What follows belongs to an exercise in optimizing a design on an open flow for small area, a short achievable clock period and few clock cycles; a production flow would make more cautious choices.
At most, simulation tests tie the RTL to the original design; equivalence was not proved.
The series may have gaps, and a smaller design here may also do less where the tests do not look.
Function not checked in runs 2 to 6 and 12: the RTL went through the layout flow alone.

==> design.v <==
`timescale          1ns/1ps
`default_nettype    none
module NfiVe_MDU (
	input clk,
	input rst_n,
	input start,
	output done,
	input [2:0] op,
	input mul_div,
	input [31:0] op1, op2,
	output [31:0] result
);
	wire [31:0] result_m, result_d;
	wire done_m, done_d;
	wire start_m, start_d;
	assign result = mul_div ? result_m : result_d;
	assign done = mul_div ? done_m : done_d;
	assign start_m = mul_div & start;
	assign start_d = ~mul_div & start;
	div div_unit (
		.clk(clk),
		.rst(rst_n),
		.dividend_i(op1),      
		.divisor_i(op2),       
		.start_i(start_d),                 
		.op_i(op),                
		.reg_waddr_i(5'd0),
		.result_o(result_d),        
		.ready_o(done_d)             
	);
	mul mul_unit (
    	.clk(clk),
		.rst_n(rst_n),
    	.op1(op1), 
		.op2(op2),
    	.op(op),
    	.result(result_m),
    	.done(done_m),
    	.start(start_m)
	);
endmodule
module mul #(parameter size = 32) (
    input clk, 
    input rst_n,
    input [size-1:0] op1, op2,
    input [2:0] op,
    output wire [size-1:0] result,
    output done,
    input start
);
    reg[2*size-1:0] mul_temp;
    reg[2*size-1:0] mul_temp_invert;
    reg [size-1:0] mul_op1, mul_op2;
    wire [size-1:0] reg1_data_invert = ~op1 + 1;
    wire [size-1:0] reg2_data_invert = ~op2 + 1;
    reg [1:0] cntr;
    always @(posedge clk or negedge rst_n)
        if(~rst_n) cntr <= 2'b00;
        else 
            if(start) 
                cntr <= cntr + 1'b1; 
            else 
                cntr <= 2'b00;
    always @ (posedge clk) if(start) begin
        case (op)
                3'b000, 3'b011: begin
                    mul_op1 <= op1;
                    mul_op2 <= op2;
                end
                3'b010: begin
                    mul_op1 <= (op1[31] == 1'b1)? (reg1_data_invert): op1;
                    mul_op2 <= op2;
                end
                3'b001: begin
                    mul_op1 <= (op1[31] == 1'b1)? (reg1_data_invert): op1;
                    mul_op2 <= (op2[31] == 1'b1)? (reg2_data_invert): op2;
                end
                default: begin
                    mul_op1 <= op1;
                    mul_op2 <= op2;
                end
        endcase
    end
    always @(posedge clk) begin
        mul_temp <= mul_op1 * mul_op2;
        mul_temp_invert <= ~mul_temp + 1;
    end
    reg [31:0] reg_wdata;
    always @* begin
        case (op)
            3'b000: reg_wdata = mul_temp[31:0];
            3'b011: reg_wdata = mul_temp[63:32];
            3'b001: 
                case ({op1[31], op2[31]})
                    2'b00: reg_wdata = mul_temp[63:32];
                    2'b11: reg_wdata = mul_temp[63:32];
                    2'b10: reg_wdata = mul_temp_invert[63:32];
                    default: reg_wdata = mul_temp_invert[63:32];
                endcase
            3'b010: begin
                if (op1[31] == 1'b1) begin
                    reg_wdata = mul_temp_invert[63:32];
                end else begin
                    reg_wdata = mul_temp[63:32];
                end
            end
            default: reg_wdata = mul_temp[31:0];
        endcase
    end
    assign result = reg_wdata;
    assign done = (cntr == 2'b10);
endmodule
module div(
    input wire clk,
    input wire rst,
    input wire[31:0] dividend_i,       
    input wire[31:0] divisor_i,        
    input wire start_i,                   
    input wire[2:0] op_i,                 
    input wire[4:0] reg_waddr_i,  
    output reg[31:0] result_o,         
    output reg ready_o,                   
    output reg busy_o,                   
    output reg[4:0] reg_waddr_o   
    );
    localparam STATE_IDLE  = 4'b0001;
    localparam STATE_START = 4'b0010;
    localparam STATE_CALC  = 4'b0100;
    localparam STATE_END   = 4'b1000;
    reg[31:0] dividend_r;
    reg[31:0] divisor_r;
    reg[2:0] op_r;
    reg[3:0] state;
    reg[31:0] count;
    reg[31:0] div_result;
    reg[31:0] div_remain;
    reg[31:0] minuend;
    reg invert_result;
    wire op_div = (op_r == 3'b100);
    wire op_divu = (op_r == 3'b101);
    wire op_rem = (op_r == 3'b110);
    wire op_remu = (op_r == 3'b111);
    wire[31:0] dividend_invert = (-dividend_r);
    wire[31:0] divisor_invert = (-divisor_r);
    wire minuend_ge_divisor = minuend >= divisor_r;
    wire[31:0] minuend_sub_res = minuend - divisor_r;
    wire[31:0] div_result_tmp = minuend_ge_divisor? ({div_result[30:0], 1'b1}): ({div_result[30:0], 1'b0});
    wire[31:0] minuend_tmp = minuend_ge_divisor? minuend_sub_res[30:0]: minuend[30:0];
    always @ (posedge clk) begin
        if (rst == 1'b0) begin
            state <= STATE_IDLE;
            ready_o <= 1'b0;
            result_o <= 32'h0;
            div_result <= 32'h0;
            div_remain <= 32'h0;
            op_r <= 3'h0;
            reg_waddr_o <= 32'h0;
            dividend_r <= 32'h0;
            divisor_r <= 32'h0;
            minuend <= 32'h0;
            invert_result <= 1'b0;
            busy_o <= 1'b0;
            count <= 32'h0;
        end else begin
            case (state)
                STATE_IDLE: begin
                    if (start_i == 1'b1) begin
                        op_r <= op_i;
                        dividend_r <= dividend_i;
                        divisor_r <= divisor_i;
                        reg_waddr_o <= reg_waddr_i;
                        state <= STATE_START;
                        busy_o <= 1'b1;
                    end else begin
                        op_r <= 3'h0;
                        reg_waddr_o <= 32'h0;
                        dividend_r <= 32'h0;
                        divisor_r <= 32'h0;
                        ready_o <= 1'b0;
                        result_o <= 32'h0;
                        busy_o <= 1'b0;
                    end
                end
                STATE_START: begin
                    if (start_i == 1'b1) begin
                        if (divisor_r == 32'h0) begin
                            if (op_div | op_divu) begin
                                result_o <= 32'hffffffff;
                            end else begin
                                result_o <= dividend_r;
                            end
                            ready_o <= 1'b1;
                            state <= STATE_IDLE;
                            busy_o <= 1'b0;
                        end else begin
                            busy_o <= 1'b1;
                            count <= 32'h40000000;
                            state <= STATE_CALC;
                            div_result <= 32'h0;
                            div_remain <= 32'h0;
                            if (op_div | op_rem) begin
                                if (dividend_r[31] == 1'b1) begin
                                    dividend_r <= dividend_invert;
                                    minuend <= dividend_invert[31];
                                end else begin
                                    minuend <= dividend_r[31];
                                end
                                if (divisor_r[31] == 1'b1) begin
                                    divisor_r <= divisor_invert;
                                end
                            end else begin
                                minuend <= dividend_r[31];
                            end
                            if ((op_div && (dividend_r[31] ^ divisor_r[31] == 1'b1))
                                || (op_rem && (dividend_r[31] == 1'b1))) begin
                                invert_result <= 1'b1;
                            end else begin
                                invert_result <= 1'b0;
                            end
                        end
                    end else begin
                        state <= STATE_IDLE;
                        result_o <= 32'h0;
                        ready_o <= 1'b0;
                        busy_o <= 1'b0;
                    end
                end
                STATE_CALC: begin
                    if (start_i == 1'b1) begin
                        dividend_r <= {dividend_r[30:0], 1'b0};
                        div_result <= div_result_tmp;
                        count <= {1'b0, count[31:1]};
                        if (|count) begin
                            minuend <= {minuend_tmp[30:0], dividend_r[30]};
                        end else begin
                            state <= STATE_END;
                            if (minuend_ge_divisor) begin
                                div_remain <= minuend_sub_res;
                            end else begin
                                div_remain <= minuend;
                            end
                        end
                    end else begin
                        state <= STATE_IDLE;
                        result_o <= 32'h0;
                        ready_o <= 1'b0;
                        busy_o <= 1'b0;
                    end
                end
                STATE_END: begin
                    if (start_i == 1'b1) begin
                        ready_o <= 1'b1;
                        state <= STATE_IDLE;
                        busy_o <= 1'b0;
                        if (op_div | op_divu) begin
                            if (invert_result) begin
                                result_o <= (-div_result);
                            end else begin
                                result_o <= div_result;
                            end
                        end else begin
                            if (invert_result) begin
                                result_o <= (-div_remain);
                            end else begin
                                result_o <= div_remain;
                            end
                        end
                    end else begin
                        state <= STATE_IDLE;
                        result_o <= 32'h0;
                        ready_o <= 1'b0;
                        busy_o <= 1'b0;
                    end
                end
            endcase
        end
    end
endmodule
==> run.sh <==
#!/bin/bash
# synth_recipe.tcl (not shown) runs the flow's synth.tcl, then flattens the netlist and writes it again
# the make line also repeats each setting of config.mk as NAME=value (left out here)
make -C /OpenROAD-flow-scripts/flow DESIGN_CONFIG=/design/flow/config.mk WORK_HOME=/design/flow/orfs CLKGATE_MAP_FILE= SYNTH_SCRIPT=/design/flow/synth_recipe.tcl finish
==> config.mk <==
export PLATFORM = sky130hd
export DESIGN_NAME = NfiVe_MDU
export DESIGN_NICKNAME = NfiVe_MDU
export VERILOG_FILES = /design/flow/design.v
export SDC_FILE = /design/flow/constraint.sdc
export NUM_CORES = 4
export LEC_CHECK = 0
export CAP_MARGIN = 20
export CORE_MARGIN = 2
export CORE_UTILIZATION = 45
export SLEW_MARGIN = 20
==> constraint.sdc <==
create_clock -name core_clock -period 10.0 [get_ports {clk}]
set_input_delay 2.0000 -clock core_clock [delete_from_list [all_inputs] [get_ports {clk}]]
set_output_delay 2.0000 -clock core_clock [all_outputs]
set_load 0.01 [all_outputs]
==> reports/qor.yml, run 1 <==
hold_ws_ns: 0.422
multi_input_gates: 4377
arrival_ns: 9.23
cts.sink_count: 394
drt-met1-wl_um: 68500
yosys.area_share.simple_pct: 18.8
areaGrowthSynthToFinish_pct: 8.07
status: "no timing/DRC/antenna violations"
critPathKind: "flop to flop"
final_cell_mix: "inv_1 (922), fa_1 (897), nand2_1 (677)"
ctsLongestPathBuffers: 3
whs_endpoint: "mul_unit.cntr[0]$_DFF_PN0_"
end_kind: "flop"
finalClockSkew_ns: 0.0252
startpoint: "mul_unit.mul_op1[14]$_DFFE_PP_"
top_register: "mul_unit.mul_temp"
r2r-start: "mul_unit.mul_op1[14]$_DFFE_PP_"
final_area_um2: 57600
crit_buf_inv: 6
remaining_drc_errors: 0
ctsHoldBuffers: 0
synth-seq-cells: 394
postCtsResizedCells: 0
met2_usage_pct: 46.3
antenna_found_initial: 4
synth_compound_area_share_pct: 11.0
top_usage_layer: "met2"
num-nets-final: 7231
ys_async_sr_fraction_pct: 0.508
drv_cap: 0
drt-initial-drc-count: 3036
start_kind: "flop"
vias_per_cell: 5.56
final_hold_viol_count: 0
fillers: 11277
Testbench counts for the RTL of run 1, summed over its fixed seeds: cycles 51,114.
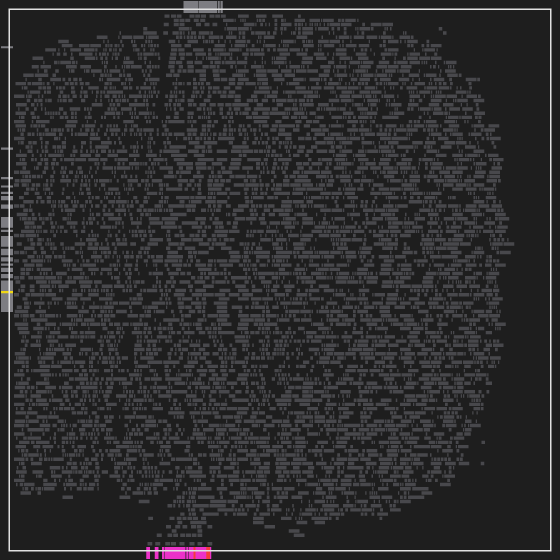
*I/O pins on the die edge, run 1*
Pins as bars across the die edge, other pins in grey.
- mul_div: yellow (pins 1; direction input; edge west)
- op: red (pins 3; direction input; edge south)
- op2: magenta (pins 32; direction input; edge south)
Die Wd: 348 um
IO buf count: 103
Die Height: 348 um

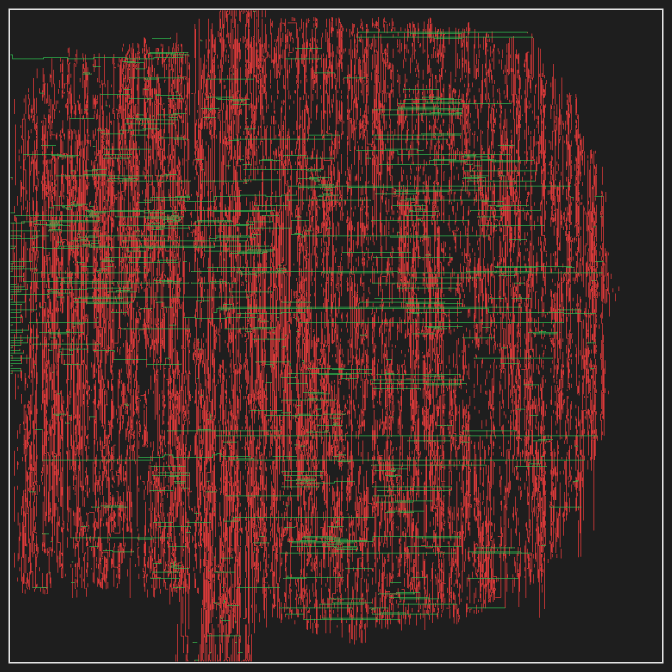
*Wiring by layer, run 1*
Two of the layers only.
- metal 2: red (wire length 78.0 mm)
- metal 3: green (wire length 10400 um)
vias: 41886
Routed Wire Length: 162000 um
gr usage total: 27.3%

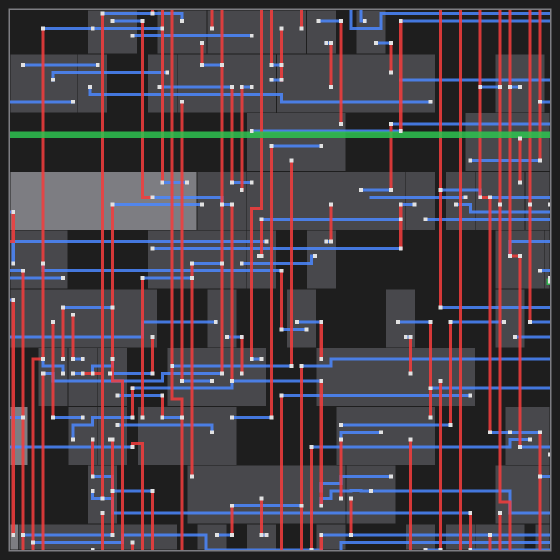
*Layout detail, run 1*
Region (162, 162) to (187, 187) um. Cells in grey, sequential cells in the stronger grey; small squares are vias.
- metal 1: blue
- metal 2: red
- metal 3: green
- cells with their middle in the window: 43
- sequential cells in the window: 1
- most frequent: inv_1 (14), and2_1 (9), ha_1 (9)
- netlist names of flops here include: mul_unit.mul_op2 (1)

### Met4 routing, run 1

Supply wires on this layer in grey. Cells faint in the background.
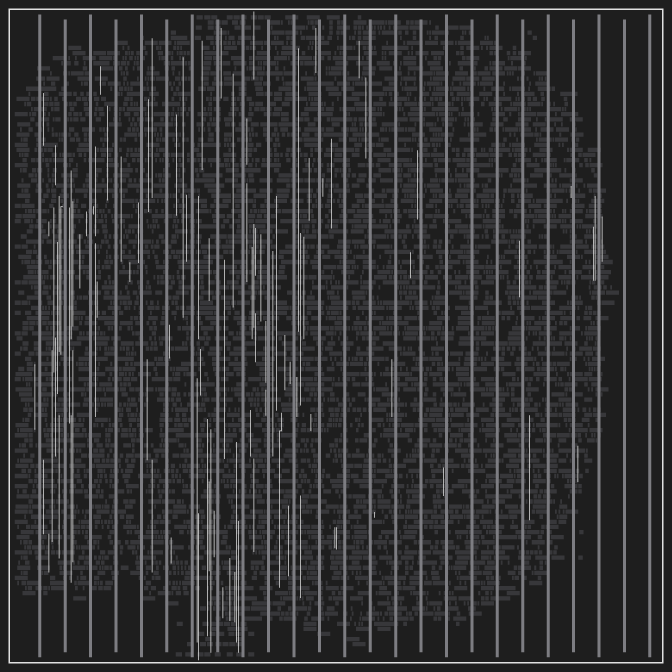

==> run 2: a larger rewrite; changed files in full <==
==> design.v <==
`timescale          1ns/1ps
`default_nettype    none
module NfiVe_MDU (
	input clk,
	input rst_n,
	input start,
	output done,
	input [2:0] op,
	input mul_div,
	input [31:0] op1, op2,
	output [31:0] result
);
	localparam S_IDLE = 3'd0, S_MUL = 3'd1, S_PRE = 3'd2, S_DIV = 3'd3,
	           S_CORR = 3'd4, S_FIN = 3'd5;
	reg [2:0]  state;
	reg        done_r;
	reg [2:0]  op_r;
	reg [4:0]  cnt;
	reg [32:0] M;       
	reg [31:0] B;       
	reg [33:0] acc;     
	reg        bprev;   
	reg        corr;    
	reg        inv;     
	reg        sa;      
	assign done = done_r;
	assign result = B;
	wire        sgn_div = ~op[0];
	wire        a_neg = sgn_div & op1[31];
	wire        b_neg = sgn_div & op2[31];
	wire [31:0] a_abs = a_neg ? (~op1 + 32'd1) : op1;
	wire [31:0] b_abs = b_neg ? (~op2 + 32'd1) : op2;
	wire       is_mul = (state == S_MUL);
	wire       is_div = (state == S_DIV);
	wire [2:0] bw0 = {B[1:0], bprev};
	wire [2:0] bw1 = B[3:1];
	wire one0 = is_mul ? (bw0[1] ^ bw0[0]) : 1'b1;
	wire two0 = is_mul & ((bw0[2] & ~bw0[1] & ~bw0[0]) | (~bw0[2] & bw0[1] & bw0[0]));
	wire neg0 = is_mul ? bw0[2] : is_div;
	wire one1 = is_mul & (bw1[1] ^ bw1[0]);
	wire two1 = is_mul & ((bw1[2] & ~bw1[1] & ~bw1[0]) | (~bw1[2] & bw1[1] & bw1[0]));
	wire neg1 = is_mul & bw1[2];
	wire [34:0] m35 = {{2{M[32]}}, M};
	wire [34:0] m2  = {M[32], M, 1'b0};
	wire [34:0] pp0 = ({35{one0}} & m35 | {35{two0}} & m2) ^ {35{neg0}};
	wire [34:0] pp1 = ({35{one1}} & m35 | {35{two1}} & m2) ^ {35{neg1}};
	wire [36:0] r0 = {{3{acc[33]}}, acc};
	wire [36:0] r1 = {{2{pp0[34]}}, pp0};
	wire [36:0] r2 = {pp1, neg1, neg1};
	wire [36:0] cs_s = r0 ^ r1 ^ r2;
	wire [36:0] cs_c = (r0 & r1) | (r0 & r2) | (r1 & r2);
	wire [36:0] sum = cs_s + {cs_c[35:0], neg1} + {36'd0, neg0};
	wire [5:0] za, zb;
	lzc32 u_lza (.x(acc[31:0]), .z(za));
	lzc32 u_lzb (.x(M[31:0]), .z(zb));
	wire [6:0] sdiff = {1'b0, zb} - {1'b0, za};
	wire       b_zero = zb[5];
	wire       s_neg = sdiff[6];
	wire [31:0] m_al = M[31:0] << sdiff[4:0];
	wire ge = ~sum[36];
	wire [31:0] r_new = ge ? sum[31:0] : acc[31:0];
	wire        rem = op_r[1];
	always @(posedge clk or negedge rst_n) begin
		if (~rst_n) begin
			state <= S_IDLE;
			done_r <= 1'b0;
		end else begin
			case (state)
			S_IDLE: begin
				done_r <= 1'b0;
				if (start) state <= mul_div ? S_MUL : S_PRE;
			end
			S_MUL: begin
				if (cnt == 5'd0) begin
					state <= corr ? S_CORR : S_IDLE;
					done_r <= corr;
				end else
					done_r <= (cnt == 5'd1) & ~corr;
			end
			S_CORR: begin
				state <= S_IDLE;
				done_r <= 1'b0;
			end
			S_PRE: begin
				if (b_zero | s_neg) begin
					state <= S_FIN;
					done_r <= 1'b1;
				end else begin
					state <= S_DIV;
					done_r <= (sdiff[4:0] == 5'd0) & ~(rem ? sa : (sa ^ inv));
				end
			end
			S_DIV: begin
				if (cnt == 5'd0) begin
					state <= inv ? S_FIN : S_IDLE;
					done_r <= inv;
				end else
					done_r <= (cnt == 5'd1) & ~inv;
			end
			default: begin  
				state <= S_IDLE;
				done_r <= 1'b0;
			end
			endcase
		end
	end
	always @(posedge clk) begin
		case (state)
		S_IDLE: if (start) begin
			op_r <= op;
			bprev <= 1'b0;
			if (mul_div) begin
				M <= {op[1:0] != 2'b11 & op1[31], op1};
				B <= op2;
				acc <= 34'd0;
				cnt <= 5'd7;
				corr <= op[1] & op2[31];
			end else begin
				M <= {1'b0, b_abs};
				acc <= {2'b00, a_abs};
				sa <= a_neg;
				inv <= b_neg;    
			end
		end
		S_MUL: begin
			acc <= {sum[36], sum[36:4]};
			bprev <= B[3];
			if (cnt == 5'd0 && op_r[1:0] != 2'b00 && !corr)
				B <= sum[35:4];
			else
				B <= {sum[3:0], B[31:4]};
			cnt <= cnt - 5'd1;
		end
		S_CORR: B <= sum[31:0];
		S_PRE: begin
			if (b_zero) begin
				B <= rem ? acc[31:0] : 32'hffffffff;
				inv <= rem & sa;
			end else if (s_neg) begin
				B <= rem ? acc[31:0] : 32'd0;
				inv <= rem & sa;
			end else begin
				B <= 32'd0;
				M <= {1'b0, m_al};
				cnt <= sdiff[4:0];
				inv <= rem ? sa : (sa ^ inv);
			end
		end
		S_DIV: begin
			acc <= {2'b00, r_new};
			M <= {1'b0, M[32:1]};
			cnt <= cnt - 5'd1;
			if (cnt == 5'd0 && rem)
				B <= r_new;
			else
				B <= {B[30:0], ge};
		end
		S_FIN: if (inv) B <= ~B + 32'd1;
		default: ;
		endcase
	end
endmodule
module lzc32 (
	input  [31:0] x,
	output [5:0]  z
);
	wire [7:0] v;
	wire [15:0] g;   
	genvar i;
	generate
		for (i = 0; i < 8; i = i + 1) begin : grp
			wire [3:0] n = x[4*i+3:4*i];
			assign v[i] = |n;
			assign g[2*i+1:2*i] = n[3] ? 2'd0 : n[2] ? 2'd1 : n[1] ? 2'd2 : 2'd3;
		end
	endgenerate
	wire [3:0] v8;
	wire [11:0] g8;
	generate
		for (i = 0; i < 4; i = i + 1) begin : p8
			assign v8[i] = v[2*i+1] | v[2*i];
			assign g8[3*i+2:3*i] = v[2*i+1] ? {1'b0, g[4*i+3:4*i+2]} : {1'b1, g[4*i+1:4*i]};
		end
	endgenerate
	wire [1:0] v16;
	wire [7:0] g16;
	generate
		for (i = 0; i < 2; i = i + 1) begin : p16
			assign v16[i] = v8[2*i+1] | v8[2*i];
			assign g16[4*i+3:4*i] = v8[2*i+1] ? {1'b0, g8[6*i+5:6*i+3]} : {1'b1, g8[6*i+2:6*i]};
		end
	endgenerate
	assign z = v16[1] ? {2'b00, g16[7:4]} :
	           v16[0] ? {2'b01, g16[3:0]} : 6'd32;
endmodule
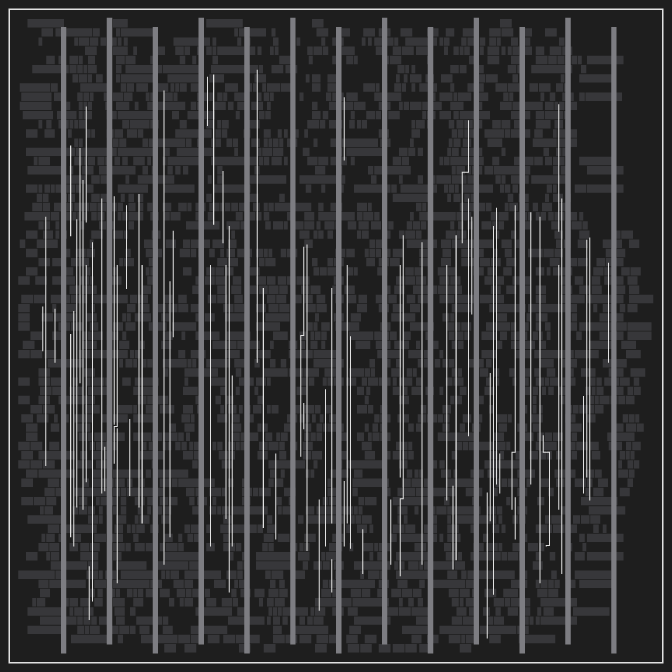
*Met4 routing, run 2*
Supply wires on this layer in grey. Cells faint in the background.
- main direction: vertical
- nets with wire on the layer: 68

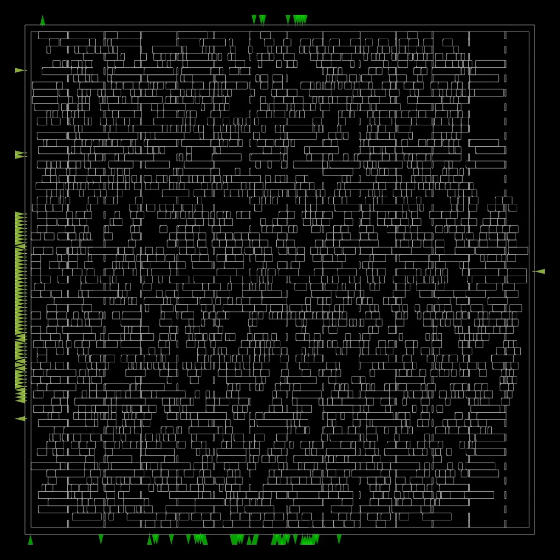
*Cell placement, run 2*
Core Footprint: 35400 um^2
sequential share of cell area: 18.7%

==> run 2 against run 1 <==
  * Area after synthesis down 70%
  * Worst hold slack better by 0.31 ns
  * Clock-buffer cell count down 48
  * Clock skew down 0.016 ns
  * Via count down 59%
  * Worst setup slack better by 1.6 ns
  * Critical endpoint is now B[8]$_DFFE_PP_
  * Highest routed layer is now met4
  * Flip-flop and latch count down 281
  * Still clean on timing, DRC and antenna
  * Sequential share of layout area up 3.9 points
  * Fmax up 23%
==> reports/qor.yml, run 2 <==
port_buffers: 102  # -0.97%
ys_async_sr_fraction_pct: 3.54  # +3.0 points
hold_ws_ns: 0.732  # +0.310 ns
final_area_um2: 18000  # -69%
startpoint: "state[1]$_DFFE_PN0P_"
vias_per_cell: 6.75  # +21%
areaGrowthSynthToFinish_pct: 12.0
r2r-start: "state[1]$_DFFE_PN0P_"
top_usage_layer: "met2"
synth-seq-cells: 113  # -71%
end_kind: "flop"
final_hold_viol_count: 0  # unchanged
yosys.area_share.simple_pct: 18.6  # -0.14 points
multi_input_gates: 1712  # -61%
setup-violations-final: 0
critPathKind: "flop to flop"
fillers: 3511  # -69%
num-nets-final: 2205  # -70%
met2_usage_pct: 57.1  # +11 points
synth-adder-area-share_pct: 8.63
cts_setup_buffers: 0
synth_compound_area_share_pct: 28.7  # +18 points
drv_cap: 0  # unchanged
drt-initial-drc-count: 1978  # -35%
start_kind: "flop"
htree_levels: 4
ioPinCount: 104
critical_path.top_delay_family: "buffers and inverters"
ctsLongestPathBuffers: 2  # -1
antenna_found_initial: 0  # -4
drv_slew: 0
arrival_ns: 7.32  # -1.91 ns
final_cell_mix: "nor2_1 (183), nand2_1 (182), o21ai_0 (181)"
remaining_drc_errors: 0  # unchanged
ctsHoldBuffers: 0  # unchanged
vias: 16998  # -59%
status: "no timing/DRC/antenna violations"
track_usage_pct: 37.5  # +10 points
worstPathRequired_ns: 10.21
die_w_um: 193  # -45%
dp_cells: 2486
synth_xor_area_share_pct: 10.5
drt-met1-wl_um: 29700  # -57%
synth_top_family_by_area: "compound AO/OA/AOI/OAI gates"
postCtsResizedCells: 0  # unchanged
whs_endpoint: "done_r$_DFF_PN0_"
finalClockSkew_ns: 0.00935  # -0.0158 ns
die-area_um2: 37200
cts.sink_count: 113  # -71%
crit_buf_inv: 6  # unchanged
wirelength_um: 70100  # -57%
cts_made_buffers: 17
start_util_pct: 45.4
die_h_um: 193  # -45%
n_antenna_cell: 0
fin_ws_ns: 2.89
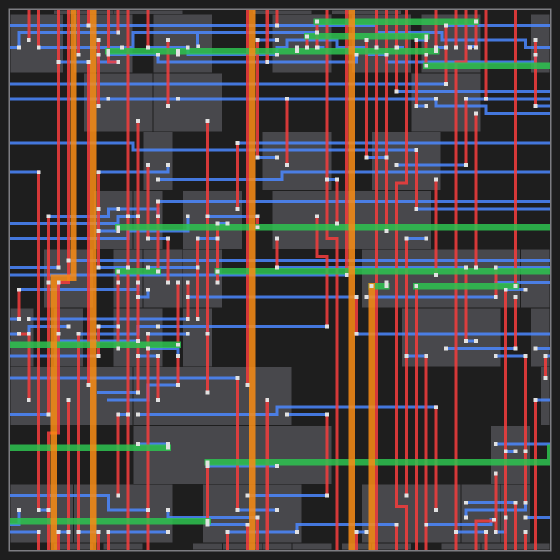
*Layout detail, run 2*
Region (84, 84) to (109, 109) um. Cells in grey, sequential cells in the stronger grey; small squares are vias.
- metal 3: green
- metal 4: orange
- metal 2: red
- metal 1: blue
- cells with their middle in the window: 35
- sequential cells in the window: 0
- most frequent: xnor2_1 (6), a22oi_1 (5), ha_1 (5)

### Wiring by layer, run 2

Two of the layers only.
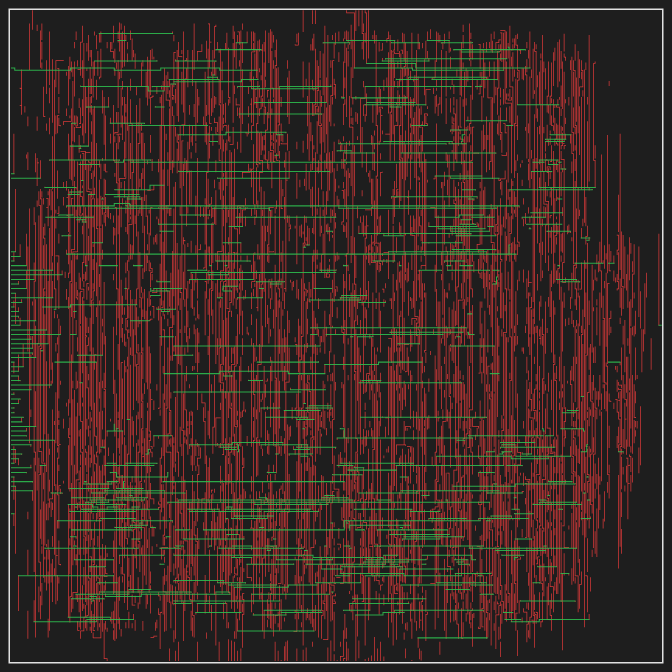

--- run 3 (diff from run 2) ---
--- a/config.mk
+++ b/config.mk
@@ -8,4 +8,5 @@
 export CAP_MARGIN = 20
 export CORE_MARGIN = 2
 export CORE_UTILIZATION = 45
+export SETUP_SLACK_MARGIN = 5
 export SLEW_MARGIN = 20
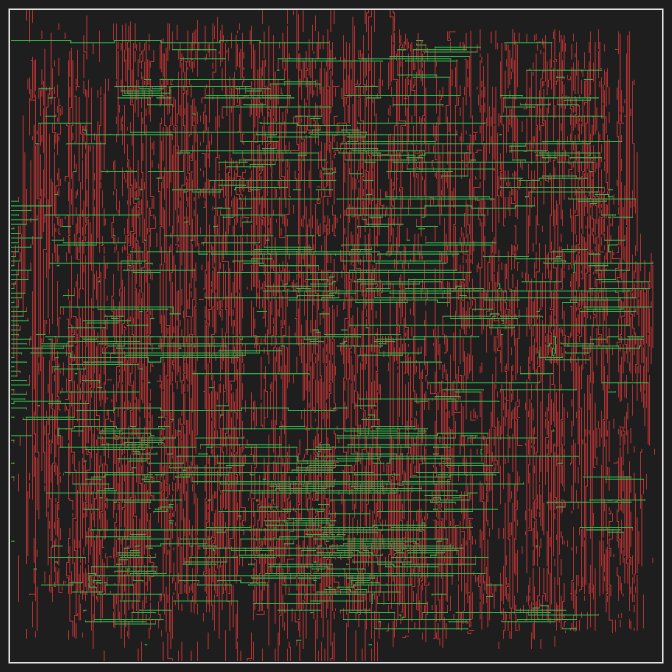
*Wiring by layer, run 3*
Two of the layers only.
- metal 2: red (wire length 33.4 mm)
- metal 3: green (wire length 8530 um)
vias: 18423
gr usage total: 41.0%

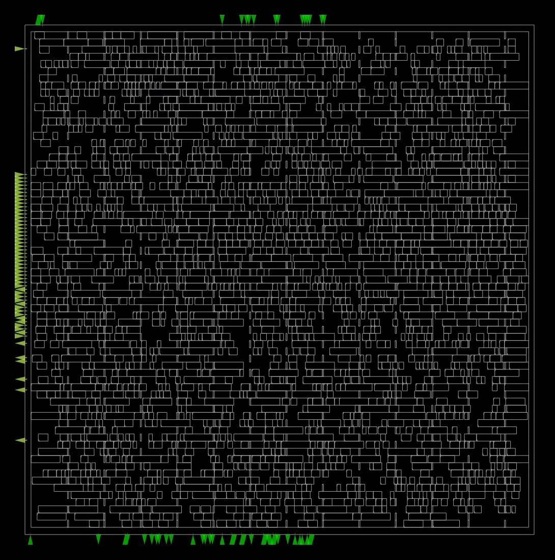
*Cell placement, run 3*
Seq cells: 113
row cnt: 69
num tapcells: 461
final std cells w/o fill: 2678

==> run 3 against run 2 <==
  * Design area rose by 17%
  * Area after synthesis did not move
  * Die area did not move
  * Via count rose by 8.4%
  * Synthesized cell count did not move
  * Critical endpoint is now B[21]$_DFFE_PP_
  * Largest cell class unchanged
==> reports/qor.yml, run 3 <==
syn_avg_cell_area_um2: 7.80
wl_met2_um: 33400
worstPathCellList: "buf_4 > xnor2_2 > nand2_8 > buf_12 > nand2_1 > xnor2_2 > ha_1 > nor3b_2 > or2_4 > nand2_1 > fa_2 > nor2b_4 > o2111ai_4 > nand2_2 > a21oi_4 > o31ai_4 > mux2i_4 > buf_12 > buf_8 > mux2i_4 > nor2_1 > o32a_1"
die_w_um: 193  # unchanged
dp_cells: 2489  # +0.12%
antenna_found_initial: 2  # +2
grt_pass1_wl_um: 110000
multi_input_gates: 1719  # +0.41%
inverters: 61
htree_levels: 4  # unchanged
synth_top_family_by_area: "compound AO/OA/AOI/OAI gates"
synth-seq-cells: 113  # unchanged
path_clk_slew_ns: 0.06
dp_hpwl_um: 55800
port_buffers: 102  # unchanged
hold_start: "sa$_DFFE_PP_"
ys_async_sr_fraction_pct: 3.54  # unchanged
fillers: 3262  # -7.1%
rrSetupSlack_ns: 4.96
synth-adder-area-share_pct: 8.63  # unchanged
r2r-start: "B[0]$_DFFE_PP_"
hold_ws_ns: 0.734  # +0.00181 ns
crit_buf_inv: 4  # -2
clock_cell_area_share_pct: 2.74
buf_share_pct: 13.8
core_area_um2: 35400  # unchanged
vias_per_cell: 6.88  # +2.0%
ctsHoldBuffers: 0  # unchanged
critical_path.top_delay_family: "simple AND/OR/NAND/NOR gates"
grt_util_met3_pct: 7.75
worst_slew_pin_slew_ns: 1.06
synth.cells.most_frequent: "nor2_1 (188), nand2_1 (182), o21ai_0 (181)"
multi_input_area_share_pct: 63.5
fmax_ghz: 0.199
areaGrowthSynthToFinish_pct: 30.9
multiInputGateArea_um2: 13400
synthesis.area_um2: 16100
period_share_pct: 50.4
status: "no timing/DRC/antenna violations"
synthCells: 2060
fin_util_pct: 59.4
worstPathRequired_ns: 10.20  # about the same
n_antenna_cell: 1  # +1
whs_endpoint: "inv$_DFFE_PP_"
critPathKind: "flop to flop"
crit_end: "B[21]$_DFFE_PP_"
cts.sink_count: 113  # unchanged
synth_warnings: 1
regArea_um2: 3370
path_max_fanout: 9
met2_usage_pct: 59.8  # +2.7 points
drv_slew: 0  # unchanged
num-nets-final: 2362  # +7.1%
hold_class: "flop to flop"
wirelength_um: 79200  # +13%
top_usage_layer: "met2"
ctsLongestPathBuffers: 2  # unchanged
postCtsResizedCells: 170  # +170
remaining_drc_errors: 0  # unchanged
grt_max_degree: 77
start_util_pct: 45.4  # unchanged
synth_xor_area_share_pct: 10.5  # unchanged
synth.distinct_cells: 83
place_area_um2: 17400
top_regs: "M (33), acc (33), B (32)"
sh_seq_area_pct: 16.0  # -2.7 points
grt-ovfl-total: 0
drt-initial-drc-count: 2612  # +32%
cts_setup_buffers: 49  # +49
synth-main-ff-cell: "edfxtp_1"
setup-violations-final: 0  # unchanged
largest_class: "multi-input gates"
start_kind: "flop"
ioPinCount: 104  # unchanged
cp_num_cells: 22
cts-root-buf: "clkbuf_16"
final_hold_viol_count: 0  # unchanged
end_kind: "flop"
yosys.area_share.simple_pct: 18.6  # unchanged
cts_made_buffers: 17  # unchanged
wl_per_cell_um: 29.6
arrival_ns: 5.23  # -2.09 ns
final_area_um2: 21000  # +17%
drt-met1-wl_um: 32100  # +8.3%
post-synth-top-area-cell: "edfxtp_1"
synth_edf_count: 109
synth_compound_area_share_pct: 28.7  # unchanged
startpoint: "B[0]$_DFFE_PP_"
first_global_vias: 16202
die-area_um2: 37200  # unchanged
fin_ws_ns: 4.96  # +2.07 ns
setup_tns_ns: 0
final_cell_mix: "nand2_1 (178), nor2_1 (178), o21ai_0 (169)"
synth.area.mux_share_pct: 6.88
drt_pre_antenna_iters: 6
finalClockSkew_ns: 0.0119  # +0.00259 ns
die_h_um: 193  # unchanged
rsz0062_at_grt: "true"
drv_cap: 0  # unchanged
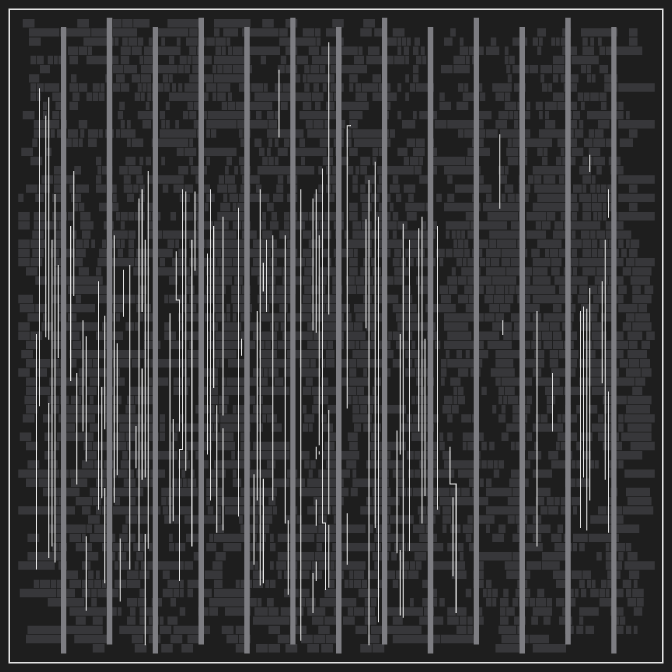
*Met4 routing, run 3*
Supply wires on this layer in grey. Cells faint in the background.
- main direction: vertical
- nets with wire on the layer: 84
- share of all routed wire: 6.5%
- wire length on this layer: 5140 um

--- run 4 (diff from run 3) ---
--- a/config.mk
+++ b/config.mk
@@ -5,6 +5,7 @@
 export SDC_FILE = /design/flow/constraint.sdc
 export NUM_CORES = 4
 export LEC_CHECK = 0
+export ABC_CLOCK_PERIOD_IN_PS = 3000
 export CAP_MARGIN = 20
 export CORE_MARGIN = 2
 export CORE_UTILIZATION = 45
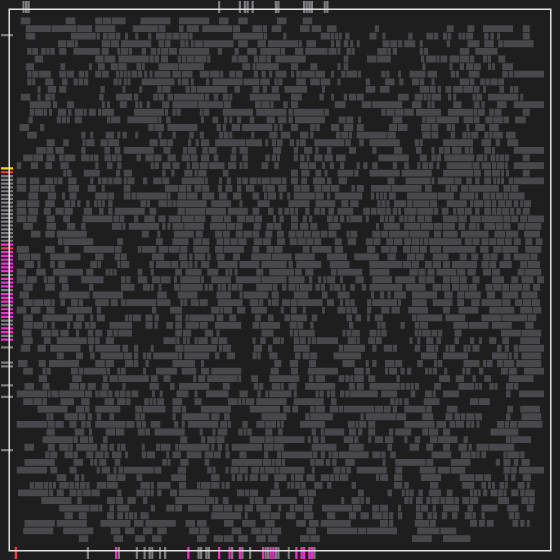
*I/O pins on the die edge, run 4*
Pins as bars across the die edge, other pins in grey.
- op2: magenta (pins 32; direction input; edge 19 west, 13 south)
- op: red (pins 3; direction input; edge 2 west, 1 south)
- mul_div: yellow (pins 1; direction input; edge west)

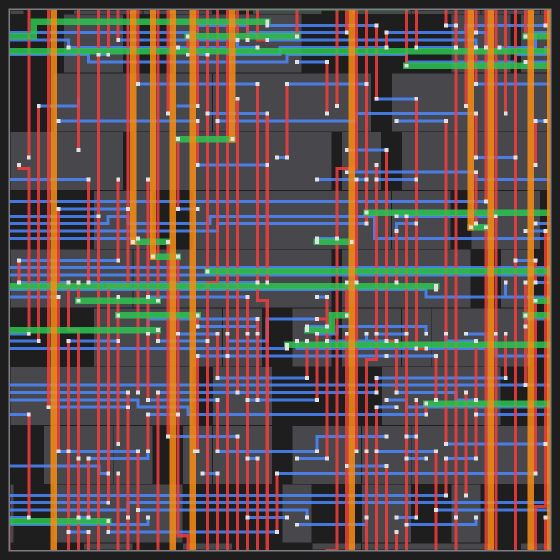
*Layout detail, run 4*
Region (84, 84) to (109, 109) um. Cells in grey, sequential cells in the stronger grey; small squares are vias.
- metal 4: orange
- metal 3: green
- metal 2: red
- metal 1: blue
- cells with their middle in the window: 39
- sequential cells in the window: 0
- most frequent: ha_4 (6), buf_4 (6)

==> run 4 against run 3 <==
  * First-iteration DRC count is the same
  * Via count unchanged
  * Routed wire length unchanged
  * Design area is the same
  * Fmax stayed put
  * Global-route usage is the same
  * Die area is the same
  * Critical path depth unchanged
==> reports/qor.yml, run 4 <==
htree_levels: 4  # unchanged
critical_path.top_delay_family: "simple AND/OR/NAND/NOR gates"
drt_pre_antenna_iters: 6  # unchanged
port_buffers: 102  # unchanged
cts-root-buf: "clkbuf_16"
cts.sink_count: 113  # unchanged
synth-adder-area-share_pct: 8.63  # unchanged
ioPinCount: 104  # unchanged
startpoint: "B[0]$_DFFE_PP_"
grt_pass1_wl_um: 110000  # unchanged
multi_input_area_share_pct: 63.5  # unchanged
largest_class: "multi-input gates"
rsz0062_at_grt: "true"
dp_cells: 2489  # unchanged
vias_per_cell: 6.88  # unchanged
final_cell_mix: "nand2_1 (178), nor2_1 (178), o21ai_0 (169)"
drv_cap: 0  # unchanged
regArea_um2: 3370  # unchanged
floorplan.rows: 69  # unchanged
synth.area.mux_share_pct: 6.88  # unchanged
cts_setup_buffers: 49  # unchanged
cts_made_buffers: 17  # unchanged
postCtsResizedCells: 170  # unchanged
start_kind: "flop"
track_usage_pct: 41.0  # unchanged
hold_class: "flop to flop"
worstPathRequired_ns: 10.20  # about the same
synthesis.area_um2: 16100  # unchanged
yosys.area_share.simple_pct: 18.6  # unchanged
multi_input_gates: 1719  # unchanged
fmax_ghz: 0.199  # unchanged
grt_util_met3_pct: 7.75  # unchanged
final_area_um2: 21000  # unchanged
top_usage_layer: "met2"
wl_met2_um: 33400  # unchanged
place_area_um2: 17400  # unchanged
met2_usage_pct: 59.8  # unchanged
synth-main-ff-cell: "edfxtp_1"
syn_avg_cell_area_um2: 7.80  # unchanged
final_hold_viol_count: 0  # unchanged
fin_ws_ns: 4.96  # unchanged
core_area_um2: 35400  # unchanged
die_w_um: 193  # unchanged
hold_ws_ns: 0.734  # unchanged
ys_async_sr_fraction_pct: 3.54  # unchanged
drt-met1-wl_um: 32100  # unchanged
arrival_ns: 5.23  # about the same
grt_max_degree: 77  # unchanged
worst_slew_pin_slew_ns: 1.06  # unchanged
buf_share_pct: 13.8  # unchanged
top_regs: "M (33), acc (33), B (32)"
die_h_um: 193  # unchanged
remaining_drc_errors: 0  # unchanged
synth_warnings: 1  # unchanged
fin_util_pct: 59.4  # unchanged
start_util_pct: 45.4  # unchanged
critPathKind: "flop to flop"
worstPathCellList: "buf_4 > xnor2_2 > nand2_8 > buf_12 > nand2_1 > xnor2_2 > ha_1 > nor3b_2 > or2_4 > nand2_1 > fa_2 > nor2b_4 > o2111ai_4 > nand2_2 > a21oi_4 > o31ai_4 > mux2i_4 > buf_12 > buf_8 > mux2i_4 > nor2_1 > o32a_1"
ctsLongestPathBuffers: 2  # unchanged
multiInputGateArea_um2: 13400  # unchanged
synth_compound_area_share_pct: 28.7  # unchanged
clock_cell_area_share_pct: 2.74  # unchanged
synth.distinct_cells: 83  # unchanged
finalClockSkew_ns: 0.0119  # unchanged
wirelength_um: 79200  # unchanged
stdcell_count: 2678  # unchanged
antenna_found_initial: 2  # unchanged
setup-violations-final: 0  # unchanged
inverters: 61  # unchanged
path_max_fanout: 9  # unchanged
cp_num_cells: 22  # unchanged
status: "no timing/DRC/antenna violations"
setup_tns_ns: 0  # unchanged
synth_top_family_by_area: "compound AO/OA/AOI/OAI gates"
dp_hpwl_um: 55800  # unchanged
num-nets-final: 2362  # unchanged
synth-seq-cells: 113  # unchanged
--- run 5 (changed files replaced; the others as in run 4) ---
removed: run.sh
==> design.v <==
`timescale          1ns/1ps
`default_nettype    none
module NfiVe_MDU (
	input clk,
	input rst_n,
	input start,
	output done,
	input [2:0] op,
	input mul_div,
	input [31:0] op1, op2,
	output [31:0] result
);
	reg st_mul, st_pre, st_div, st_corr, st_fin;
	wire st_idle = ~(st_mul | st_pre | st_div | st_corr | st_fin);
	reg        done_r;
	reg        rem;     
	reg        mulhi;   
	reg [4:0]  cnt;
	reg [32:0] M;       
	reg [31:0] B;       
	reg [33:0] acc;     
	reg        corr;    
	reg        inv;     
	reg        sa;      
	reg        one0, two0, neg0, one1, two1, neg1;
	assign done = done_r;
	assign result = B;
	wire        sgn_div = ~op[0];
	wire        a_neg = sgn_div & op1[31];
	wire        b_neg = sgn_div & op2[31];
	wire [31:0] a_abs = a_neg ? (~op1 + 32'd1) : op1;
	wire [31:0] b_abs = b_neg ? (~op2 + 32'd1) : op2;
	wire [34:0] m35 = {{2{M[32]}}, M};
	wire [34:0] m2  = {M[32], M, 1'b0};
	wire [34:0] pp0 = ({35{one0}} & m35 | {35{two0}} & m2) ^ {35{neg0}};
	wire [34:0] pp1 = ({35{one1}} & m35 | {35{two1}} & m2) ^ {35{neg1}};
	wire [36:0] r0 = {{3{acc[33]}}, acc};
	wire [36:0] r1 = {{2{pp0[34]}}, pp0};
	wire [36:0] r2 = {pp1, neg1, neg1};
	wire [36:0] cs_s = r0 ^ r1 ^ r2;
	wire [36:0] cs_c = (r0 & r1) | (r0 & r2) | (r1 & r2);
	wire [37:0] sum_x = {cs_s, 1'b1} + {cs_c[35:0], neg1, neg0};
	wire [36:0] sum = sum_x[37:1];
	wire [2:0] nb0 = st_idle ? {op2[1:0], 1'b0} : B[5:3];
	wire [2:0] nb1 = st_idle ? op2[3:1] : B[7:5];
	wire [5:0] za, zb;
	lzc32 u_lza (.x(acc[31:0]), .z(za));
	lzc32 u_lzb (.x(M[31:0]), .z(zb));
	wire [6:0] sdiff = {1'b0, zb} - {1'b0, za};
	wire       b_zero = zb[5];
	wire       s_neg = sdiff[6];
	wire [31:0] m_al = M[31:0] << sdiff[4:0];
	wire ge = ~sum[36];
	wire [31:0] r_new = ge ? sum[31:0] : acc[31:0];
	wire mul_last = st_mul & (cnt == 5'd0);
	wire div_last = st_div & (cnt == 5'd0);
	always @(posedge clk or negedge rst_n) begin
		if (~rst_n) begin
			st_mul <= 1'b0; st_pre <= 1'b0; st_div <= 1'b0; st_corr <= 1'b0; st_fin <= 1'b0;
			done_r <= 1'b0;
		end else begin
			st_mul <= st_idle & start & mul_div | st_mul & (cnt != 5'd0);
			st_corr <= mul_last & corr;
			st_pre <= st_idle & start & ~mul_div;
			st_div <= st_pre & ~(b_zero | s_neg) | st_div & (cnt != 5'd0);
			st_fin <= st_pre & (b_zero | s_neg) | div_last & inv;
			done_r <= st_mul & (cnt == 5'd1) & ~corr
			        | mul_last & corr
			        | st_pre & (b_zero | s_neg)
			        | st_pre & ~(b_zero | s_neg) & (sdiff[4:0] == 5'd0) & ~(rem ? sa : (sa ^ inv))
			        | st_div & (cnt == 5'd1) & ~inv
			        | div_last & inv;
		end
	end
	always @(posedge clk) begin
		if (st_idle | st_mul) begin
			one0 <= nb0[1] ^ nb0[0];
			two0 <= (nb0[2] & ~nb0[1] & ~nb0[0]) | (~nb0[2] & nb0[1] & nb0[0]);
			neg0 <= nb0[2];
			one1 <= nb1[1] ^ nb1[0];
			two1 <= (nb1[2] & ~nb1[1] & ~nb1[0]) | (~nb1[2] & nb1[1] & nb1[0]);
			neg1 <= nb1[2];
		end
		if (st_idle & start & ~mul_div) begin
			one0 <= 1'b1; two0 <= 1'b0; neg0 <= 1'b1;
			one1 <= 1'b0; two1 <= 1'b0; neg1 <= 1'b0;
		end
		if (mul_last) begin
			one0 <= 1'b1; two0 <= 1'b0; neg0 <= 1'b0;
			one1 <= 1'b0; two1 <= 1'b0; neg1 <= 1'b0;
		end
		if (st_idle & start) begin
			rem <= op[1];
			mulhi <= op[1:0] != 2'b00;
			if (mul_div) begin
				M <= {op[1:0] != 2'b11 & op1[31], op1};
				B <= op2;
				acc <= 34'd0;
				cnt <= 5'd7;
				corr <= op[1] & op2[31];
			end else begin
				M <= {1'b0, b_abs};
				acc <= {2'b00, a_abs};
				sa <= a_neg;
				inv <= b_neg;    
			end
		end
		if (st_mul) begin
			acc <= {sum[36], sum[36:4]};
			if (cnt == 5'd0 && mulhi && !corr)
				B <= sum[35:4];
			else
				B <= {sum[3:0], B[31:4]};
			cnt <= cnt - 5'd1;
		end
		if (st_corr) B <= sum[31:0];
		if (st_pre) begin
			if (b_zero) begin
				B <= rem ? acc[31:0] : 32'hffffffff;
				inv <= rem & sa;
			end else if (s_neg) begin
				B <= rem ? acc[31:0] : 32'd0;
				inv <= rem & sa;
			end else begin
				B <= 32'd0;
				M <= {1'b0, m_al};
				cnt <= sdiff[4:0];
				inv <= rem ? sa : (sa ^ inv);
			end
		end
		if (st_div) begin
			acc <= {2'b00, r_new};
			M <= {1'b0, M[32:1]};
			cnt <= cnt - 5'd1;
			if (cnt == 5'd0 && rem)
				B <= r_new;
			else
				B <= {B[30:0], ge};
		end
		if (st_fin & inv) B <= ~B + 32'd1;
	end
endmodule
module lzc32 (
	input  [31:0] x,
	output [5:0]  z
);
	wire [7:0] v;
	wire [15:0] g;   
	genvar i;
	generate
		for (i = 0; i < 8; i = i + 1) begin : grp
			wire [3:0] n = x[4*i+3:4*i];
			assign v[i] = |n;
			assign g[2*i+1:2*i] = n[3] ? 2'd0 : n[2] ? 2'd1 : n[1] ? 2'd2 : 2'd3;
		end
	endgenerate
	wire [3:0] v8;
	wire [11:0] g8;
	generate
		for (i = 0; i < 4; i = i + 1) begin : p8
			assign v8[i] = v[2*i+1] | v[2*i];
			assign g8[3*i+2:3*i] = v[2*i+1] ? {1'b0, g[4*i+3:4*i+2]} : {1'b1, g[4*i+1:4*i]};
		end
	endgenerate
	wire [1:0] v16;
	wire [7:0] g16;
	generate
		for (i = 0; i < 2; i = i + 1) begin : p16
			assign v16[i] = v8[2*i+1] | v8[2*i];
			assign g16[4*i+3:4*i] = v8[2*i+1] ? {1'b0, g8[6*i+5:6*i+3]} : {1'b1, g8[6*i+2:6*i]};
		end
	endgenerate
	assign z = v16[1] ? {2'b00, g16[7:4]} :
	           v16[0] ? {2'b01, g16[3:0]} : 6'd32;
endmodule
==> flow/run.sh <==
#!/bin/bash
set -euo pipefail
cd "$(dirname "$0")/.."
MARGIN=$(cat flow/margin.txt)
bash standard.sh SETUP_SLACK_MARGIN=$MARGIN finish > flow_standard.log 2>&1
==> flow/margin.txt <==
7
==> standard.sh <==
#!/bin/bash
# synth_recipe.tcl (not shown) runs the flow's synth.tcl, then flattens the netlist and writes it again
# the make line also repeats each setting of config.mk as NAME=value (left out here)
make -C /OpenROAD-flow-scripts/flow DESIGN_CONFIG=/design/flow/config.mk WORK_HOME=/design/flow/orfs CLKGATE_MAP_FILE= SYNTH_SCRIPT=/design/flow/synth_recipe.tcl "${@:-finish}"
==> config.mk <==
export PLATFORM = sky130hd
export DESIGN_NAME = NfiVe_MDU
export DESIGN_NICKNAME = NfiVe_MDU
export VERILOG_FILES = /design/flow/design.v
export SDC_FILE = /design/flow/constraint.sdc
export NUM_CORES = 4
export LEC_CHECK = 0
export CAP_MARGIN = 20
export CORE_MARGIN = 2
export CORE_UTILIZATION = 45
export SLEW_MARGIN = 20
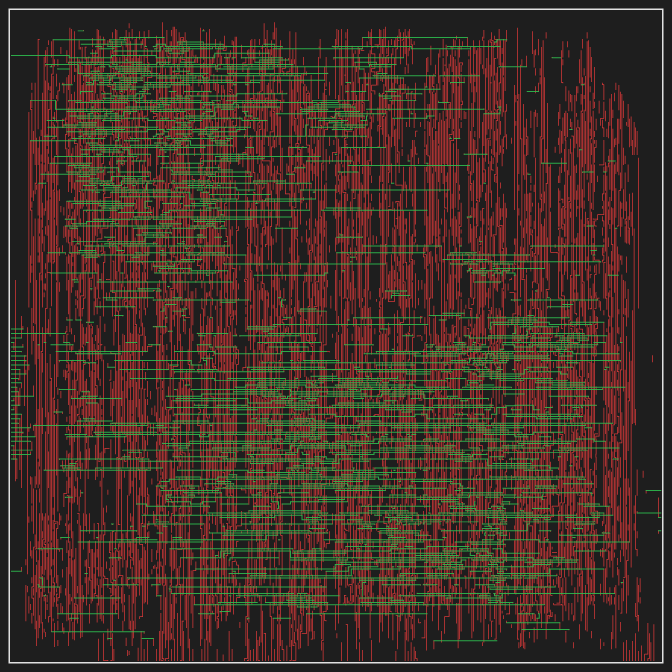
*Wiring by layer, run 5*
Two of the layers only.
- metal 2: red (wire length 40.0 mm)
- metal 3: green (wire length 12000 um)

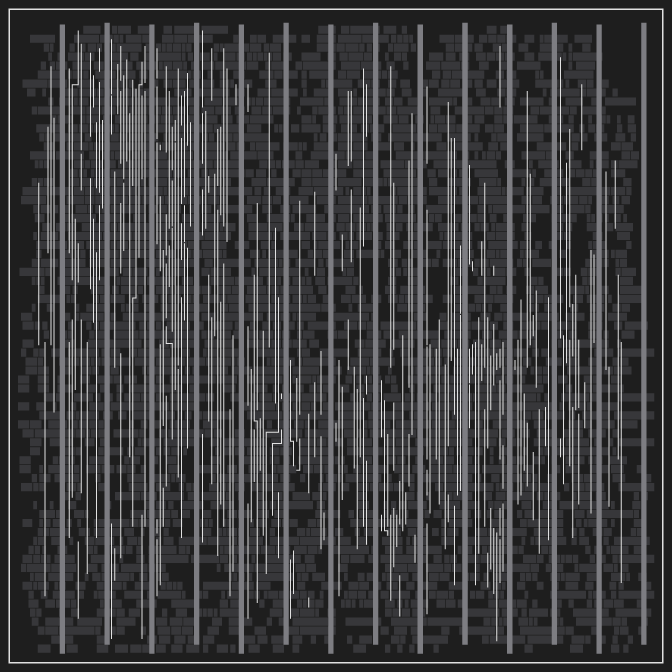
*Met4 routing, run 5*
Supply wires on this layer in grey. Cells faint in the background.
Routed Wire Length: 93300 um
vias: 21879

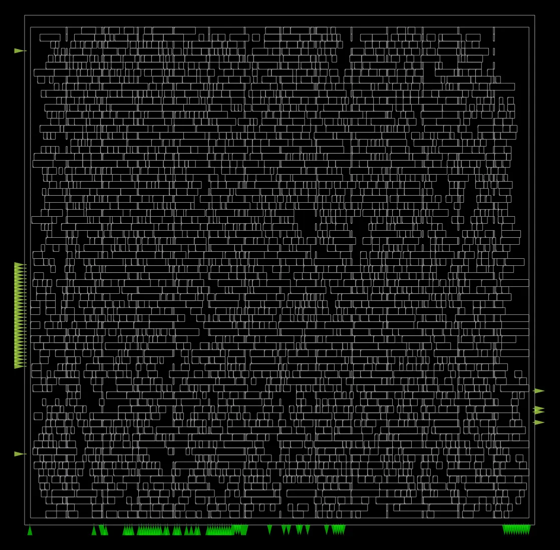
*Cell placement, run 5*
Seq cells: 120
num tapcells: 468
final std cells w/o fill: 3068

==> run 5 against run 4 <==
  * Still clean
  * Via count grew 19%
  * First-iteration DRC count rose by 35%
  * Area after synthesis is 5.1% higher
  * Worst setup slack gained 0.43 ns
  * Utilization up 9.5 points
  * Largest cell class unchanged
  * Highest routed layer unchanged
==> reports/qor.yml, run 5 <==
largest_class: "multi-input gates"
worstPathCellList: "inv_2 > nand4_1 > nor2_2 > and3_2 > o31ai_4 > o31ai_4 > ha_2 > inv_2 > fa_2 > buf_12 > buf_12 > clkinvlp_4 > buf_6 > buf_6 > a211oi_4 > a21oi_2 > mux2i_2 > mux2i_2 > a2111oi_4 > a221oi_1"
clock_cell_area_share_pct: 2.30  # -0.44 points
startpoint: "acc[25]$_DFFE_PP_"
arrival_ns: 4.90  # -0.33 ns
synth.distinct_cells: 83  # unchanged
final_hold_viol_count: 0  # unchanged
final_area_um2: 25300  # +20%
cts-root-buf: "clkbuf_16"
die_w_um: 198  # +2.5%
die_h_um: 198  # +2.5%
vias_per_cell: 7.13  # +3.7%
inverters: 150  # +150%
drt_pre_antenna_iters: 7  # +1
sh_seq_area_pct: 12.7
htree_levels: 4  # unchanged
cts_setup_buffers: 205  # +320%
num-nets-final: 2744  # +16%
rsz0062_at_grt: "true"
track_usage_pct: 45.1  # +4.0 points
worst_slew_pin_slew_ns: 1.02  # -0.0376 ns
synth-main-ff-cell: "edfxtp_1"
grt_max_degree: 77  # unchanged
hold_ws_ns: 0.552  # -0.182 ns
multiInputGateArea_um2: 15900  # +19%
remaining_drc_errors: 0  # unchanged
critical_path.top_delay_family: "compound AO/OA/AOI/OAI gates"
cts_made_buffers: 17  # unchanged
start_kind: "flop"
port_buffers: 102  # unchanged
grt_pass1_wl_um: 130000  # +18%
antenna_found_initial: 0  # -2
start_util_pct: 45.9  # +0.53 points
cp_num_cells: 20  # -9.1%
postCtsResizedCells: 754  # +340%
drt-met1-wl_um: 32900  # +2.3%
top_regs: "M (33), acc (33), B (32)"
synth_warnings: 1  # unchanged
drv_cap: 0  # unchanged
setup-violations-final: 0  # unchanged
grt_util_met3_pct: 12.2  # +4.5 points
top_usage_layer: "met2"
worstPathRequired_ns: 10.30  # +0.10 ns
fmax_ghz: 0.217  # +9.3%
critPathKind: "flop to flop"
path_max_fanout: 4  # -5
yosys.area_share.simple_pct: 19.5  # +0.89 points
cts.sink_count: 120  # +6.2%
met2_usage_pct: 68.6  # +8.8 points
synth_compound_area_share_pct: 31.1  # +2.3 points
syn_avg_cell_area_um2: 7.30  # -6.4%
ys_async_sr_fraction_pct: 5.00  # +1.5 points
status: "no timing/DRC/antenna violations"
synth_top_family_by_area: "compound AO/OA/AOI/OAI gates"
multi_input_area_share_pct: 62.7  # -0.82 points
finalClockSkew_ns: 0.0203  # +0.00832 ns
ioPinCount: 104  # unchanged
hold_class: "flop to flop"
buf_share_pct: 17.6  # +3.8 points
multi_input_gates: 1858  # +8.1%
dp_hpwl_um: 59100  # +5.9%
regArea_um2: 3210  # -5.0%
place_area_um2: 18400  # +5.7%
setup_tns_ns: 0  # unchanged
### Layout detail, run 5

Region (86, 86) to (111, 111) um. Cells in grey, sequential cells in the stronger grey; small squares are vias.
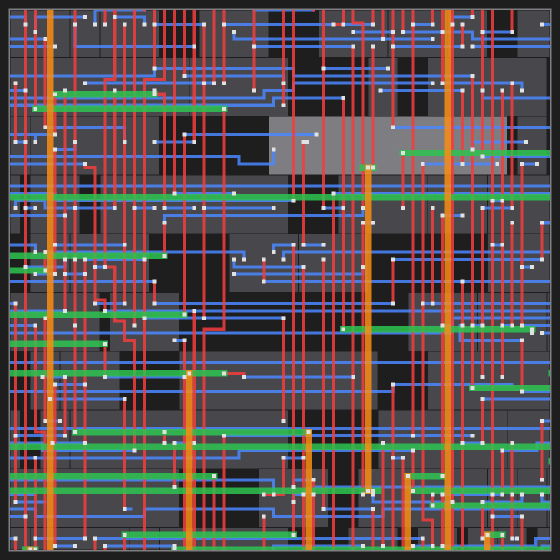

--- run 6 (diff from run 5) ---
--- a/design.v
+++ b/design.v
@@ -22,15 +22,21 @@
 	reg        corr;    
 	reg        inv;     
 	reg        sa;      
+	reg        dv;      
 	reg        one0, two0, neg0, one1, two1, neg1;
 	assign done = done_r;
 	assign result = B;
 	wire        sgn_div = ~op[0];
 	wire        a_neg = sgn_div & op1[31];
 	wire        b_neg = sgn_div & op2[31];
-	wire [31:0] a_abs = a_neg ? (~op1 + 32'd1) : op1;
-	wire [31:0] b_abs = b_neg ? (~op2 + 32'd1) : op2;
-	wire [34:0] m35 = {{2{M[32]}}, M};
+	wire [31:0] a_abs = (op1 ^ {32{a_neg}}) + {31'd0, a_neg};
+	wire [31:0] b_abs = (op2 ^ {32{b_neg}}) + {31'd0, b_neg};
+	wire [5:0] za_in, zb_raw;
+	lzc32 u_lza (.x(a_abs), .z(za_in));
+	lzc32 u_lzb (.x(op2 ^ {32{b_neg}}), .z(zb_raw));
+	wire [5:0] zb_in = (zb_raw[5] & b_neg) ? 6'd31 : zb_raw;
+	wire        msx = M[32] & ~dv;
+	wire [34:0] m35 = {msx, msx, M};
 	wire [34:0] m2  = {M[32], M, 1'b0};
 	wire [34:0] pp0 = ({35{one0}} & m35 | {35{two0}} & m2) ^ {35{neg0}};
 	wire [34:0] pp1 = ({35{one1}} & m35 | {35{two1}} & m2) ^ {35{neg1}};
@@ -43,13 +49,11 @@
 	wire [36:0] sum = sum_x[37:1];
 	wire [2:0] nb0 = st_idle ? {op2[1:0], 1'b0} : B[5:3];
 	wire [2:0] nb1 = st_idle ? op2[3:1] : B[7:5];
-	wire [5:0] za, zb;
-	lzc32 u_lza (.x(acc[31:0]), .z(za));
-	lzc32 u_lzb (.x(M[31:0]), .z(zb));
+	reg  [5:0] za, zb;
 	wire [6:0] sdiff = {1'b0, zb} - {1'b0, za};
 	wire       b_zero = zb[5];
 	wire       s_neg = sdiff[6];
-	wire [31:0] m_al = M[31:0] << sdiff[4:0];
+	wire [32:0] m_al = {1'b0, M[31:0]} << sdiff[4:0];
 	wire ge = ~sum[36];
 	wire [31:0] r_new = ge ? sum[31:0] : acc[31:0];
 	wire mul_last = st_mul & (cnt == 5'd0);
@@ -91,6 +95,9 @@
 		end
 		if (st_idle & start) begin
 			rem <= op[1];
+			dv <= ~mul_div;
+			za <= za_in;
+			zb <= zb_in;
 			mulhi <= op[1:0] != 2'b00;
 			if (mul_div) begin
 				M <= {op[1:0] != 2'b11 & op1[31], op1};
@@ -123,7 +130,7 @@
 				inv <= rem & sa;
 			end else begin
 				B <= 32'd0;
-				M <= {1'b0, m_al};
+				M <= m_al;
 				cnt <= sdiff[4:0];
 				inv <= rem ? sa : (sa ^ inv);
 			end
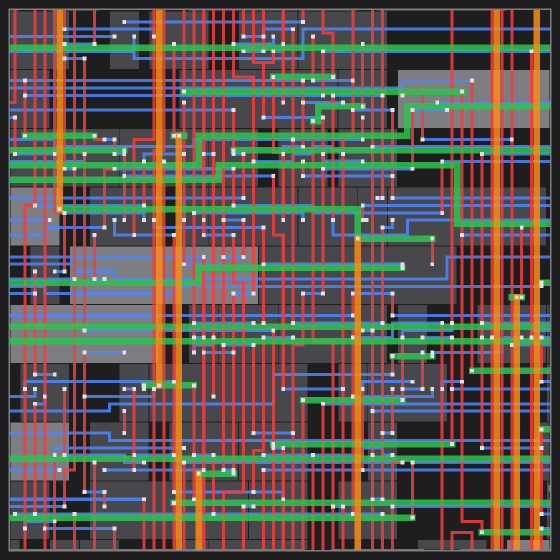
*Layout detail, run 6*
Region (92, 92) to (117, 117) um. Cells in grey, sequential cells in the stronger grey; small squares are vias.
- metal 1: blue
- metal 4: orange
- metal 3: green
- metal 2: red
- sequential cells in the window: 3
- most frequent: buf_4 (6), nor2_1 (5), buf_12 (4)
- cells with their middle in the window: 41

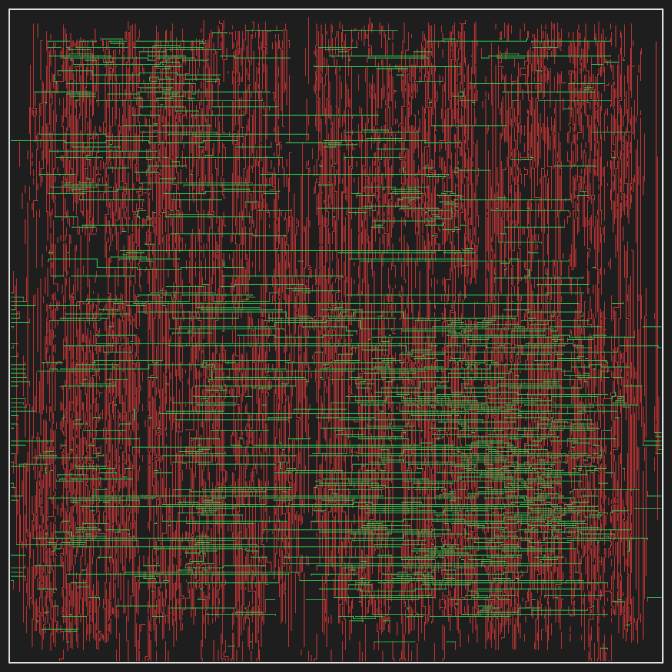
*Wiring by layer, run 6*
Two of the layers only.
- metal 2: red (wire length 44.6 mm)
- metal 3: green (wire length 12200 um)

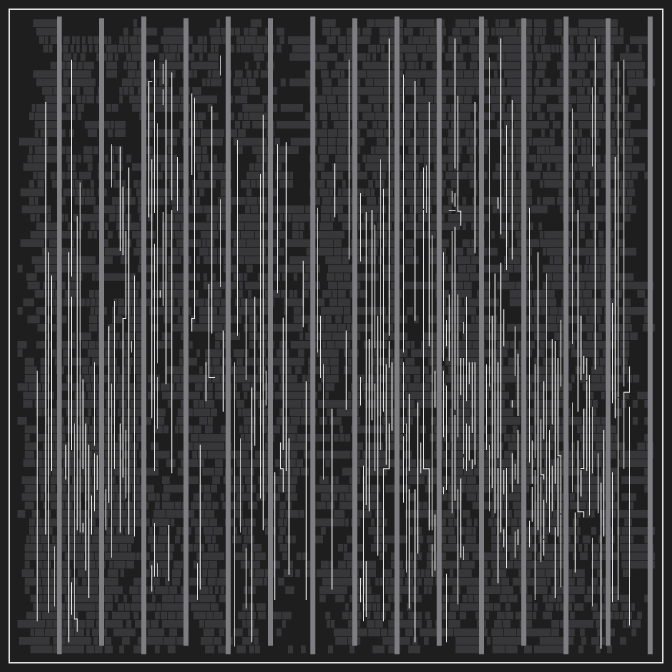
*Met4 routing, run 6*
Supply wires on this layer in grey. Cells faint in the background.
- nets with wire on the layer: 199
- longest straight run: 139 um
- share of all routed wire: 8.7%
vias: 24075
Routed Wire Length: 103000 um

==> run 6 against run 5 <==
  * Fmax is 4.2% lower
  * Utilization decreased by 1.5 points
  * Die area increased by 12%
  * Still clean
  * Flip-flop and latch count up 13
  * Register-to-register slack improved by 0.11 ns
  * Highest routed layer unchanged
==> reports/qor.yml, run 6 <==
hold_ws_ns: 0.573  # +0.0214 ns
top_regs: "M (33), acc (33), B (32)"
cts_made_buffers: 17  # unchanged
drt-met1-wl_um: 37500  # +14%
synth.distinct_cells: 96  # +16%
grt_util_met3_pct: 12.1  # -0.13 points
multi_input_area_share_pct: 62.4  # -0.29 points
hold_class: "flop to flop"
stdcell_count: 3429  # +12%
yosys.area_share.simple_pct: 19.6  # +0.11 points
final_area_um2: 28200  # +11%
synth_top_family_by_area: "compound AO/OA/AOI/OAI gates"
regArea_um2: 3590  # +12%
grt_pass1_wl_um: 146000  # +12%
arrival_ns: 5.04  # +0.14 ns
largest_class: "multi-input gates"
status: "no timing/DRC/antenna violations"
sh_seq_area_pct: 12.7  # +0.080 points
die_w_um: 210  # +6.0%
num-nets-final: 3030  # +10%
grt_max_degree: 70  # -9.1%
remaining_drc_errors: 0  # unchanged
clock_cell_area_share_pct: 2.19  # -0.11 points
critical_path.top_delay_family: "simple AND/OR/NAND/NOR gates"
dp_hpwl_um: 66500  # +13%
track_usage_pct: 44.8  # -0.26 points
path_max_fanout: 4  # unchanged
antenna_found_initial: 2  # +2
start_util_pct: 45.4  # -0.47 points
vias_per_cell: 7.02  # -1.5%
drv_cap: 0  # unchanged
start_kind: "input port"
inverters: 159  # +6.0%
flops_and_latches: 133  # +11%
drt_pre_antenna_iters: 8  # +1
final_hold_viol_count: 0  # unchanged
cts.sink_count: 133  # +11%
taps: 539  # +15%
### Cell placement, run 6

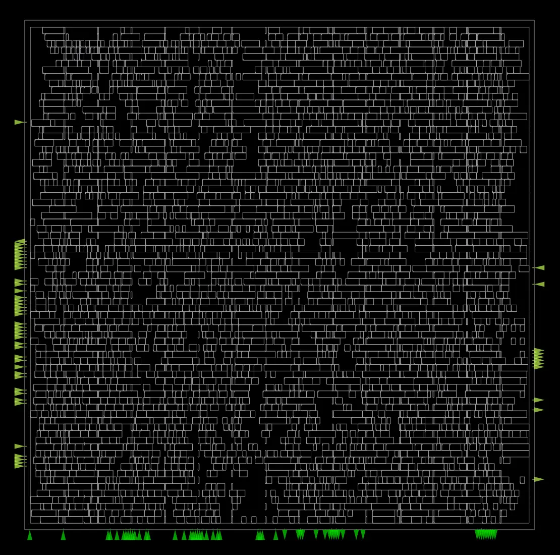

## Run 7: files that changed since run 6, shown whole
==> design.v <==
`timescale          1ns/1ps
`default_nettype    none
module NfiVe_MDU (
	input clk,
	input rst_n,
	input start,
	output done,
	input [2:0] op,
	input mul_div,
	input [31:0] op1, op2,
	output [31:0] result
);
	reg st_mul, st_pre, st_div, st_corr, st_fin;
	wire st_idle = ~(st_mul | st_pre | st_div | st_corr | st_fin);
	reg        done_r;
	reg        rem;     
	reg        mulhi;   
	reg        dv;      
	reg [4:0]  cnt;
	reg [32:0] M;       
	reg [31:0] B;       
	reg [33:0] acc;     
	reg        corr;    
	reg        inv;     
	reg        sa;      
	reg        finw;    
	reg        one0, two0, neg0, one1, two1, neg1;   
	reg        r0z, r0i;                             
	assign done = done_r;
	assign result = B;
	wire        sgn_div = ~op[0];
	wire        a_neg = sgn_div & op1[31];
	wire        b_neg = sgn_div & op2[31];
	wire [31:0] a_abs = a_neg ? (~op1 + 32'd1) : op1;
	wire [31:0] b_abs = b_neg ? (~op2 + 32'd1) : op2;
	wire        msx = M[32] & ~dv;
	wire [34:0] m35 = {msx, msx, M};
	wire [34:0] m2  = {msx, M, 1'b0};
	wire [34:0] pp0 = ({35{one0}} & m35 | {35{two0}} & m2) ^ {35{neg0}};
	wire [34:0] pp1 = ({35{one1}} & m35 | {35{two1}} & m2) ^ {35{neg1}};
	wire [36:0] r0 = ({{3{acc[33]}}, acc} & {37{~r0z}}) ^ {37{r0i}};
	wire [36:0] r1 = {{2{pp0[34]}}, pp0};
	wire [36:0] r2 = {pp1, neg1, neg1 | r0i};
	wire [36:0] cs_s = r0 ^ r1 ^ r2;
	wire [36:0] cs_c = (r0 & r1) | (r0 & r2) | (r1 & r2);
	wire [37:0] sum_x = {cs_s, 1'b1} + {cs_c[35:0], neg1, neg0};
	wire [36:0] sum = sum_x[37:1];
	wire        sneg = sum[36];
	wire [2:0] nb0 = st_idle ? {op2[1:0], 1'b0} : B[5:3];
	wire [2:0] nb1 = st_idle ? op2[3:1] : B[7:5];
	wire [5:0] za, zb;
	lzc32 u_lza (.x(acc[31:0]), .z(za));
	lzc32 u_lzb (.x(M[31:0]), .z(zb));
	wire [6:0] sdiff = {1'b0, zb} - {1'b0, za};
	wire       b_zero = zb[5];
	wire       s_neg = sdiff[6];
	wire       quick = b_zero | s_neg;
	wire [31:0] m_al = M[31:0] << sdiff[4:0];
	wire       inv_n = rem ? sa : (sa ^ inv);
	wire mul_last = st_mul & (cnt == 5'd0);
	wire div_last = st_div & (cnt == 5'd0);
	wire [31:0] q_new = {B[30:0], ~sneg};
	always @(posedge clk or negedge rst_n) begin
		if (~rst_n) begin
			st_mul <= 1'b0; st_pre <= 1'b0; st_div <= 1'b0; st_corr <= 1'b0; st_fin <= 1'b0;
			done_r <= 1'b0;
		end else begin
			st_mul <= st_idle & start & mul_div | st_mul & (cnt != 5'd0);
			st_corr <= mul_last & corr;
			st_pre <= st_idle & start & ~mul_div;
			st_div <= st_pre & ~quick | st_div & (cnt != 5'd0);
			st_fin <= st_pre & quick | div_last & (rem | inv);
			done_r <= st_mul & (cnt == 5'd1) & ~corr
			        | mul_last & corr
			        | st_pre & quick
			        | st_pre & ~quick & (sdiff[4:0] == 5'd0) & ~rem & ~inv_n
			        | st_div & (cnt == 5'd1) & ~rem & ~inv
			        | div_last & (rem | inv);
		end
	end
	always @(posedge clk) begin
		if (st_idle | st_mul) begin
			one0 <= nb0[1] ^ nb0[0];
			two0 <= (nb0[2] & ~nb0[1] & ~nb0[0]) | (~nb0[2] & nb0[1] & nb0[0]);
			neg0 <= nb0[2];
			one1 <= nb1[1] ^ nb1[0];
			two1 <= (nb1[2] & ~nb1[1] & ~nb1[0]) | (~nb1[2] & nb1[1] & nb1[0]);
			neg1 <= nb1[2];
			r0z <= 1'b0;
			r0i <= 1'b0;
		end
		if (st_idle & start & ~mul_div) begin
			one0 <= 1'b1; two0 <= 1'b0; neg0 <= 1'b1;
			one1 <= 1'b0; two1 <= 1'b0; neg1 <= 1'b0;
		end
		if (mul_last) begin
			one0 <= 1'b1; two0 <= 1'b0; neg0 <= 1'b0;
			one1 <= 1'b0; two1 <= 1'b0; neg1 <= 1'b0;
		end
		if (st_pre & quick) begin
			one0 <= 1'b0; neg0 <= 1'b0;
			r0i <= rem & sa;
		end
		if (st_div) begin
			if (cnt != 5'd0)
				neg0 <= ~sneg;
			else if (rem) begin
				one0 <= sneg;
				neg0 <= sneg & inv;
				r0i <= inv;
			end else begin
				neg0 <= 1'b1;
				r0z <= 1'b1;
			end
		end
		if (st_idle & start) begin
			rem <= op[1];
			mulhi <= op[1:0] != 2'b00;
			dv <= ~mul_div;
			if (mul_div) begin
				M <= {op[1:0] != 2'b11 & op1[31], op1};
				B <= op2;
				acc <= 34'd0;
				cnt <= 5'd7;
				corr <= op[1] & op2[31];
			end else begin
				M <= {1'b0, b_abs};
				acc <= {2'b00, a_abs};
				sa <= a_neg;
				inv <= b_neg;    
			end
		end
		if (st_mul) begin
			acc <= {sum[36], sum[36:4]};
			if (cnt == 5'd0 && mulhi && !corr)
				B <= sum[35:4];
			else
				B <= {sum[3:0], B[31:4]};
			cnt <= cnt - 5'd1;
		end
		if (st_corr) B <= sum[31:0];
		if (st_pre) begin
			finw <= rem;
			if (quick) begin
				B <= b_zero ? 32'hffffffff : 32'd0;
			end else begin
				B <= 32'd0;
				M <= {1'b0, m_al};
				cnt <= sdiff[4:0];
				inv <= inv_n;
			end
		end
		if (st_div) begin
			acc <= sum[33:0];
			cnt <= cnt - 5'd1;
			if (cnt != 5'd0) begin
				M <= {1'b0, M[32:1]};
				B <= q_new;
			end else if (!rem) begin
				if (inv) begin
					M <= {1'b0, q_new};
					finw <= 1'b1;
				end else
					B <= q_new;
			end
		end
		if (st_fin & finw) B <= sum[31:0];
	end
endmodule
module lzc32 (
	input  [31:0] x,
	output [5:0]  z
);
	wire [7:0] v;
	wire [15:0] g;   
	genvar i;
	generate
		for (i = 0; i < 8; i = i + 1) begin : grp
			wire [3:0] n = x[4*i+3:4*i];
			assign v[i] = |n;
			assign g[2*i+1:2*i] = n[3] ? 2'd0 : n[2] ? 2'd1 : n[1] ? 2'd2 : 2'd3;
		end
	endgenerate
	wire [3:0] v8;
	wire [11:0] g8;
	generate
		for (i = 0; i < 4; i = i + 1) begin : p8
			assign v8[i] = v[2*i+1] | v[2*i];
			assign g8[3*i+2:3*i] = v[2*i+1] ? {1'b0, g[4*i+3:4*i+2]} : {1'b1, g[4*i+1:4*i]};
		end
	endgenerate
	wire [1:0] v16;
	wire [7:0] g16;
	generate
		for (i = 0; i < 2; i = i + 1) begin : p16
			assign v16[i] = v8[2*i+1] | v8[2*i];
			assign g16[4*i+3:4*i] = v8[2*i+1] ? {1'b0, g8[6*i+5:6*i+3]} : {1'b1, g8[6*i+2:6*i]};
		end
	endgenerate
	assign z = v16[1] ? {2'b00, g16[7:4]} :
	           v16[0] ? {2'b01, g16[3:0]} : 6'd32;
endmodule
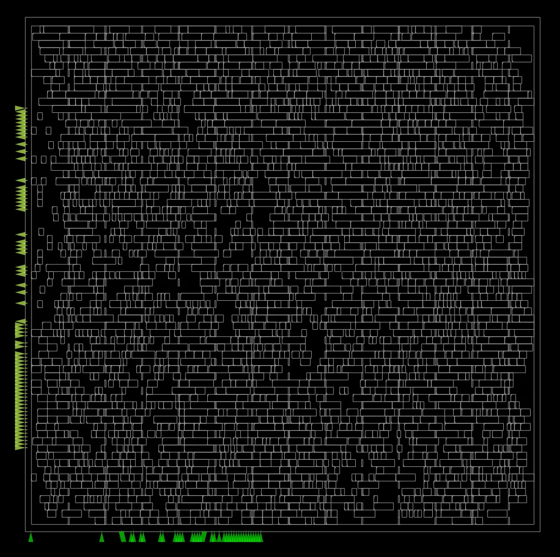
*Cell placement, run 7*
Fillers: 2832
Core Footprint: 35500 um^2
Seq cells: 125
final core utilization: 68.8%
num tapcells: 461

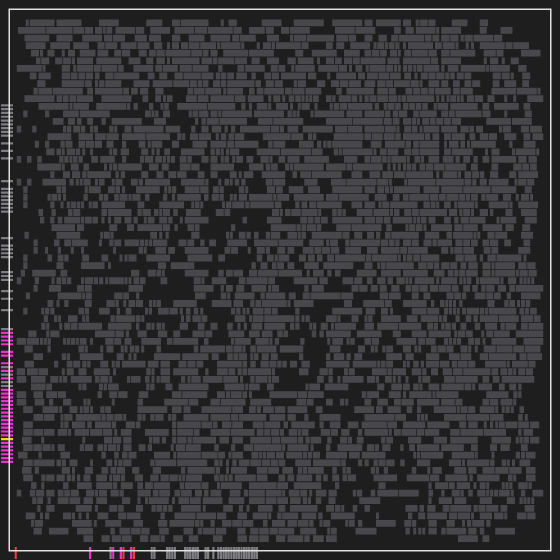
*I/O pins on the die edge, run 7*
Pins as bars across the die edge, other pins in grey.
IO buf count: 102
Die Wd: 194 um
Die Height: 194 um

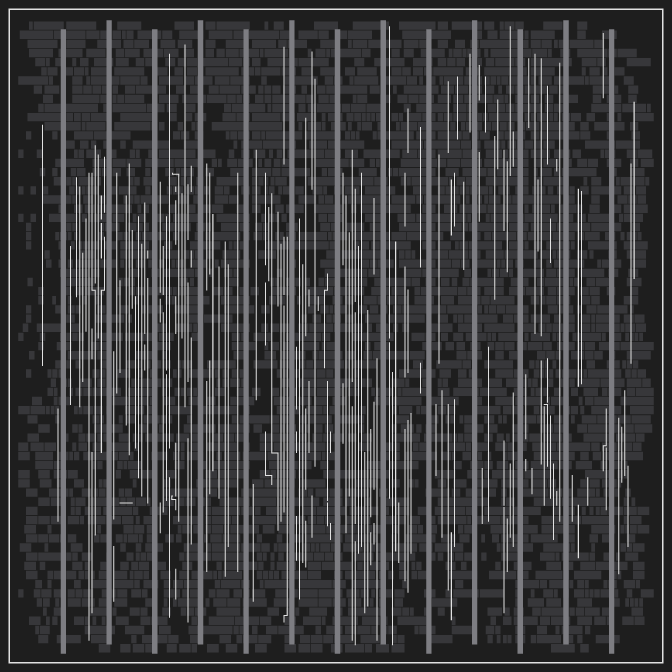
*Met4 routing, run 7*
Supply wires on this layer in grey. Cells faint in the background.
- share of all routed wire: 8.1%
- longest straight run: 139 um
- nets with wire on the layer: 153
- wire length on this layer: 7570 um
Routed Wire Length: 93600 um
vias: 20564

==> run 7 against run 6 <==
  * Still clean on timing, DRC and antenna
  * Design area fell by 13%
  * Worst setup slack improved by 0.022 ns
  * Synthesized cell count fell by 14%
  * Sequential share of layout area rose by 0.17 points
  * Flip-flop and latch count fell by 8
  * Die area fell by 15%
  * Routed wire length fell by 9.3%
  * Clock-buffer cell count fell by 7
  * Area after synthesis fell by 15%
  * Critical path depth rose by 6
  * Critical endpoint is now M[26]$_DFF_P_
  * Highest routed layer is now met5
==> reports/qor.yml, run 7 <==
postCtsResizedCells: 737
synth_area_leaders: "dfxtp_1 (9.8%), xnor2_1 (9.3%), edfxtp_1 (7.4%), nand2_1 (5.6%), a21oi_1 (5.6%)"
path_common_cell: "mux2i_2"
regArea_um2: 3150  # -12%
syn-num-nets: 2369
first_global_vias: 18883
period_share_pct: 47.9
synthesis.area_um2: 16200
ys_seq_area_share_pct: 18.1
min_path_cells: 2
nClkBuffers: 18
clk_latency_ns: 0.46
largest_class: "multi-input gates"
synth-adder-area-share_pct: 8.33
multiInputGateArea_um2: 15600
path_max_fanout: 10  # +6
crit_buf_inv: 2
r2r-start: "acc[28]$_DFFE_PP_"
track_usage_pct: 47.5  # +2.7 points
yosys.area_share.simple_pct: 19.8  # +0.20 points
synth.distinct_cells: 77  # -20%
rrSetupSlack_ns: 5.21
htree_levels: 4
synth_xor_area_share_pct: 11.2
ctsHoldBuffers: 0
wl_met2_um: 38100
start_util_pct: 45.6  # +0.17 points
cts_made_buffers: 17  # unchanged
worstPathCellList: "nor4_2 > and3_1 > nand4_1 > a311oi_4 > nor3_4 > ha_2 > inv_2 > fa_4 > buf_8 > mux2i_2 > mux2i_1 > mux2i_2 > mux2i_2 > nor2_1 > a21oi_1 > o21ai_0 > a31oi_1"
drv_cap: 0  # unchanged
largest_register_ffs: 34
top_regs: "acc (34), M (33), B (32)"
cts-root-buf: "clkbuf_16"
drt_pre_antenna_iters: 8  # unchanged
die-area_um2: 37500
cp_num_cells: 17
grt_util_met3_pct: 12.2  # +0.056 points
grt_max_degree: 92  # +31%
top_usage_layer: "met2"
grt_pass1_wl_um: 132000  # -9.8%
hold_start: "finw$_DFF_P_"
wl_met3_um: 13200
worst_slew_pin_slew_ns: 1.16
hold_class: "flop to flop"
stdcell_count: 2931  # -15%
final_common_cell: "nand2_1"
remaining_drc_errors: 0  # unchanged
start_kind: "flop"
synth.area.mux_share_pct: 6.96
final_hold_viol_count: 0  # unchanged
num-nets-final: 2612  # -14%
cts_setup_buffers: 214
grt-ovfl-total: 0
end_kind: "flop"
inverters: 102  # -36%
synth_top_family_by_area: "compound AO/OA/AOI/OAI gates"
hold_ws_ns: 0.503  # -0.0699 ns
cts.sink_count: 125  # -6.0%
highest_layer: "met5"
antenna_found_initial: 3  # +1
drt-met1-wl_um: 34800  # -7.3%
critical_path.top_delay_family: "multiplexers"
floorplan.rows: 69
multi_input_area_share_pct: 64.1  # +1.7 points
vias_per_cell: 7.02  # about the same
sh_seq_area_pct: 12.9  # +0.17 points
final_area_um2: 24400  # -13%
status: "no timing/DRC/antenna violations"
clock_cell_area_share_pct: 2.35  # +0.16 points
cpPeakStageDelay_ns: 0.68
fmax_ghz: 0.209
finalClockSkew_ns: 0.0282
arrival_ns: 5.15  # +0.11 ns
ioPinCount: 104
dp_hpwl_um: 58900  # -11%
critPathKind: "flop to flop"
Testbench counts for the RTL of run 7, summed over its fixed seeds: cycles 22,552.
### Wiring by layer, run 7

Two of the layers only.
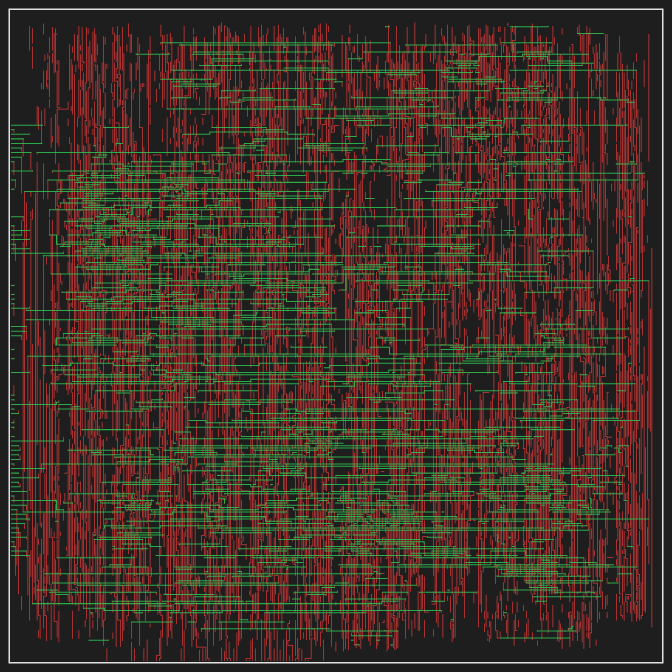

--- run 8 (diff from run 7) ---
==> flow/run.sh (replaced) <==
#!/bin/bash
set -euo pipefail
cd "$(dirname "$0")/.."
bash standard.sh $(cat flow/knobs.txt) finish > flow_standard.log 2>&1
==> flow/knobs.txt (new file) <==
SETUP_SLACK_MARGIN=6.5 TNS_END_PERCENT=0
removed: flow/margin.txt
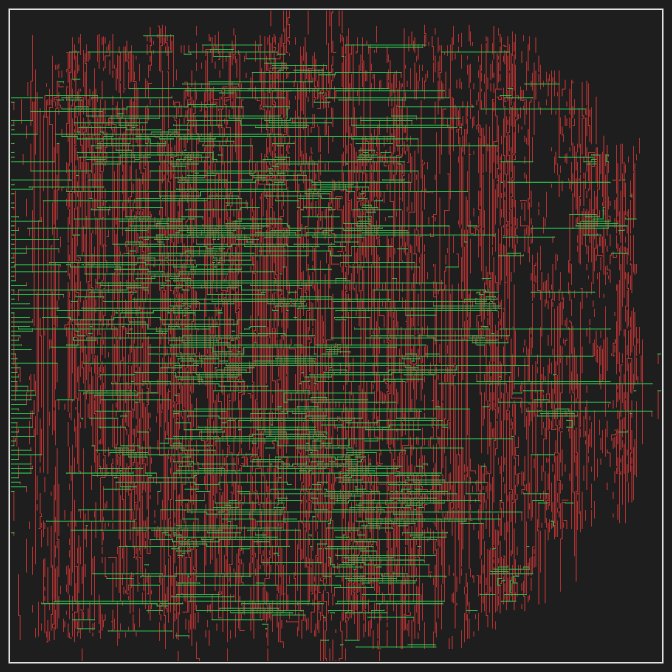
*Wiring by layer, run 8*
Two of the layers only.
- metal 2: red (wire length 31.4 mm)
- metal 3: green (wire length 10500 um)

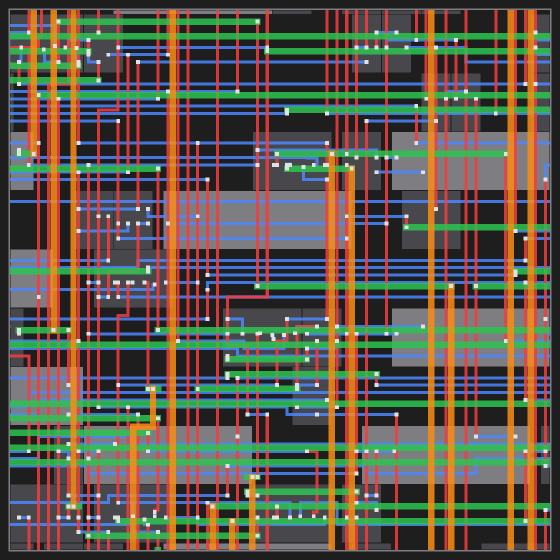
*Layout detail, run 8*
Region (84, 84) to (109, 109) um. Cells in grey, sequential cells in the stronger grey; small squares are vias.
- metal 3: green
- metal 1: blue
- metal 2: red
- metal 4: orange
- cells with their middle in the window: 26
- netlist names of flops here include: M (5)
- most frequent: a222oi_1 (6), nand2_1 (5), o21ai_0 (4)
- sequential cells in the window: 5

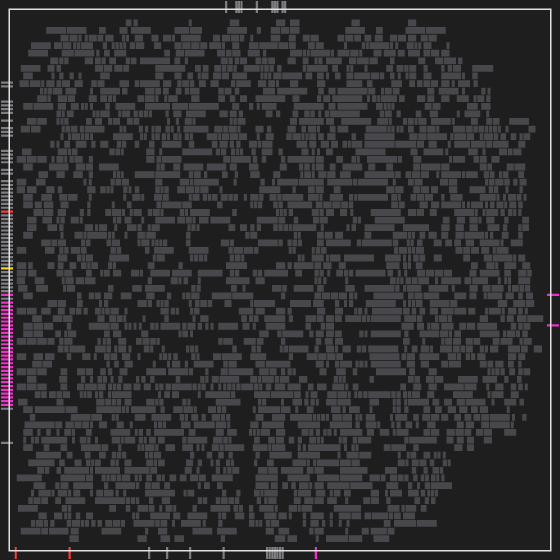
*I/O pins on the die edge, run 8*
Pins as bars across the die edge, other pins in grey.

==> run 8 against run 7 <==
  * Non-clock buffer count down 211
  * Worst setup slack better by 0.21 ns
  * Critical endpoint is now M[25]$_DFF_P_
  * Clock skew down 0.015 ns
  * Worst hold slack better by 0.025 ns
  * Die area unchanged
  * Largest cell class unchanged
==> reports/qor.yml, run 8 <==
drt_pre_antenna_iters: 10  # +2
end_kind: "flop"
wl_met2_um: 31400  # -18%
final_hold_viol_count: 0  # unchanged
drv_cap: 0  # unchanged
hold_ws_ns: 0.528  # +0.0251 ns
inverters: 98  # -3.9%
cts-root-buf: "clkbuf_16"
start_kind: "flop"
highest_layer: "met4"
cts_setup_buffers: 35  # -84%
critPathKind: "flop to flop"
largest_class: "multi-input gates"
stdcell_count: 2709  # -7.6%
ctsHoldBuffers: 0  # unchanged
syn-num-nets: 2369  # unchanged
grt_pass1_wl_um: 112000  # -15%
top_regs: "acc (34), M (33), B (32)"
synth_xor_area_share_pct: 11.2  # unchanged
wl_met3_um: 10500  # -21%
cts_made_buffers: 17  # unchanged
synth_area_leaders: "dfxtp_1 (9.8%), xnor2_1 (9.3%), edfxtp_1 (7.4%), nand2_1 (5.6%), a21oi_1 (5.6%)"
finalClockSkew_ns: 0.0132  # -0.0150 ns
die_h_um: 194  # unchanged
worst_slew_pin_slew_ns: 1.20  # +0.0435 ns
hold_start: "cnt[0]$_DFF_P_"
hold_class: "flop to flop"
wirelength_um: 77300  # -17%
floorplan.rows: 69  # unchanged
r2r-start: "acc[9]$_DFFE_PP_"
sh_seq_area_pct: 15.4  # +2.5 points
clk_latency_ns: 0.44  # -0.02 ns
grt_max_degree: 73  # -21%
status: "no timing/DRC/antenna violations"
regArea_um2: 2960  # -5.9%
clock_cell_area_share_pct: 2.88  # +0.53 points
antenna_found_initial: 1  # -2
grt_util_met3_pct: 9.69  # -2.5 points
arrival_ns: 4.89  # -0.26 ns
start_util_pct: 45.6  # unchanged
cts.sink_count: 125  # unchanged
min_path_cells: 1  # -1
critical_path.top_delay_family: "compound AO/OA/AOI/OAI gates"
flops_and_latches: 125  # unchanged
grt-ovfl-total: 0  # unchanged
path_max_fanout: 5  # -5
period_share_pct: 45.8  # -2.1 points
fillers: 3415  # +21%
multi_input_area_share_pct: 67.2  # +3.1 points
vias: 18549  # -9.8%
drt-met1-wl_um: 30200  # -13%
cp_num_cells: 16  # -1
track_usage_pct: 39.5  # -8.0 points
synth_top_family_by_area: "compound AO/OA/AOI/OAI gates"
final_area_um2: 19300  # -21%
fmax_ghz: 0.218  # +4.5%
top_usage_layer: "met2"
dp_hpwl_um: 56700  # -3.7%
synth.distinct_cells: 77  # unchanged
synth-adder-area-share_pct: 8.33  # unchanged
synthesis.area_um2: 16200  # unchanged
vias_per_cell: 6.85  # -2.4%
first_global_vias: 16960  # -10%
port_buffers: 102  # unchanged
taps: 461  # unchanged
### Met4 routing, run 8

Supply wires on this layer in grey. Cells faint in the background.
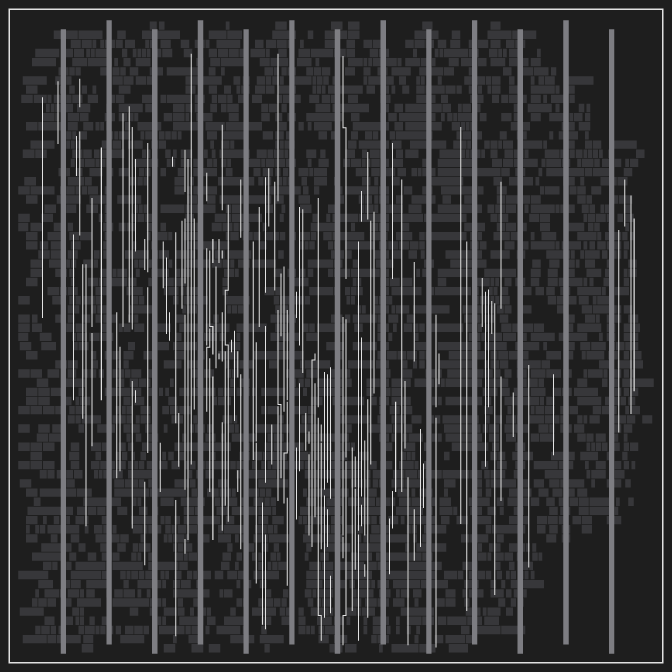

--- run 9 (diff from run 8) ---
--- a/config.mk
+++ b/config.mk
@@ -5,6 +5,7 @@
 export SDC_FILE = /design/flow/constraint.sdc
 export NUM_CORES = 4
 export LEC_CHECK = 0
+export ABC_AREA = 1
 export CAP_MARGIN = 20
 export CORE_MARGIN = 2
 export CORE_UTILIZATION = 45
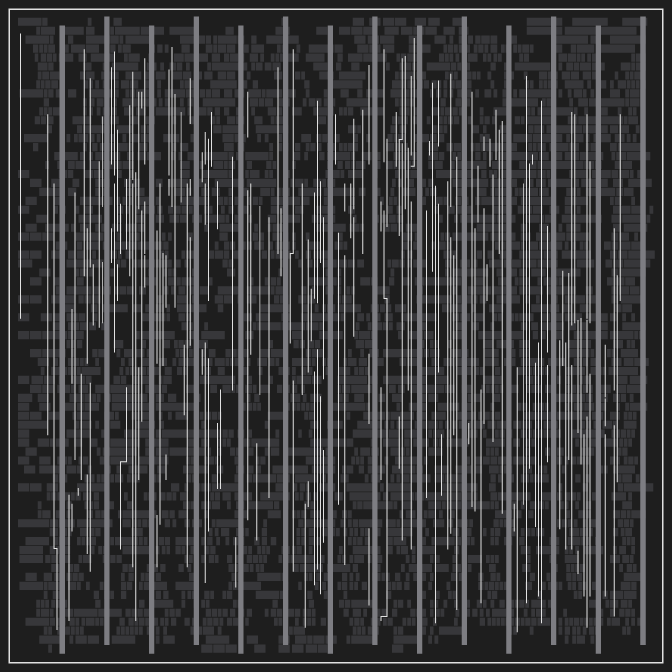
*Met4 routing, run 9*
Supply wires on this layer in grey. Cells faint in the background.
- wire length on this layer: 8160 um
- main direction: vertical
- nets with wire on the layer: 152
- longest straight run: 160 um

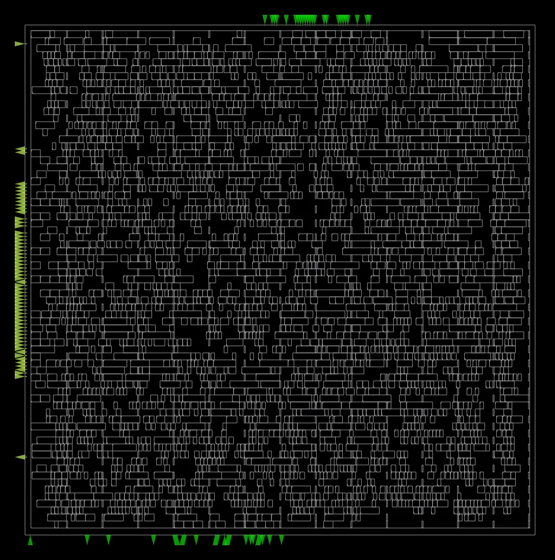
*Cell placement, run 9*
final core utilization: 56.0%
row cnt: 71
Core Footprint: 37400 um^2
sequential share of cell area: 14.1%

==> run 9 against run 8 <==
  * Still clean
  * Die area increased by 4.6%
  * Worst hold slack got worse by 0.038 ns
  * Design area increased by 8.8%
  * Clock skew increased by 0.0025 ns
==> reports/qor.yml, run 9 <==
highest_layer: "met5"
synth_xor_area_share_pct: 7.91  # -3.3 points
die-area_um2: 39200
largest_class: "multi-input gates"
r2r-start: "acc[14]$_DFFE_PP_"
met2_usage_pct: 67.8
die_w_um: 198
worstPathRequired_ns: 10.19
final_hold_viol_count: 0  # unchanged
ctsHoldBuffers: 0  # unchanged
syn-num-nets: 2945  # +24%
post-synth-top-area-cell: "nand2_1"
htree_levels: 4
wirelength_um: 88700  # +15%
synth-adder-area-share_pct: 7.96  # -0.37 points
fmax_ghz: 0.252  # +15%
regArea_um2: 2960  # about the same
synth_top_area_share_pct: 15.7
grt_util_met3_pct: 10.0  # +0.36 points
num-nets-final: 3053
synth-main-ff-cell: "dfxtp_1"
startpoint: "op1[0]"
taps: 511  # +11%
top_regs: "acc (34), M (33), B (32)"
end_kind: "flop"
arrival_ns: 4.16  # -0.73 ns
cts-root-buf: "clkbuf_16"
first_global_vias: 19203  # +13%
synth.area.mux_share_pct: 0.709
drv_cap: 0  # unchanged
period_share_pct: 39.7  # -6.1 points
start_kind: "input port"
worstPathCellList: "clkdlybuf4s50_1 > inv_2 > ha_4 > nand3_4 > nor2_4 > nand2_2 > inv_2 > nand4_1 > buf_4 > buf_4 > nand2_1 > nand2_1 > a31oi_1 > a21oi_1"
wl_per_cell_um: 25.9
ys_async_sr_fraction_pct: 4.80
hold_ws_ns: 0.490  # -0.0383 ns
gp_congestion: 1.05
min_path_cells: 1  # unchanged
grt_max_degree: 74  # +1.4%
synthCells: 2789
track_usage_pct: 44.6  # +5.1 points
critPathKind: "input port to flop"
wl_met2_um: 37500  # +20%
synth_top_family_by_area: "simple AND/OR/NAND/NOR gates"
multi_input_area_share_pct: 61.6  # -5.6 points
place_area_um2: 18300
ff2ff_path_depth: 21
dp_hpwl_um: 66800  # +18%
drtAntennaViolNets: 0
die_h_um: 198  # +2.3%
hold_start: "cnt[0]$_DFF_P_"
port_buffers: 102  # unchanged
clock_cell_area_share_pct: 2.89  # +0.013 points
grt-ovfl-total: 0  # unchanged
drt_pre_antenna_iters: 6  # -4
drv_slew: 0
drt-met1-wl_um: 32700  # +8.4%
worst_slew_pin_slew_ns: 1.05  # -0.151 ns
synth.distinct_cells: 63  # -18%
cts_made_buffers: 17  # unchanged
synth_area_leaders: "nand2_1 (16%), dfxtp_1 (9.3%), inv_1 (8.0%), xor2_1 (7.1%), edfxtp_1 (7.1%)"
grt_pass1_wl_um: 127000  # +13%
synthesis.area_um2: 16900  # +4.7%
wl_met3_um: 10300  # -1.7%
vias_per_cell: 6.14  # -10%
final.min_clock_period_ns: 3.97
multi_input_gates: 2138
stdcell_count: 3424  # +26%
cp_num_cells: 14  # -2
synth-seq-cells: 125
flops_and_latches: 125  # unchanged
final_area_um2: 20900  # +8.8%
start_util_pct: 45.3  # -0.31 points
synth.cells.most_frequent: "nand2_1 (711), inv_1 (360), a21oi_1 (202)"
crit_end: "acc[18]$_DFFE_PP_"
vias: 21039  # +13%
top_usage_layer: "met2"
hold_class: "flop to flop"
fillers: 3828  # +12%
top_register: "acc"
critical_path.top_delay_family: "buffers and inverters"
buf_share_pct: 10.6
finalClockSkew_ns: 0.0157  # +0.00250 ns
final_cell_mix: "nand2_1 (679), inv_1 (329), nor2_1 (179)"
setup_tns_ns: 0
clk_latency_ns: 0.47  # +0.03 ns
remaining_drc_errors: 0
cts_setup_buffers: 48  # +37%
drt-initial-drc-count: 2589
cts.sink_count: 125  # unchanged
antenna_found_initial: 2  # +1
nNonClkBuffers: 225
synth_compound_area_share_pct: 24.7
status: "no timing/DRC/antenna violations"
n_antenna_cell: 3
rrSetupSlack_ns: 6.06
path_max_fanout: 3  # -2
inverters: 390  # +300%
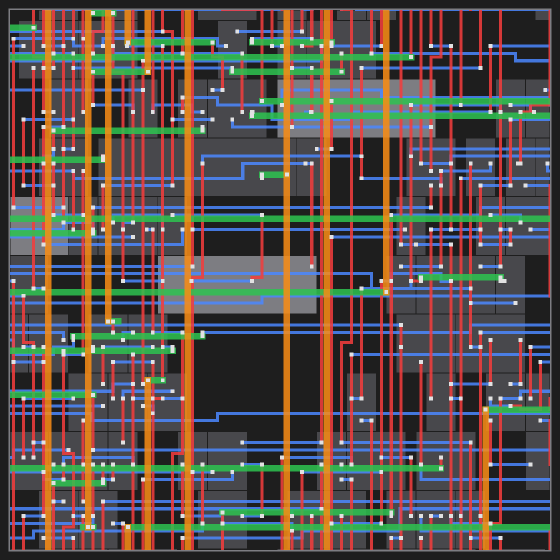
*Layout detail, run 9*
Region (87, 87) to (112, 112) um. Cells in grey, sequential cells in the stronger grey; small squares are vias.

### I/O pins on the die edge, run 9

Pins as bars across the die edge, other pins in grey.
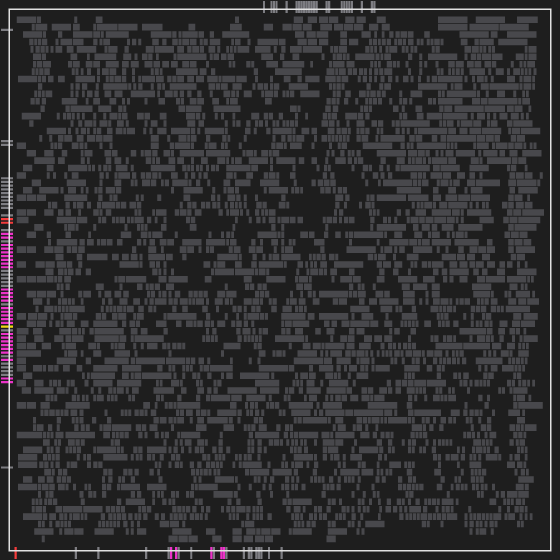

--- run 10 (diff from run 9) ---
==> flow/knobs.txt (replaced) <==
SETUP_SLACK_MARGIN=7.5 TNS_END_PERCENT=0
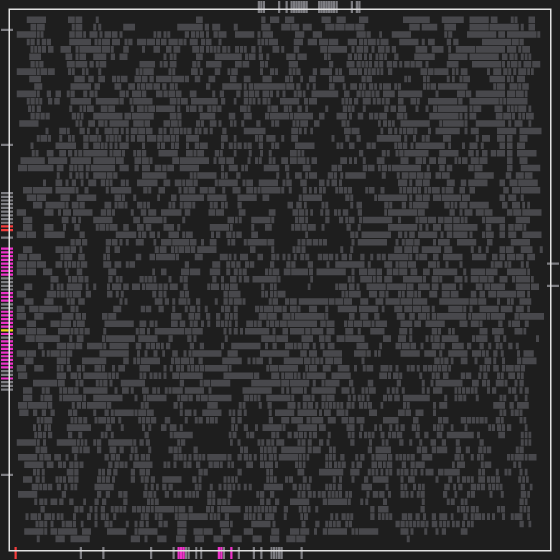
*I/O pins on the die edge, run 10*
Pins as bars across the die edge, other pins in grey.
- op: red (pins 3; direction input; edge 2 west, 1 south)
- op2: magenta (pins 32; direction input; edge 26 west, 6 south)
- mul_div: yellow (pins 1; direction input; edge west)

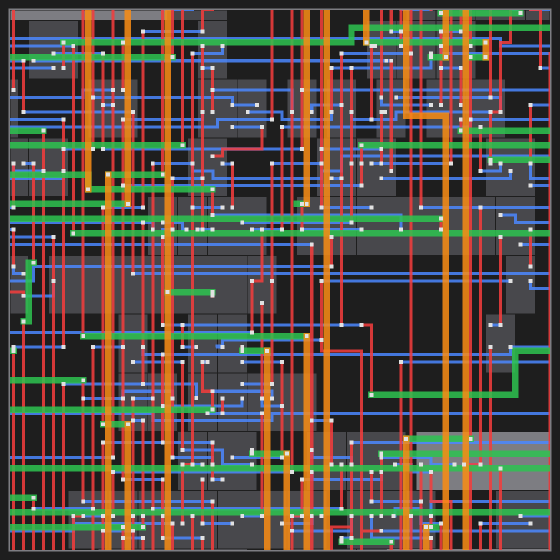
*Layout detail, run 10*
Region (87, 87) to (112, 112) um. Cells in grey, sequential cells in the stronger grey; small squares are vias.
- metal 4: orange
- metal 1: blue
- metal 3: green
- metal 2: red
- netlist names of flops here include: acc (1)
- most frequent: nand2_1 (8), inv_1 (6), nor2_1 (6)
- sequential cells in the window: 1
- cells with their middle in the window: 49

==> run 10 against run 9 <==
  * Utilization shrank 0.060 points
  * Die area is the same
  * Register-to-register slack got worse by 0.08 ns
  * Clock-buffer cell count fell by 1
  * Cell count is 0.12% lower
  * Critical path type unchanged
  * Area after synthesis stayed put
  * Worst setup slack got worse by 0.049 ns
  * Non-clock buffer count decreased by 2
  * Fmax is 1.2% lower
  * Worst hold slack better by 0.0085 ns
==> reports/qor.yml, run 10 <==
status: "no timing/DRC/antenna violations"
cp_num_cells: 13  # -1
top_regs: "acc (34), M (33), B (32)"
cts_setup_buffers: 59  # +23%
ctsHoldBuffers: 0  # unchanged
final.min_clock_period_ns: 4.02  # +0.0492 ns
worstPathRequired_ns: 10.15  # -0.04 ns
wl_met3_um: 10300  # +0.13%
final_area_um2: 20900  # -0.11%
synth-seq-cells: 125  # unchanged
hold_class: "flop to flop"
core_area_um2: 37400  # unchanged
period_share_pct: 40.2  # +0.49 points
synth_xor_area_share_pct: 7.91  # unchanged
fmax_ghz: 0.249  # -1.2%
final_hold_viol_count: 0  # unchanged
wl_met2_um: 36600  # -2.4%
die-area_um2: 39200  # unchanged
synth_top_area_share_pct: 15.7  # unchanged
port_buffers: 102  # unchanged
regArea_um2: 2960  # -0.17%
highest_layer: "met4"
drv_cap: 0  # unchanged
n_antenna_cell: 0  # -3
remaining_drc_errors: 0  # unchanged
wl_per_cell_um: 25.6  # -1.1%
finalClockSkew_ns: 0.0191  # +0.00338 ns
synth.distinct_cells: 63  # unchanged
ff2ff_path_depth: 20  # -4.8%
synthesis.area_um2: 16900  # unchanged
start_kind: "input port"
gp_congestion: 1.06  # +1.4%
hold_start: "cnt[0]$_DFF_P_"
min_path_cells: 1  # unchanged
fin_util_pct: 55.9  # -0.060 points
floorplan.rows: 71  # unchanged
post-synth-top-area-cell: "nand2_1"
drt-met1-wl_um: 32500  # -0.58%
worst_slew_pin_slew_ns: 1.13  # +0.0834 ns
die_h_um: 198  # unchanged
final_cell_mix: "nand2_1 (676), inv_1 (331), nor2_1 (180)"
path_max_fanout: 13  # +10
top_register: "acc"
crit_end: "acc[29]$_DFFE_PP_"
grt_max_degree: 74  # unchanged
buf_share_pct: 10.6  # -0.042 points
drv_slew: 0  # unchanged
largest_class: "multi-input gates"
end_kind: "flop"
met2_usage_pct: 65.0  # -2.8 points
critical_path.top_delay_family: "buffers and inverters"
cts.sink_count: 125  # unchanged
num-nets-final: 3052  # -0.033%
synthCells: 2789  # unchanged
flops_and_latches: 125  # unchanged
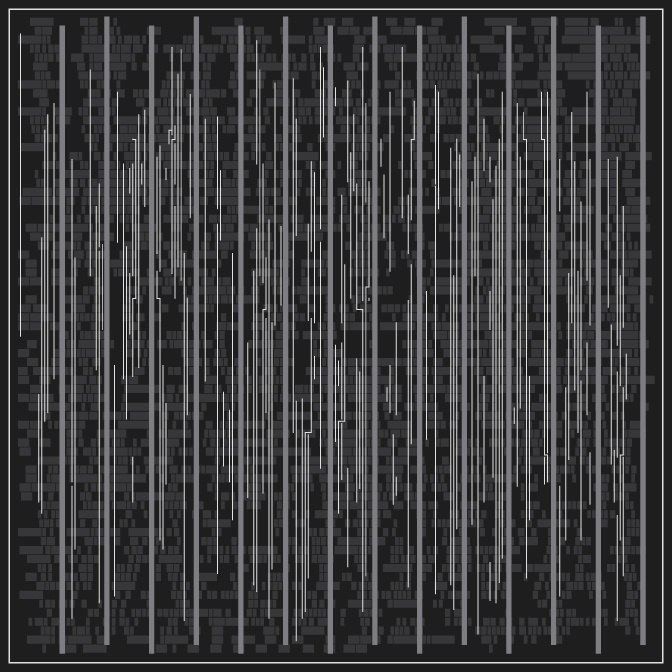
*Met4 routing, run 10*
Supply wires on this layer in grey. Cells faint in the background.
- share of all routed wire: 9.3%
- wire length on this layer: 8170 um
- longest straight run: 170 um
- nets with wire on the layer: 136
vias: 21059
Routed Wire Length: 87600 um

### Cell placement, run 10

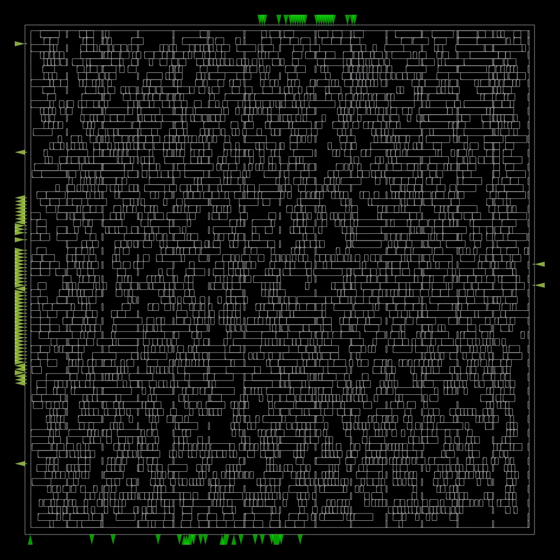

--- run 11 (diff from run 10) ---
==> flow/knobs.txt (replaced) <==
SETUP_SLACK_MARGIN=7 TNS_END_PERCENT=0
--- a/config.mk
+++ b/config.mk
@@ -5,8 +5,7 @@
 export SDC_FILE = /design/flow/constraint.sdc
 export NUM_CORES = 4
 export LEC_CHECK = 0
-export ABC_AREA = 1
 export CAP_MARGIN = 20
 export CORE_MARGIN = 2
-export CORE_UTILIZATION = 45
+export CORE_UTILIZATION = 52
 export SLEW_MARGIN = 20
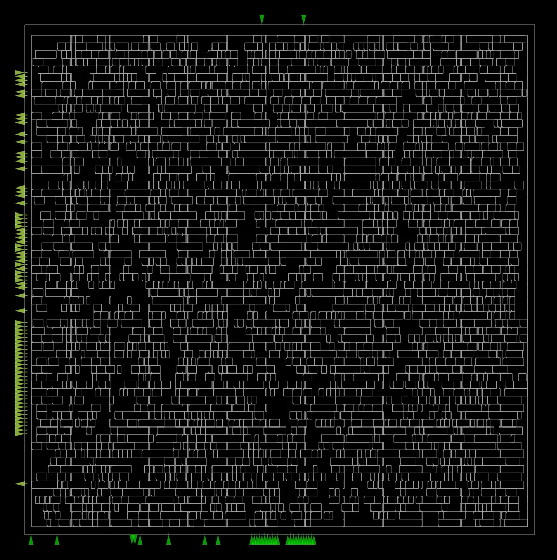
*Cell placement, run 11*
Fillers: 2737
Core Footprint: 30600 um^2
num tapcells: 396

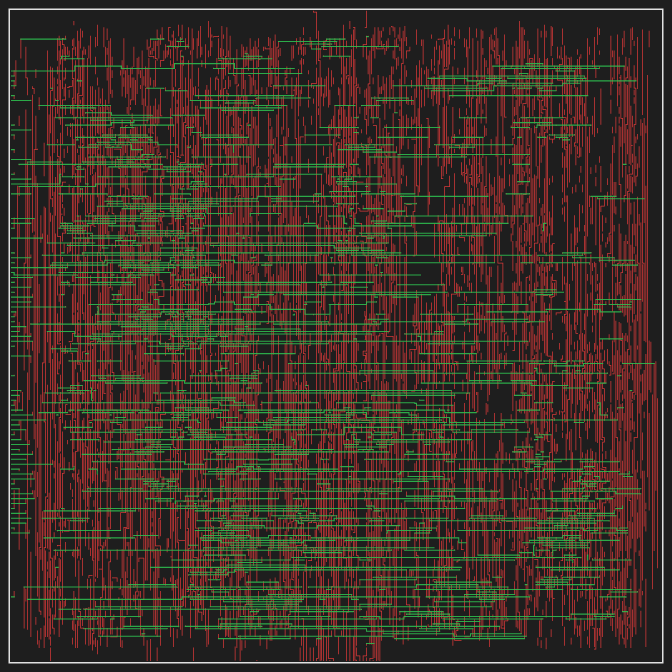
*Wiring by layer, run 11*
Two of the layers only.
- metal 2: red (wire length 32.1 mm)
- metal 3: green (wire length 11100 um)
vias: 18807
gr usage total: 45.6%
Wirelength per Cell: 29.3 um

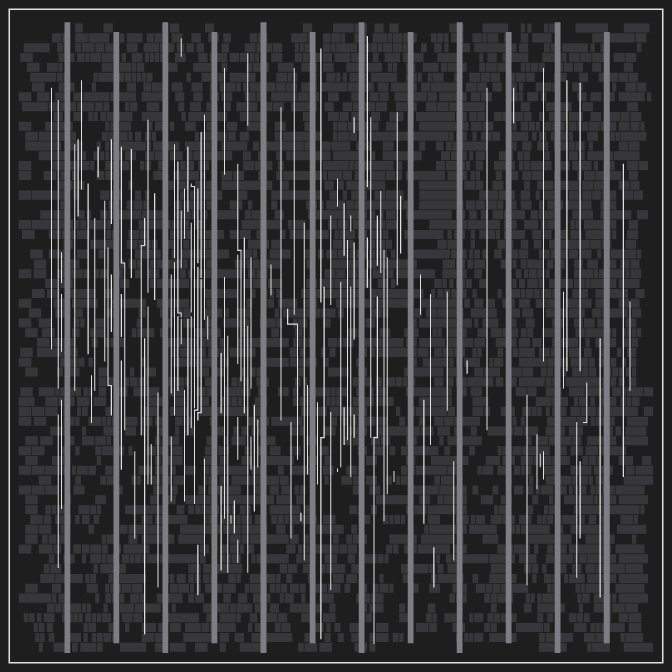
*Met4 routing, run 11*
Supply wires on this layer in grey. Cells faint in the background.
Routed Wire Length: 77600 um

==> run 11 against run 10 <==
  * Sequential share of layout area is 1.2 points higher
  * Critical endpoint is now M[27]$_DFF_P_
  * Area after synthesis is 4.5% lower
  * Routed wire length is 11% lower
==> reports/qor.yml, run 11 <==
status: "no timing/DRC/antenna violations"
num-nets-final: 2399  # -21%
n_antenna_cell: 2  # +2
synth-seq-cells: 125  # unchanged
cts_setup_buffers: 30  # -49%
start_kind: "flop"
floorplan.rows: 64  # -9.9%
synth_xor_area_share_pct: 11.2  # +3.3 points
die-area_um2: 32600  # -17%
largest_class: "multi-input gates"
regArea_um2: 2980  # +0.93%
drt-met1-wl_um: 29900  # -8.1%
post-synth-top-area-cell: "dfxtp_1"
grt_max_degree: 92  # +24%
critical_path.top_delay_family: "simple AND/OR/NAND/NOR gates"
worst_slew_pin_slew_ns: 1.06  # -0.0757 ns
crit_end: "M[27]$_DFF_P_"
synth_top_area_share_pct: 9.77  # -6.0 points
flops_and_latches: 125  # unchanged
finalClockSkew_ns: 0.0197  # +0.000661 ns
final_hold_viol_count: 0  # unchanged
path_max_fanout: 18  # +5
remaining_drc_errors: 0  # unchanged
wl_met3_um: 11100  # +7.6%
fmax_ghz: 0.225  # -9.7%
final_cell_mix: "nand2_1 (239), nor2_1 (189), a21oi_1 (170)"
ctsHoldBuffers: 0  # unchanged
drv_cap: 0  # unchanged
hold_start: "r0i$_DFF_P_"
highest_layer: "met5"
drv_slew: 0  # unchanged
synthesis.area_um2: 16200  # -4.5%
worstPathRequired_ns: 10.38  # +0.23 ns
period_share_pct: 44.5  # +4.3 points
gp_congestion: 1.09  # +2.6%
min_path_cells: 2  # +1
buf_share_pct: 10.2  # -0.37 points
wl_met2_um: 32100  # -12%
port_buffers: 102  # unchanged
hold_class: "flop to flop"
top_register: "acc"
end_kind: "flop"
die_h_um: 180  # -8.9%
final_area_um2: 19400  # -7.0%
met2_usage_pct: 67.1  # +2.1 points
cp_num_cells: 19  # +6
ff2ff_path_depth: 19  # -5.0%
fin_util_pct: 63.6  # +7.6 points
top_regs: "acc (34), M (33), B (32)"
cts.sink_count: 125  # unchanged
synth.distinct_cells: 77  # +22%
### Layout detail, run 11

Region (78, 78) to (103, 103) um. Cells in grey, sequential cells in the stronger grey; small squares are vias.
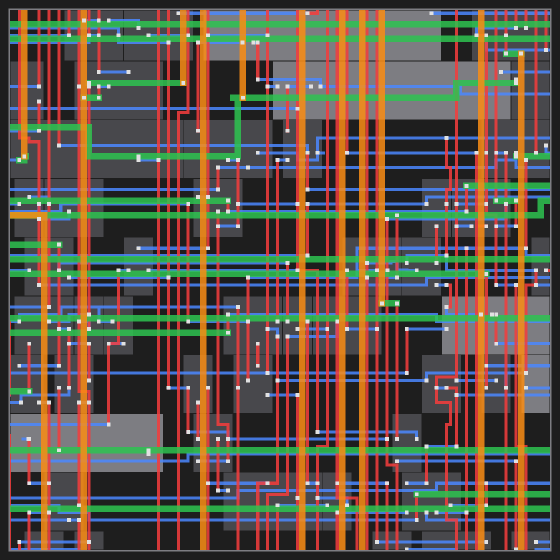

--- run 12 (diff from run 11) ---
--- a/design.v
+++ b/design.v
@@ -33,6 +33,9 @@
 	wire        b_neg = sgn_div & op2[31];
 	wire [31:0] a_abs = a_neg ? (~op1 + 32'd1) : op1;
 	wire [31:0] b_abs = b_neg ? (~op2 + 32'd1) : op2;
+	wire [5:0]  za_in, zb_in;
+	lzc32 u_lza (.x(a_abs), .z(za_in));
+	lzc32 u_lzb (.x(b_abs), .z(zb_in));
 	wire        msx = M[32] & ~dv;
 	wire [34:0] m35 = {msx, msx, M};
 	wire [34:0] m2  = {msx, M, 1'b0};
@@ -48,9 +51,7 @@
 	wire        sneg = sum[36];
 	wire [2:0] nb0 = st_idle ? {op2[1:0], 1'b0} : B[5:3];
 	wire [2:0] nb1 = st_idle ? op2[3:1] : B[7:5];
-	wire [5:0] za, zb;
-	lzc32 u_lza (.x(acc[31:0]), .z(za));
-	lzc32 u_lzb (.x(M[31:0]), .z(zb));
+	reg  [5:0] za, zb;
 	wire [6:0] sdiff = {1'b0, zb} - {1'b0, za};
 	wire       b_zero = zb[5];
 	wire       s_neg = sdiff[6];
@@ -117,6 +118,8 @@
 			rem <= op[1];
 			mulhi <= op[1:0] != 2'b00;
 			dv <= ~mul_div;
+			za <= za_in;
+			zb <= zb_in;
 			if (mul_div) begin
 				M <= {op[1:0] != 2'b11 & op1[31], op1};
 				B <= op2;
==> flow/knobs.txt (replaced) <==
SETUP_SLACK_MARGIN=6.5 TNS_END_PERCENT=0
--- a/config.mk
+++ b/config.mk
@@ -7,5 +7,5 @@
 export LEC_CHECK = 0
 export CAP_MARGIN = 20
 export CORE_MARGIN = 2
-export CORE_UTILIZATION = 52
+export CORE_UTILIZATION = 45
 export SLEW_MARGIN = 20
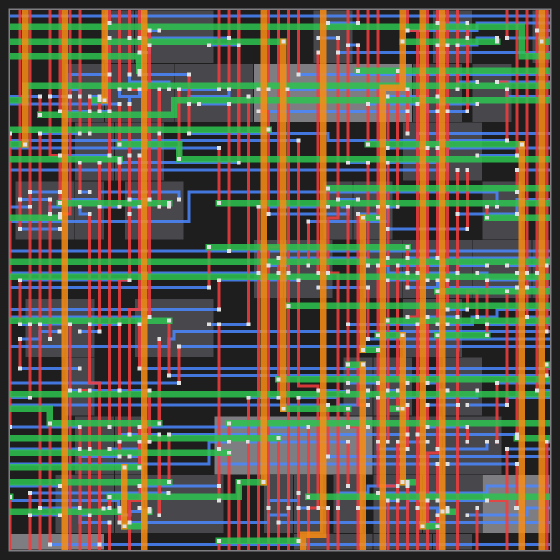
*Layout detail, run 12*
Region (89, 89) to (114, 114) um. Cells in grey, sequential cells in the stronger grey; small squares are vias.
- metal 3: green
- metal 1: blue
- metal 2: red
- metal 4: orange
- sequential cells in the window: 2
- most frequent: nand2_1 (9), o21ai_0 (6)
- cells with their middle in the window: 46
- netlist names of flops here include: B (2)

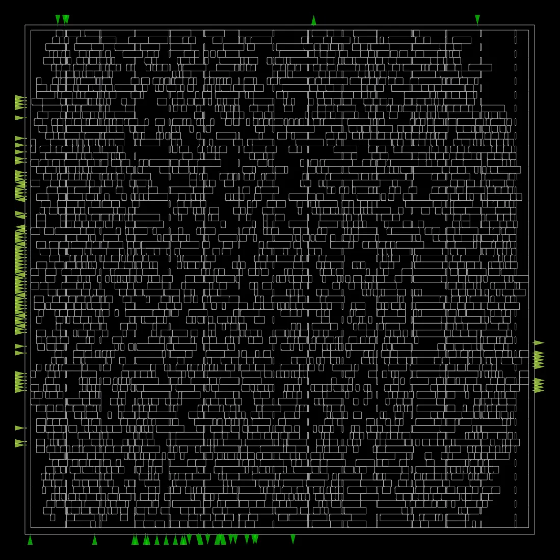
*Cell placement, run 12*
Core Footprint: 39500 um^2
final std cells w/o fill: 3004

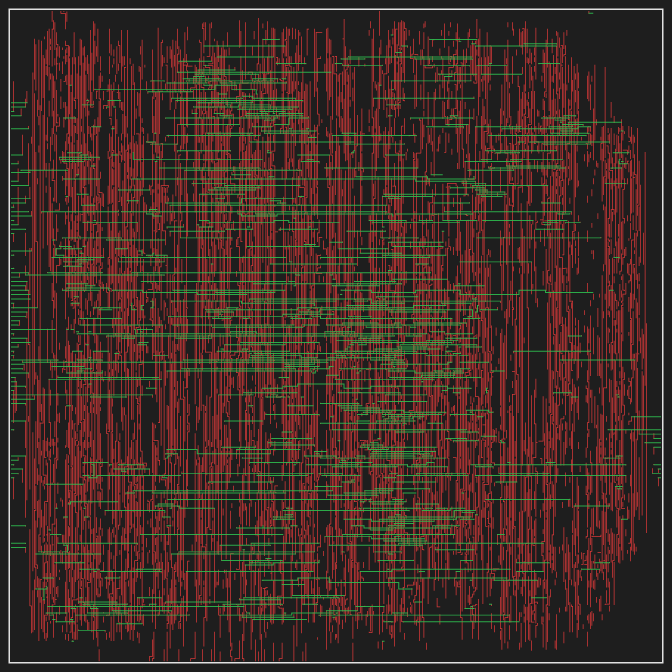
*Wiring by layer, run 12*
Two of the layers only.
- metal 2: red (wire length 37.6 mm)
- metal 3: green (wire length 8930 um)

==> run 12 against run 11 <==
  * Design area grew 11%
  * Clock skew shrank 0.010 ns
  * Flip-flop and latch count grew 12
  * First-iteration DRC count shrank 16%
  * Largest cell class unchanged
  * Fmax grew 1.8%
  * Register-to-register slack gained 0.10 ns
  * Via count grew 8.0%
  * Utilization shrank 8.7 points
  * Sequential share of layout area is essentially flat
==> reports/qor.yml, run 12 <==
fillers: 3797  # +39%
ctsHoldBuffers: 0  # unchanged
fmax_ghz: 0.229  # +1.8%
regArea_um2: 3330  # +11%
synth_top_area_share_pct: 8.85  # -0.92 points
flops_and_latches: 137  # +9.6%
remaining_drc_errors: 0  # unchanged
post-synth-top-area-cell: "dfxtp_1"
final_area_um2: 21700  # +11%
wl_met3_um: 8930  # -19%
highest_layer: "met5"
hold_class: "flop to flop"
fin_util_pct: 54.9  # -8.7 points
wl_per_cell_um: 28.9  # -1.2%
synth-seq-cells: 137  # +9.6%
top_regs: "acc (34), M (33), B (32)"
track_usage_pct: 41.4  # -4.2 points
synth.distinct_cells: 91  # +18%
final_cell_mix: "nand2_1 (247), nor2_1 (197), o21ai_0 (173)"
largest_class: "multi-input gates"
die_h_um: 203  # +13%
synth_xor_area_share_pct: 10.4  # -0.83 points
drv_slew: 0  # unchanged
met2_usage_pct: 63.3  # -3.8 points
start_kind: "input port"
taps: 525  # +33%
ff2ff_path_depth: 16  # -3
status: "no timing/DRC/antenna violations"
worstPathRequired_ns: 10.21  # -0.17 ns
gp_congestion: 1.03  # -5.4%
final_hold_viol_count: 0  # unchanged
finalClockSkew_ns: 0.00933  # -0.0104 ns
crit_end: "za[0]$_DFFE_PP_"
cp_num_cells: 11  # -8
grt_max_degree: 63  # -32%
buf_share_pct: 10.6  # +0.43 points
floorplan.rows: 73  # +14%
drt-met1-wl_um: 34200  # +14%
num-nets-final: 2624  # +9.4%
n_antenna_cell: 0  # -2
period_share_pct: 43.7  # -0.81 points
drv_cap: 0  # unchanged
critical_path.top_delay_family: "simple AND/OR/NAND/NOR gates"
hold_start: "finw$_DFF_P_"
cts.sink_count: 137  # +9.6%
port_buffers: 102  # unchanged
top_register: "acc"

==> screenshots <==
I/O pins on the die edge.
Pins as bars across the die edge, other pins in grey.
(a)
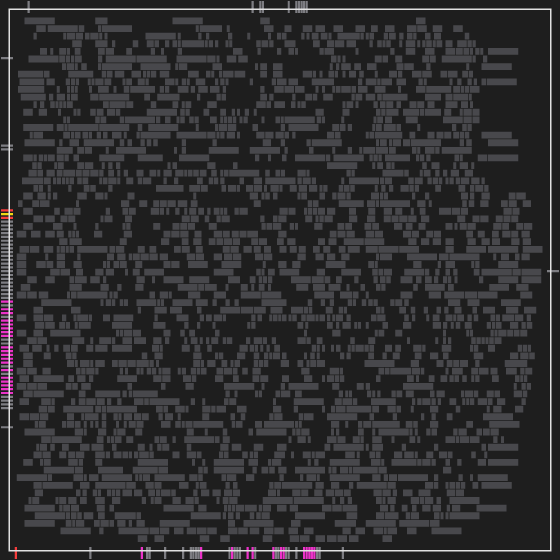
(b)
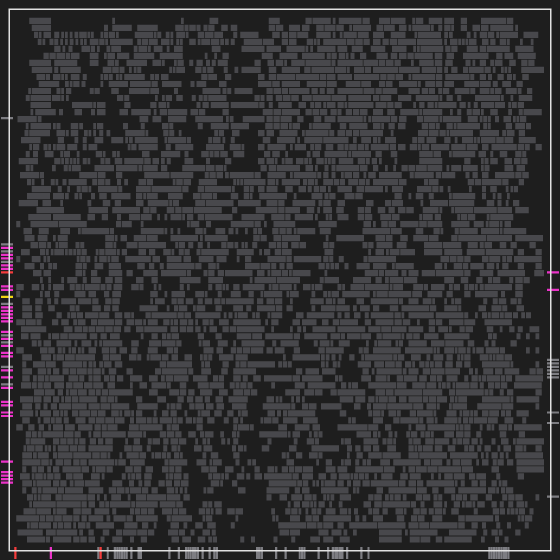
(c)
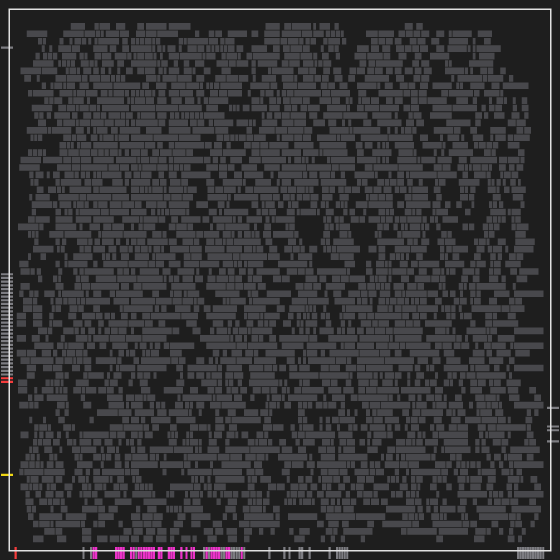
(d)
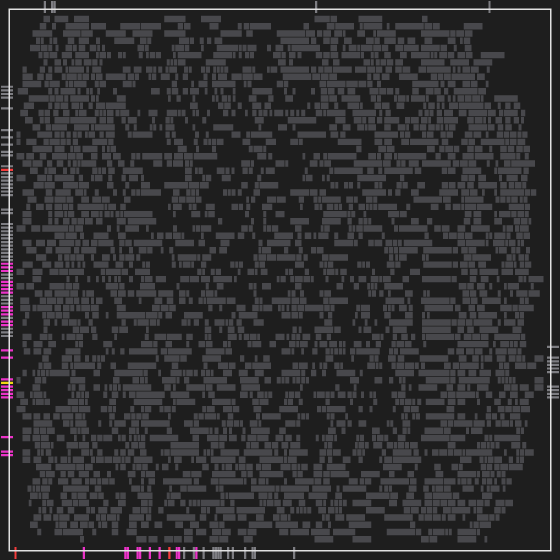
(e)
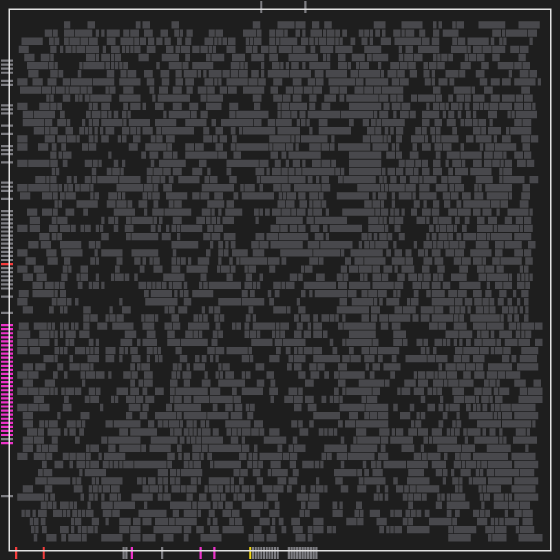
(c) -> run 5
(e) -> run 11
(d) -> run 12
(b) -> run 6
(a) -> run 2

## separate check: timing with driven ports
The flow's constraints put no driver on any port. The routed layouts listed below were extracted and timed again, unchanged, in two steps.
Step 1: set_driving_cell puts a clkbuf_16 on clk and a buf_2 on each other input, an assumption about the parent block.
Step 2, shift: input delay + t, output delay - t, t = (earliest + latest rising clock arrival at the registers) / 2. This alone moves slack from input paths to output paths.
Slacks: ideal ports / drivers / drivers and shift; pairs: ideal ports / drivers.
run | t (ns) | setup slack, ns | hold WS [ns] | worst setup path at the end
run 1 | 0.681 | 1.281 / 1.281 / 1.281 | 0.422 / 0.422 / 0.422 | register to register
run 2 | 0.510 | 2.889 / 2.889 / 2.889 | 0.732 / 0.732 / 0.732 | register to register
run 3 | 0.504 | 4.964 / 4.964 / 4.598 | 0.734 / 0.734 / 0.734 | input to register
run 4 | 0.504 | 4.964 / 4.964 / 4.598 | 0.734 / 0.734 / 0.734 | input to register
run 5 | 0.510 | 5.392 / 5.392 / 5.071 | 0.552 / 0.552 / 0.552 | input to register
run 6 | 0.542 | 5.190 / 5.207 / 4.665 | 0.573 / 0.573 / 0.573 | input to register
run 7 | 0.498 | 5.212 / 5.212 / 4.893 | 0.503 / 0.503 / 0.503 | input to register
run 8 | 0.483 | 5.417 / 5.417 / 4.963 | 0.528 / 0.528 / 0.528 | input to register
run 9 | 0.515 | 6.028 / 6.050 / 5.535 | 0.490 / 0.490 / 0.490 | input to register
run 10 | 0.506 | 5.979 / 5.983 / 5.505 | 0.498 / 0.498 / 0.498 | input to register
run 11 | 0.490 | 5.549 / 5.549 / 5.105 | 0.495 / 0.495 / 0.495 | input to register
run 12 | 0.511 | 5.630 / 5.647 / 5.150 | 0.514 / 0.514 / 0.514 | input to register
After both steps every run listed still meets setup and hold. The setup slack of run 6, which loses most, moves by +0.017 ns with the drivers and by -0.525 ns with both steps.
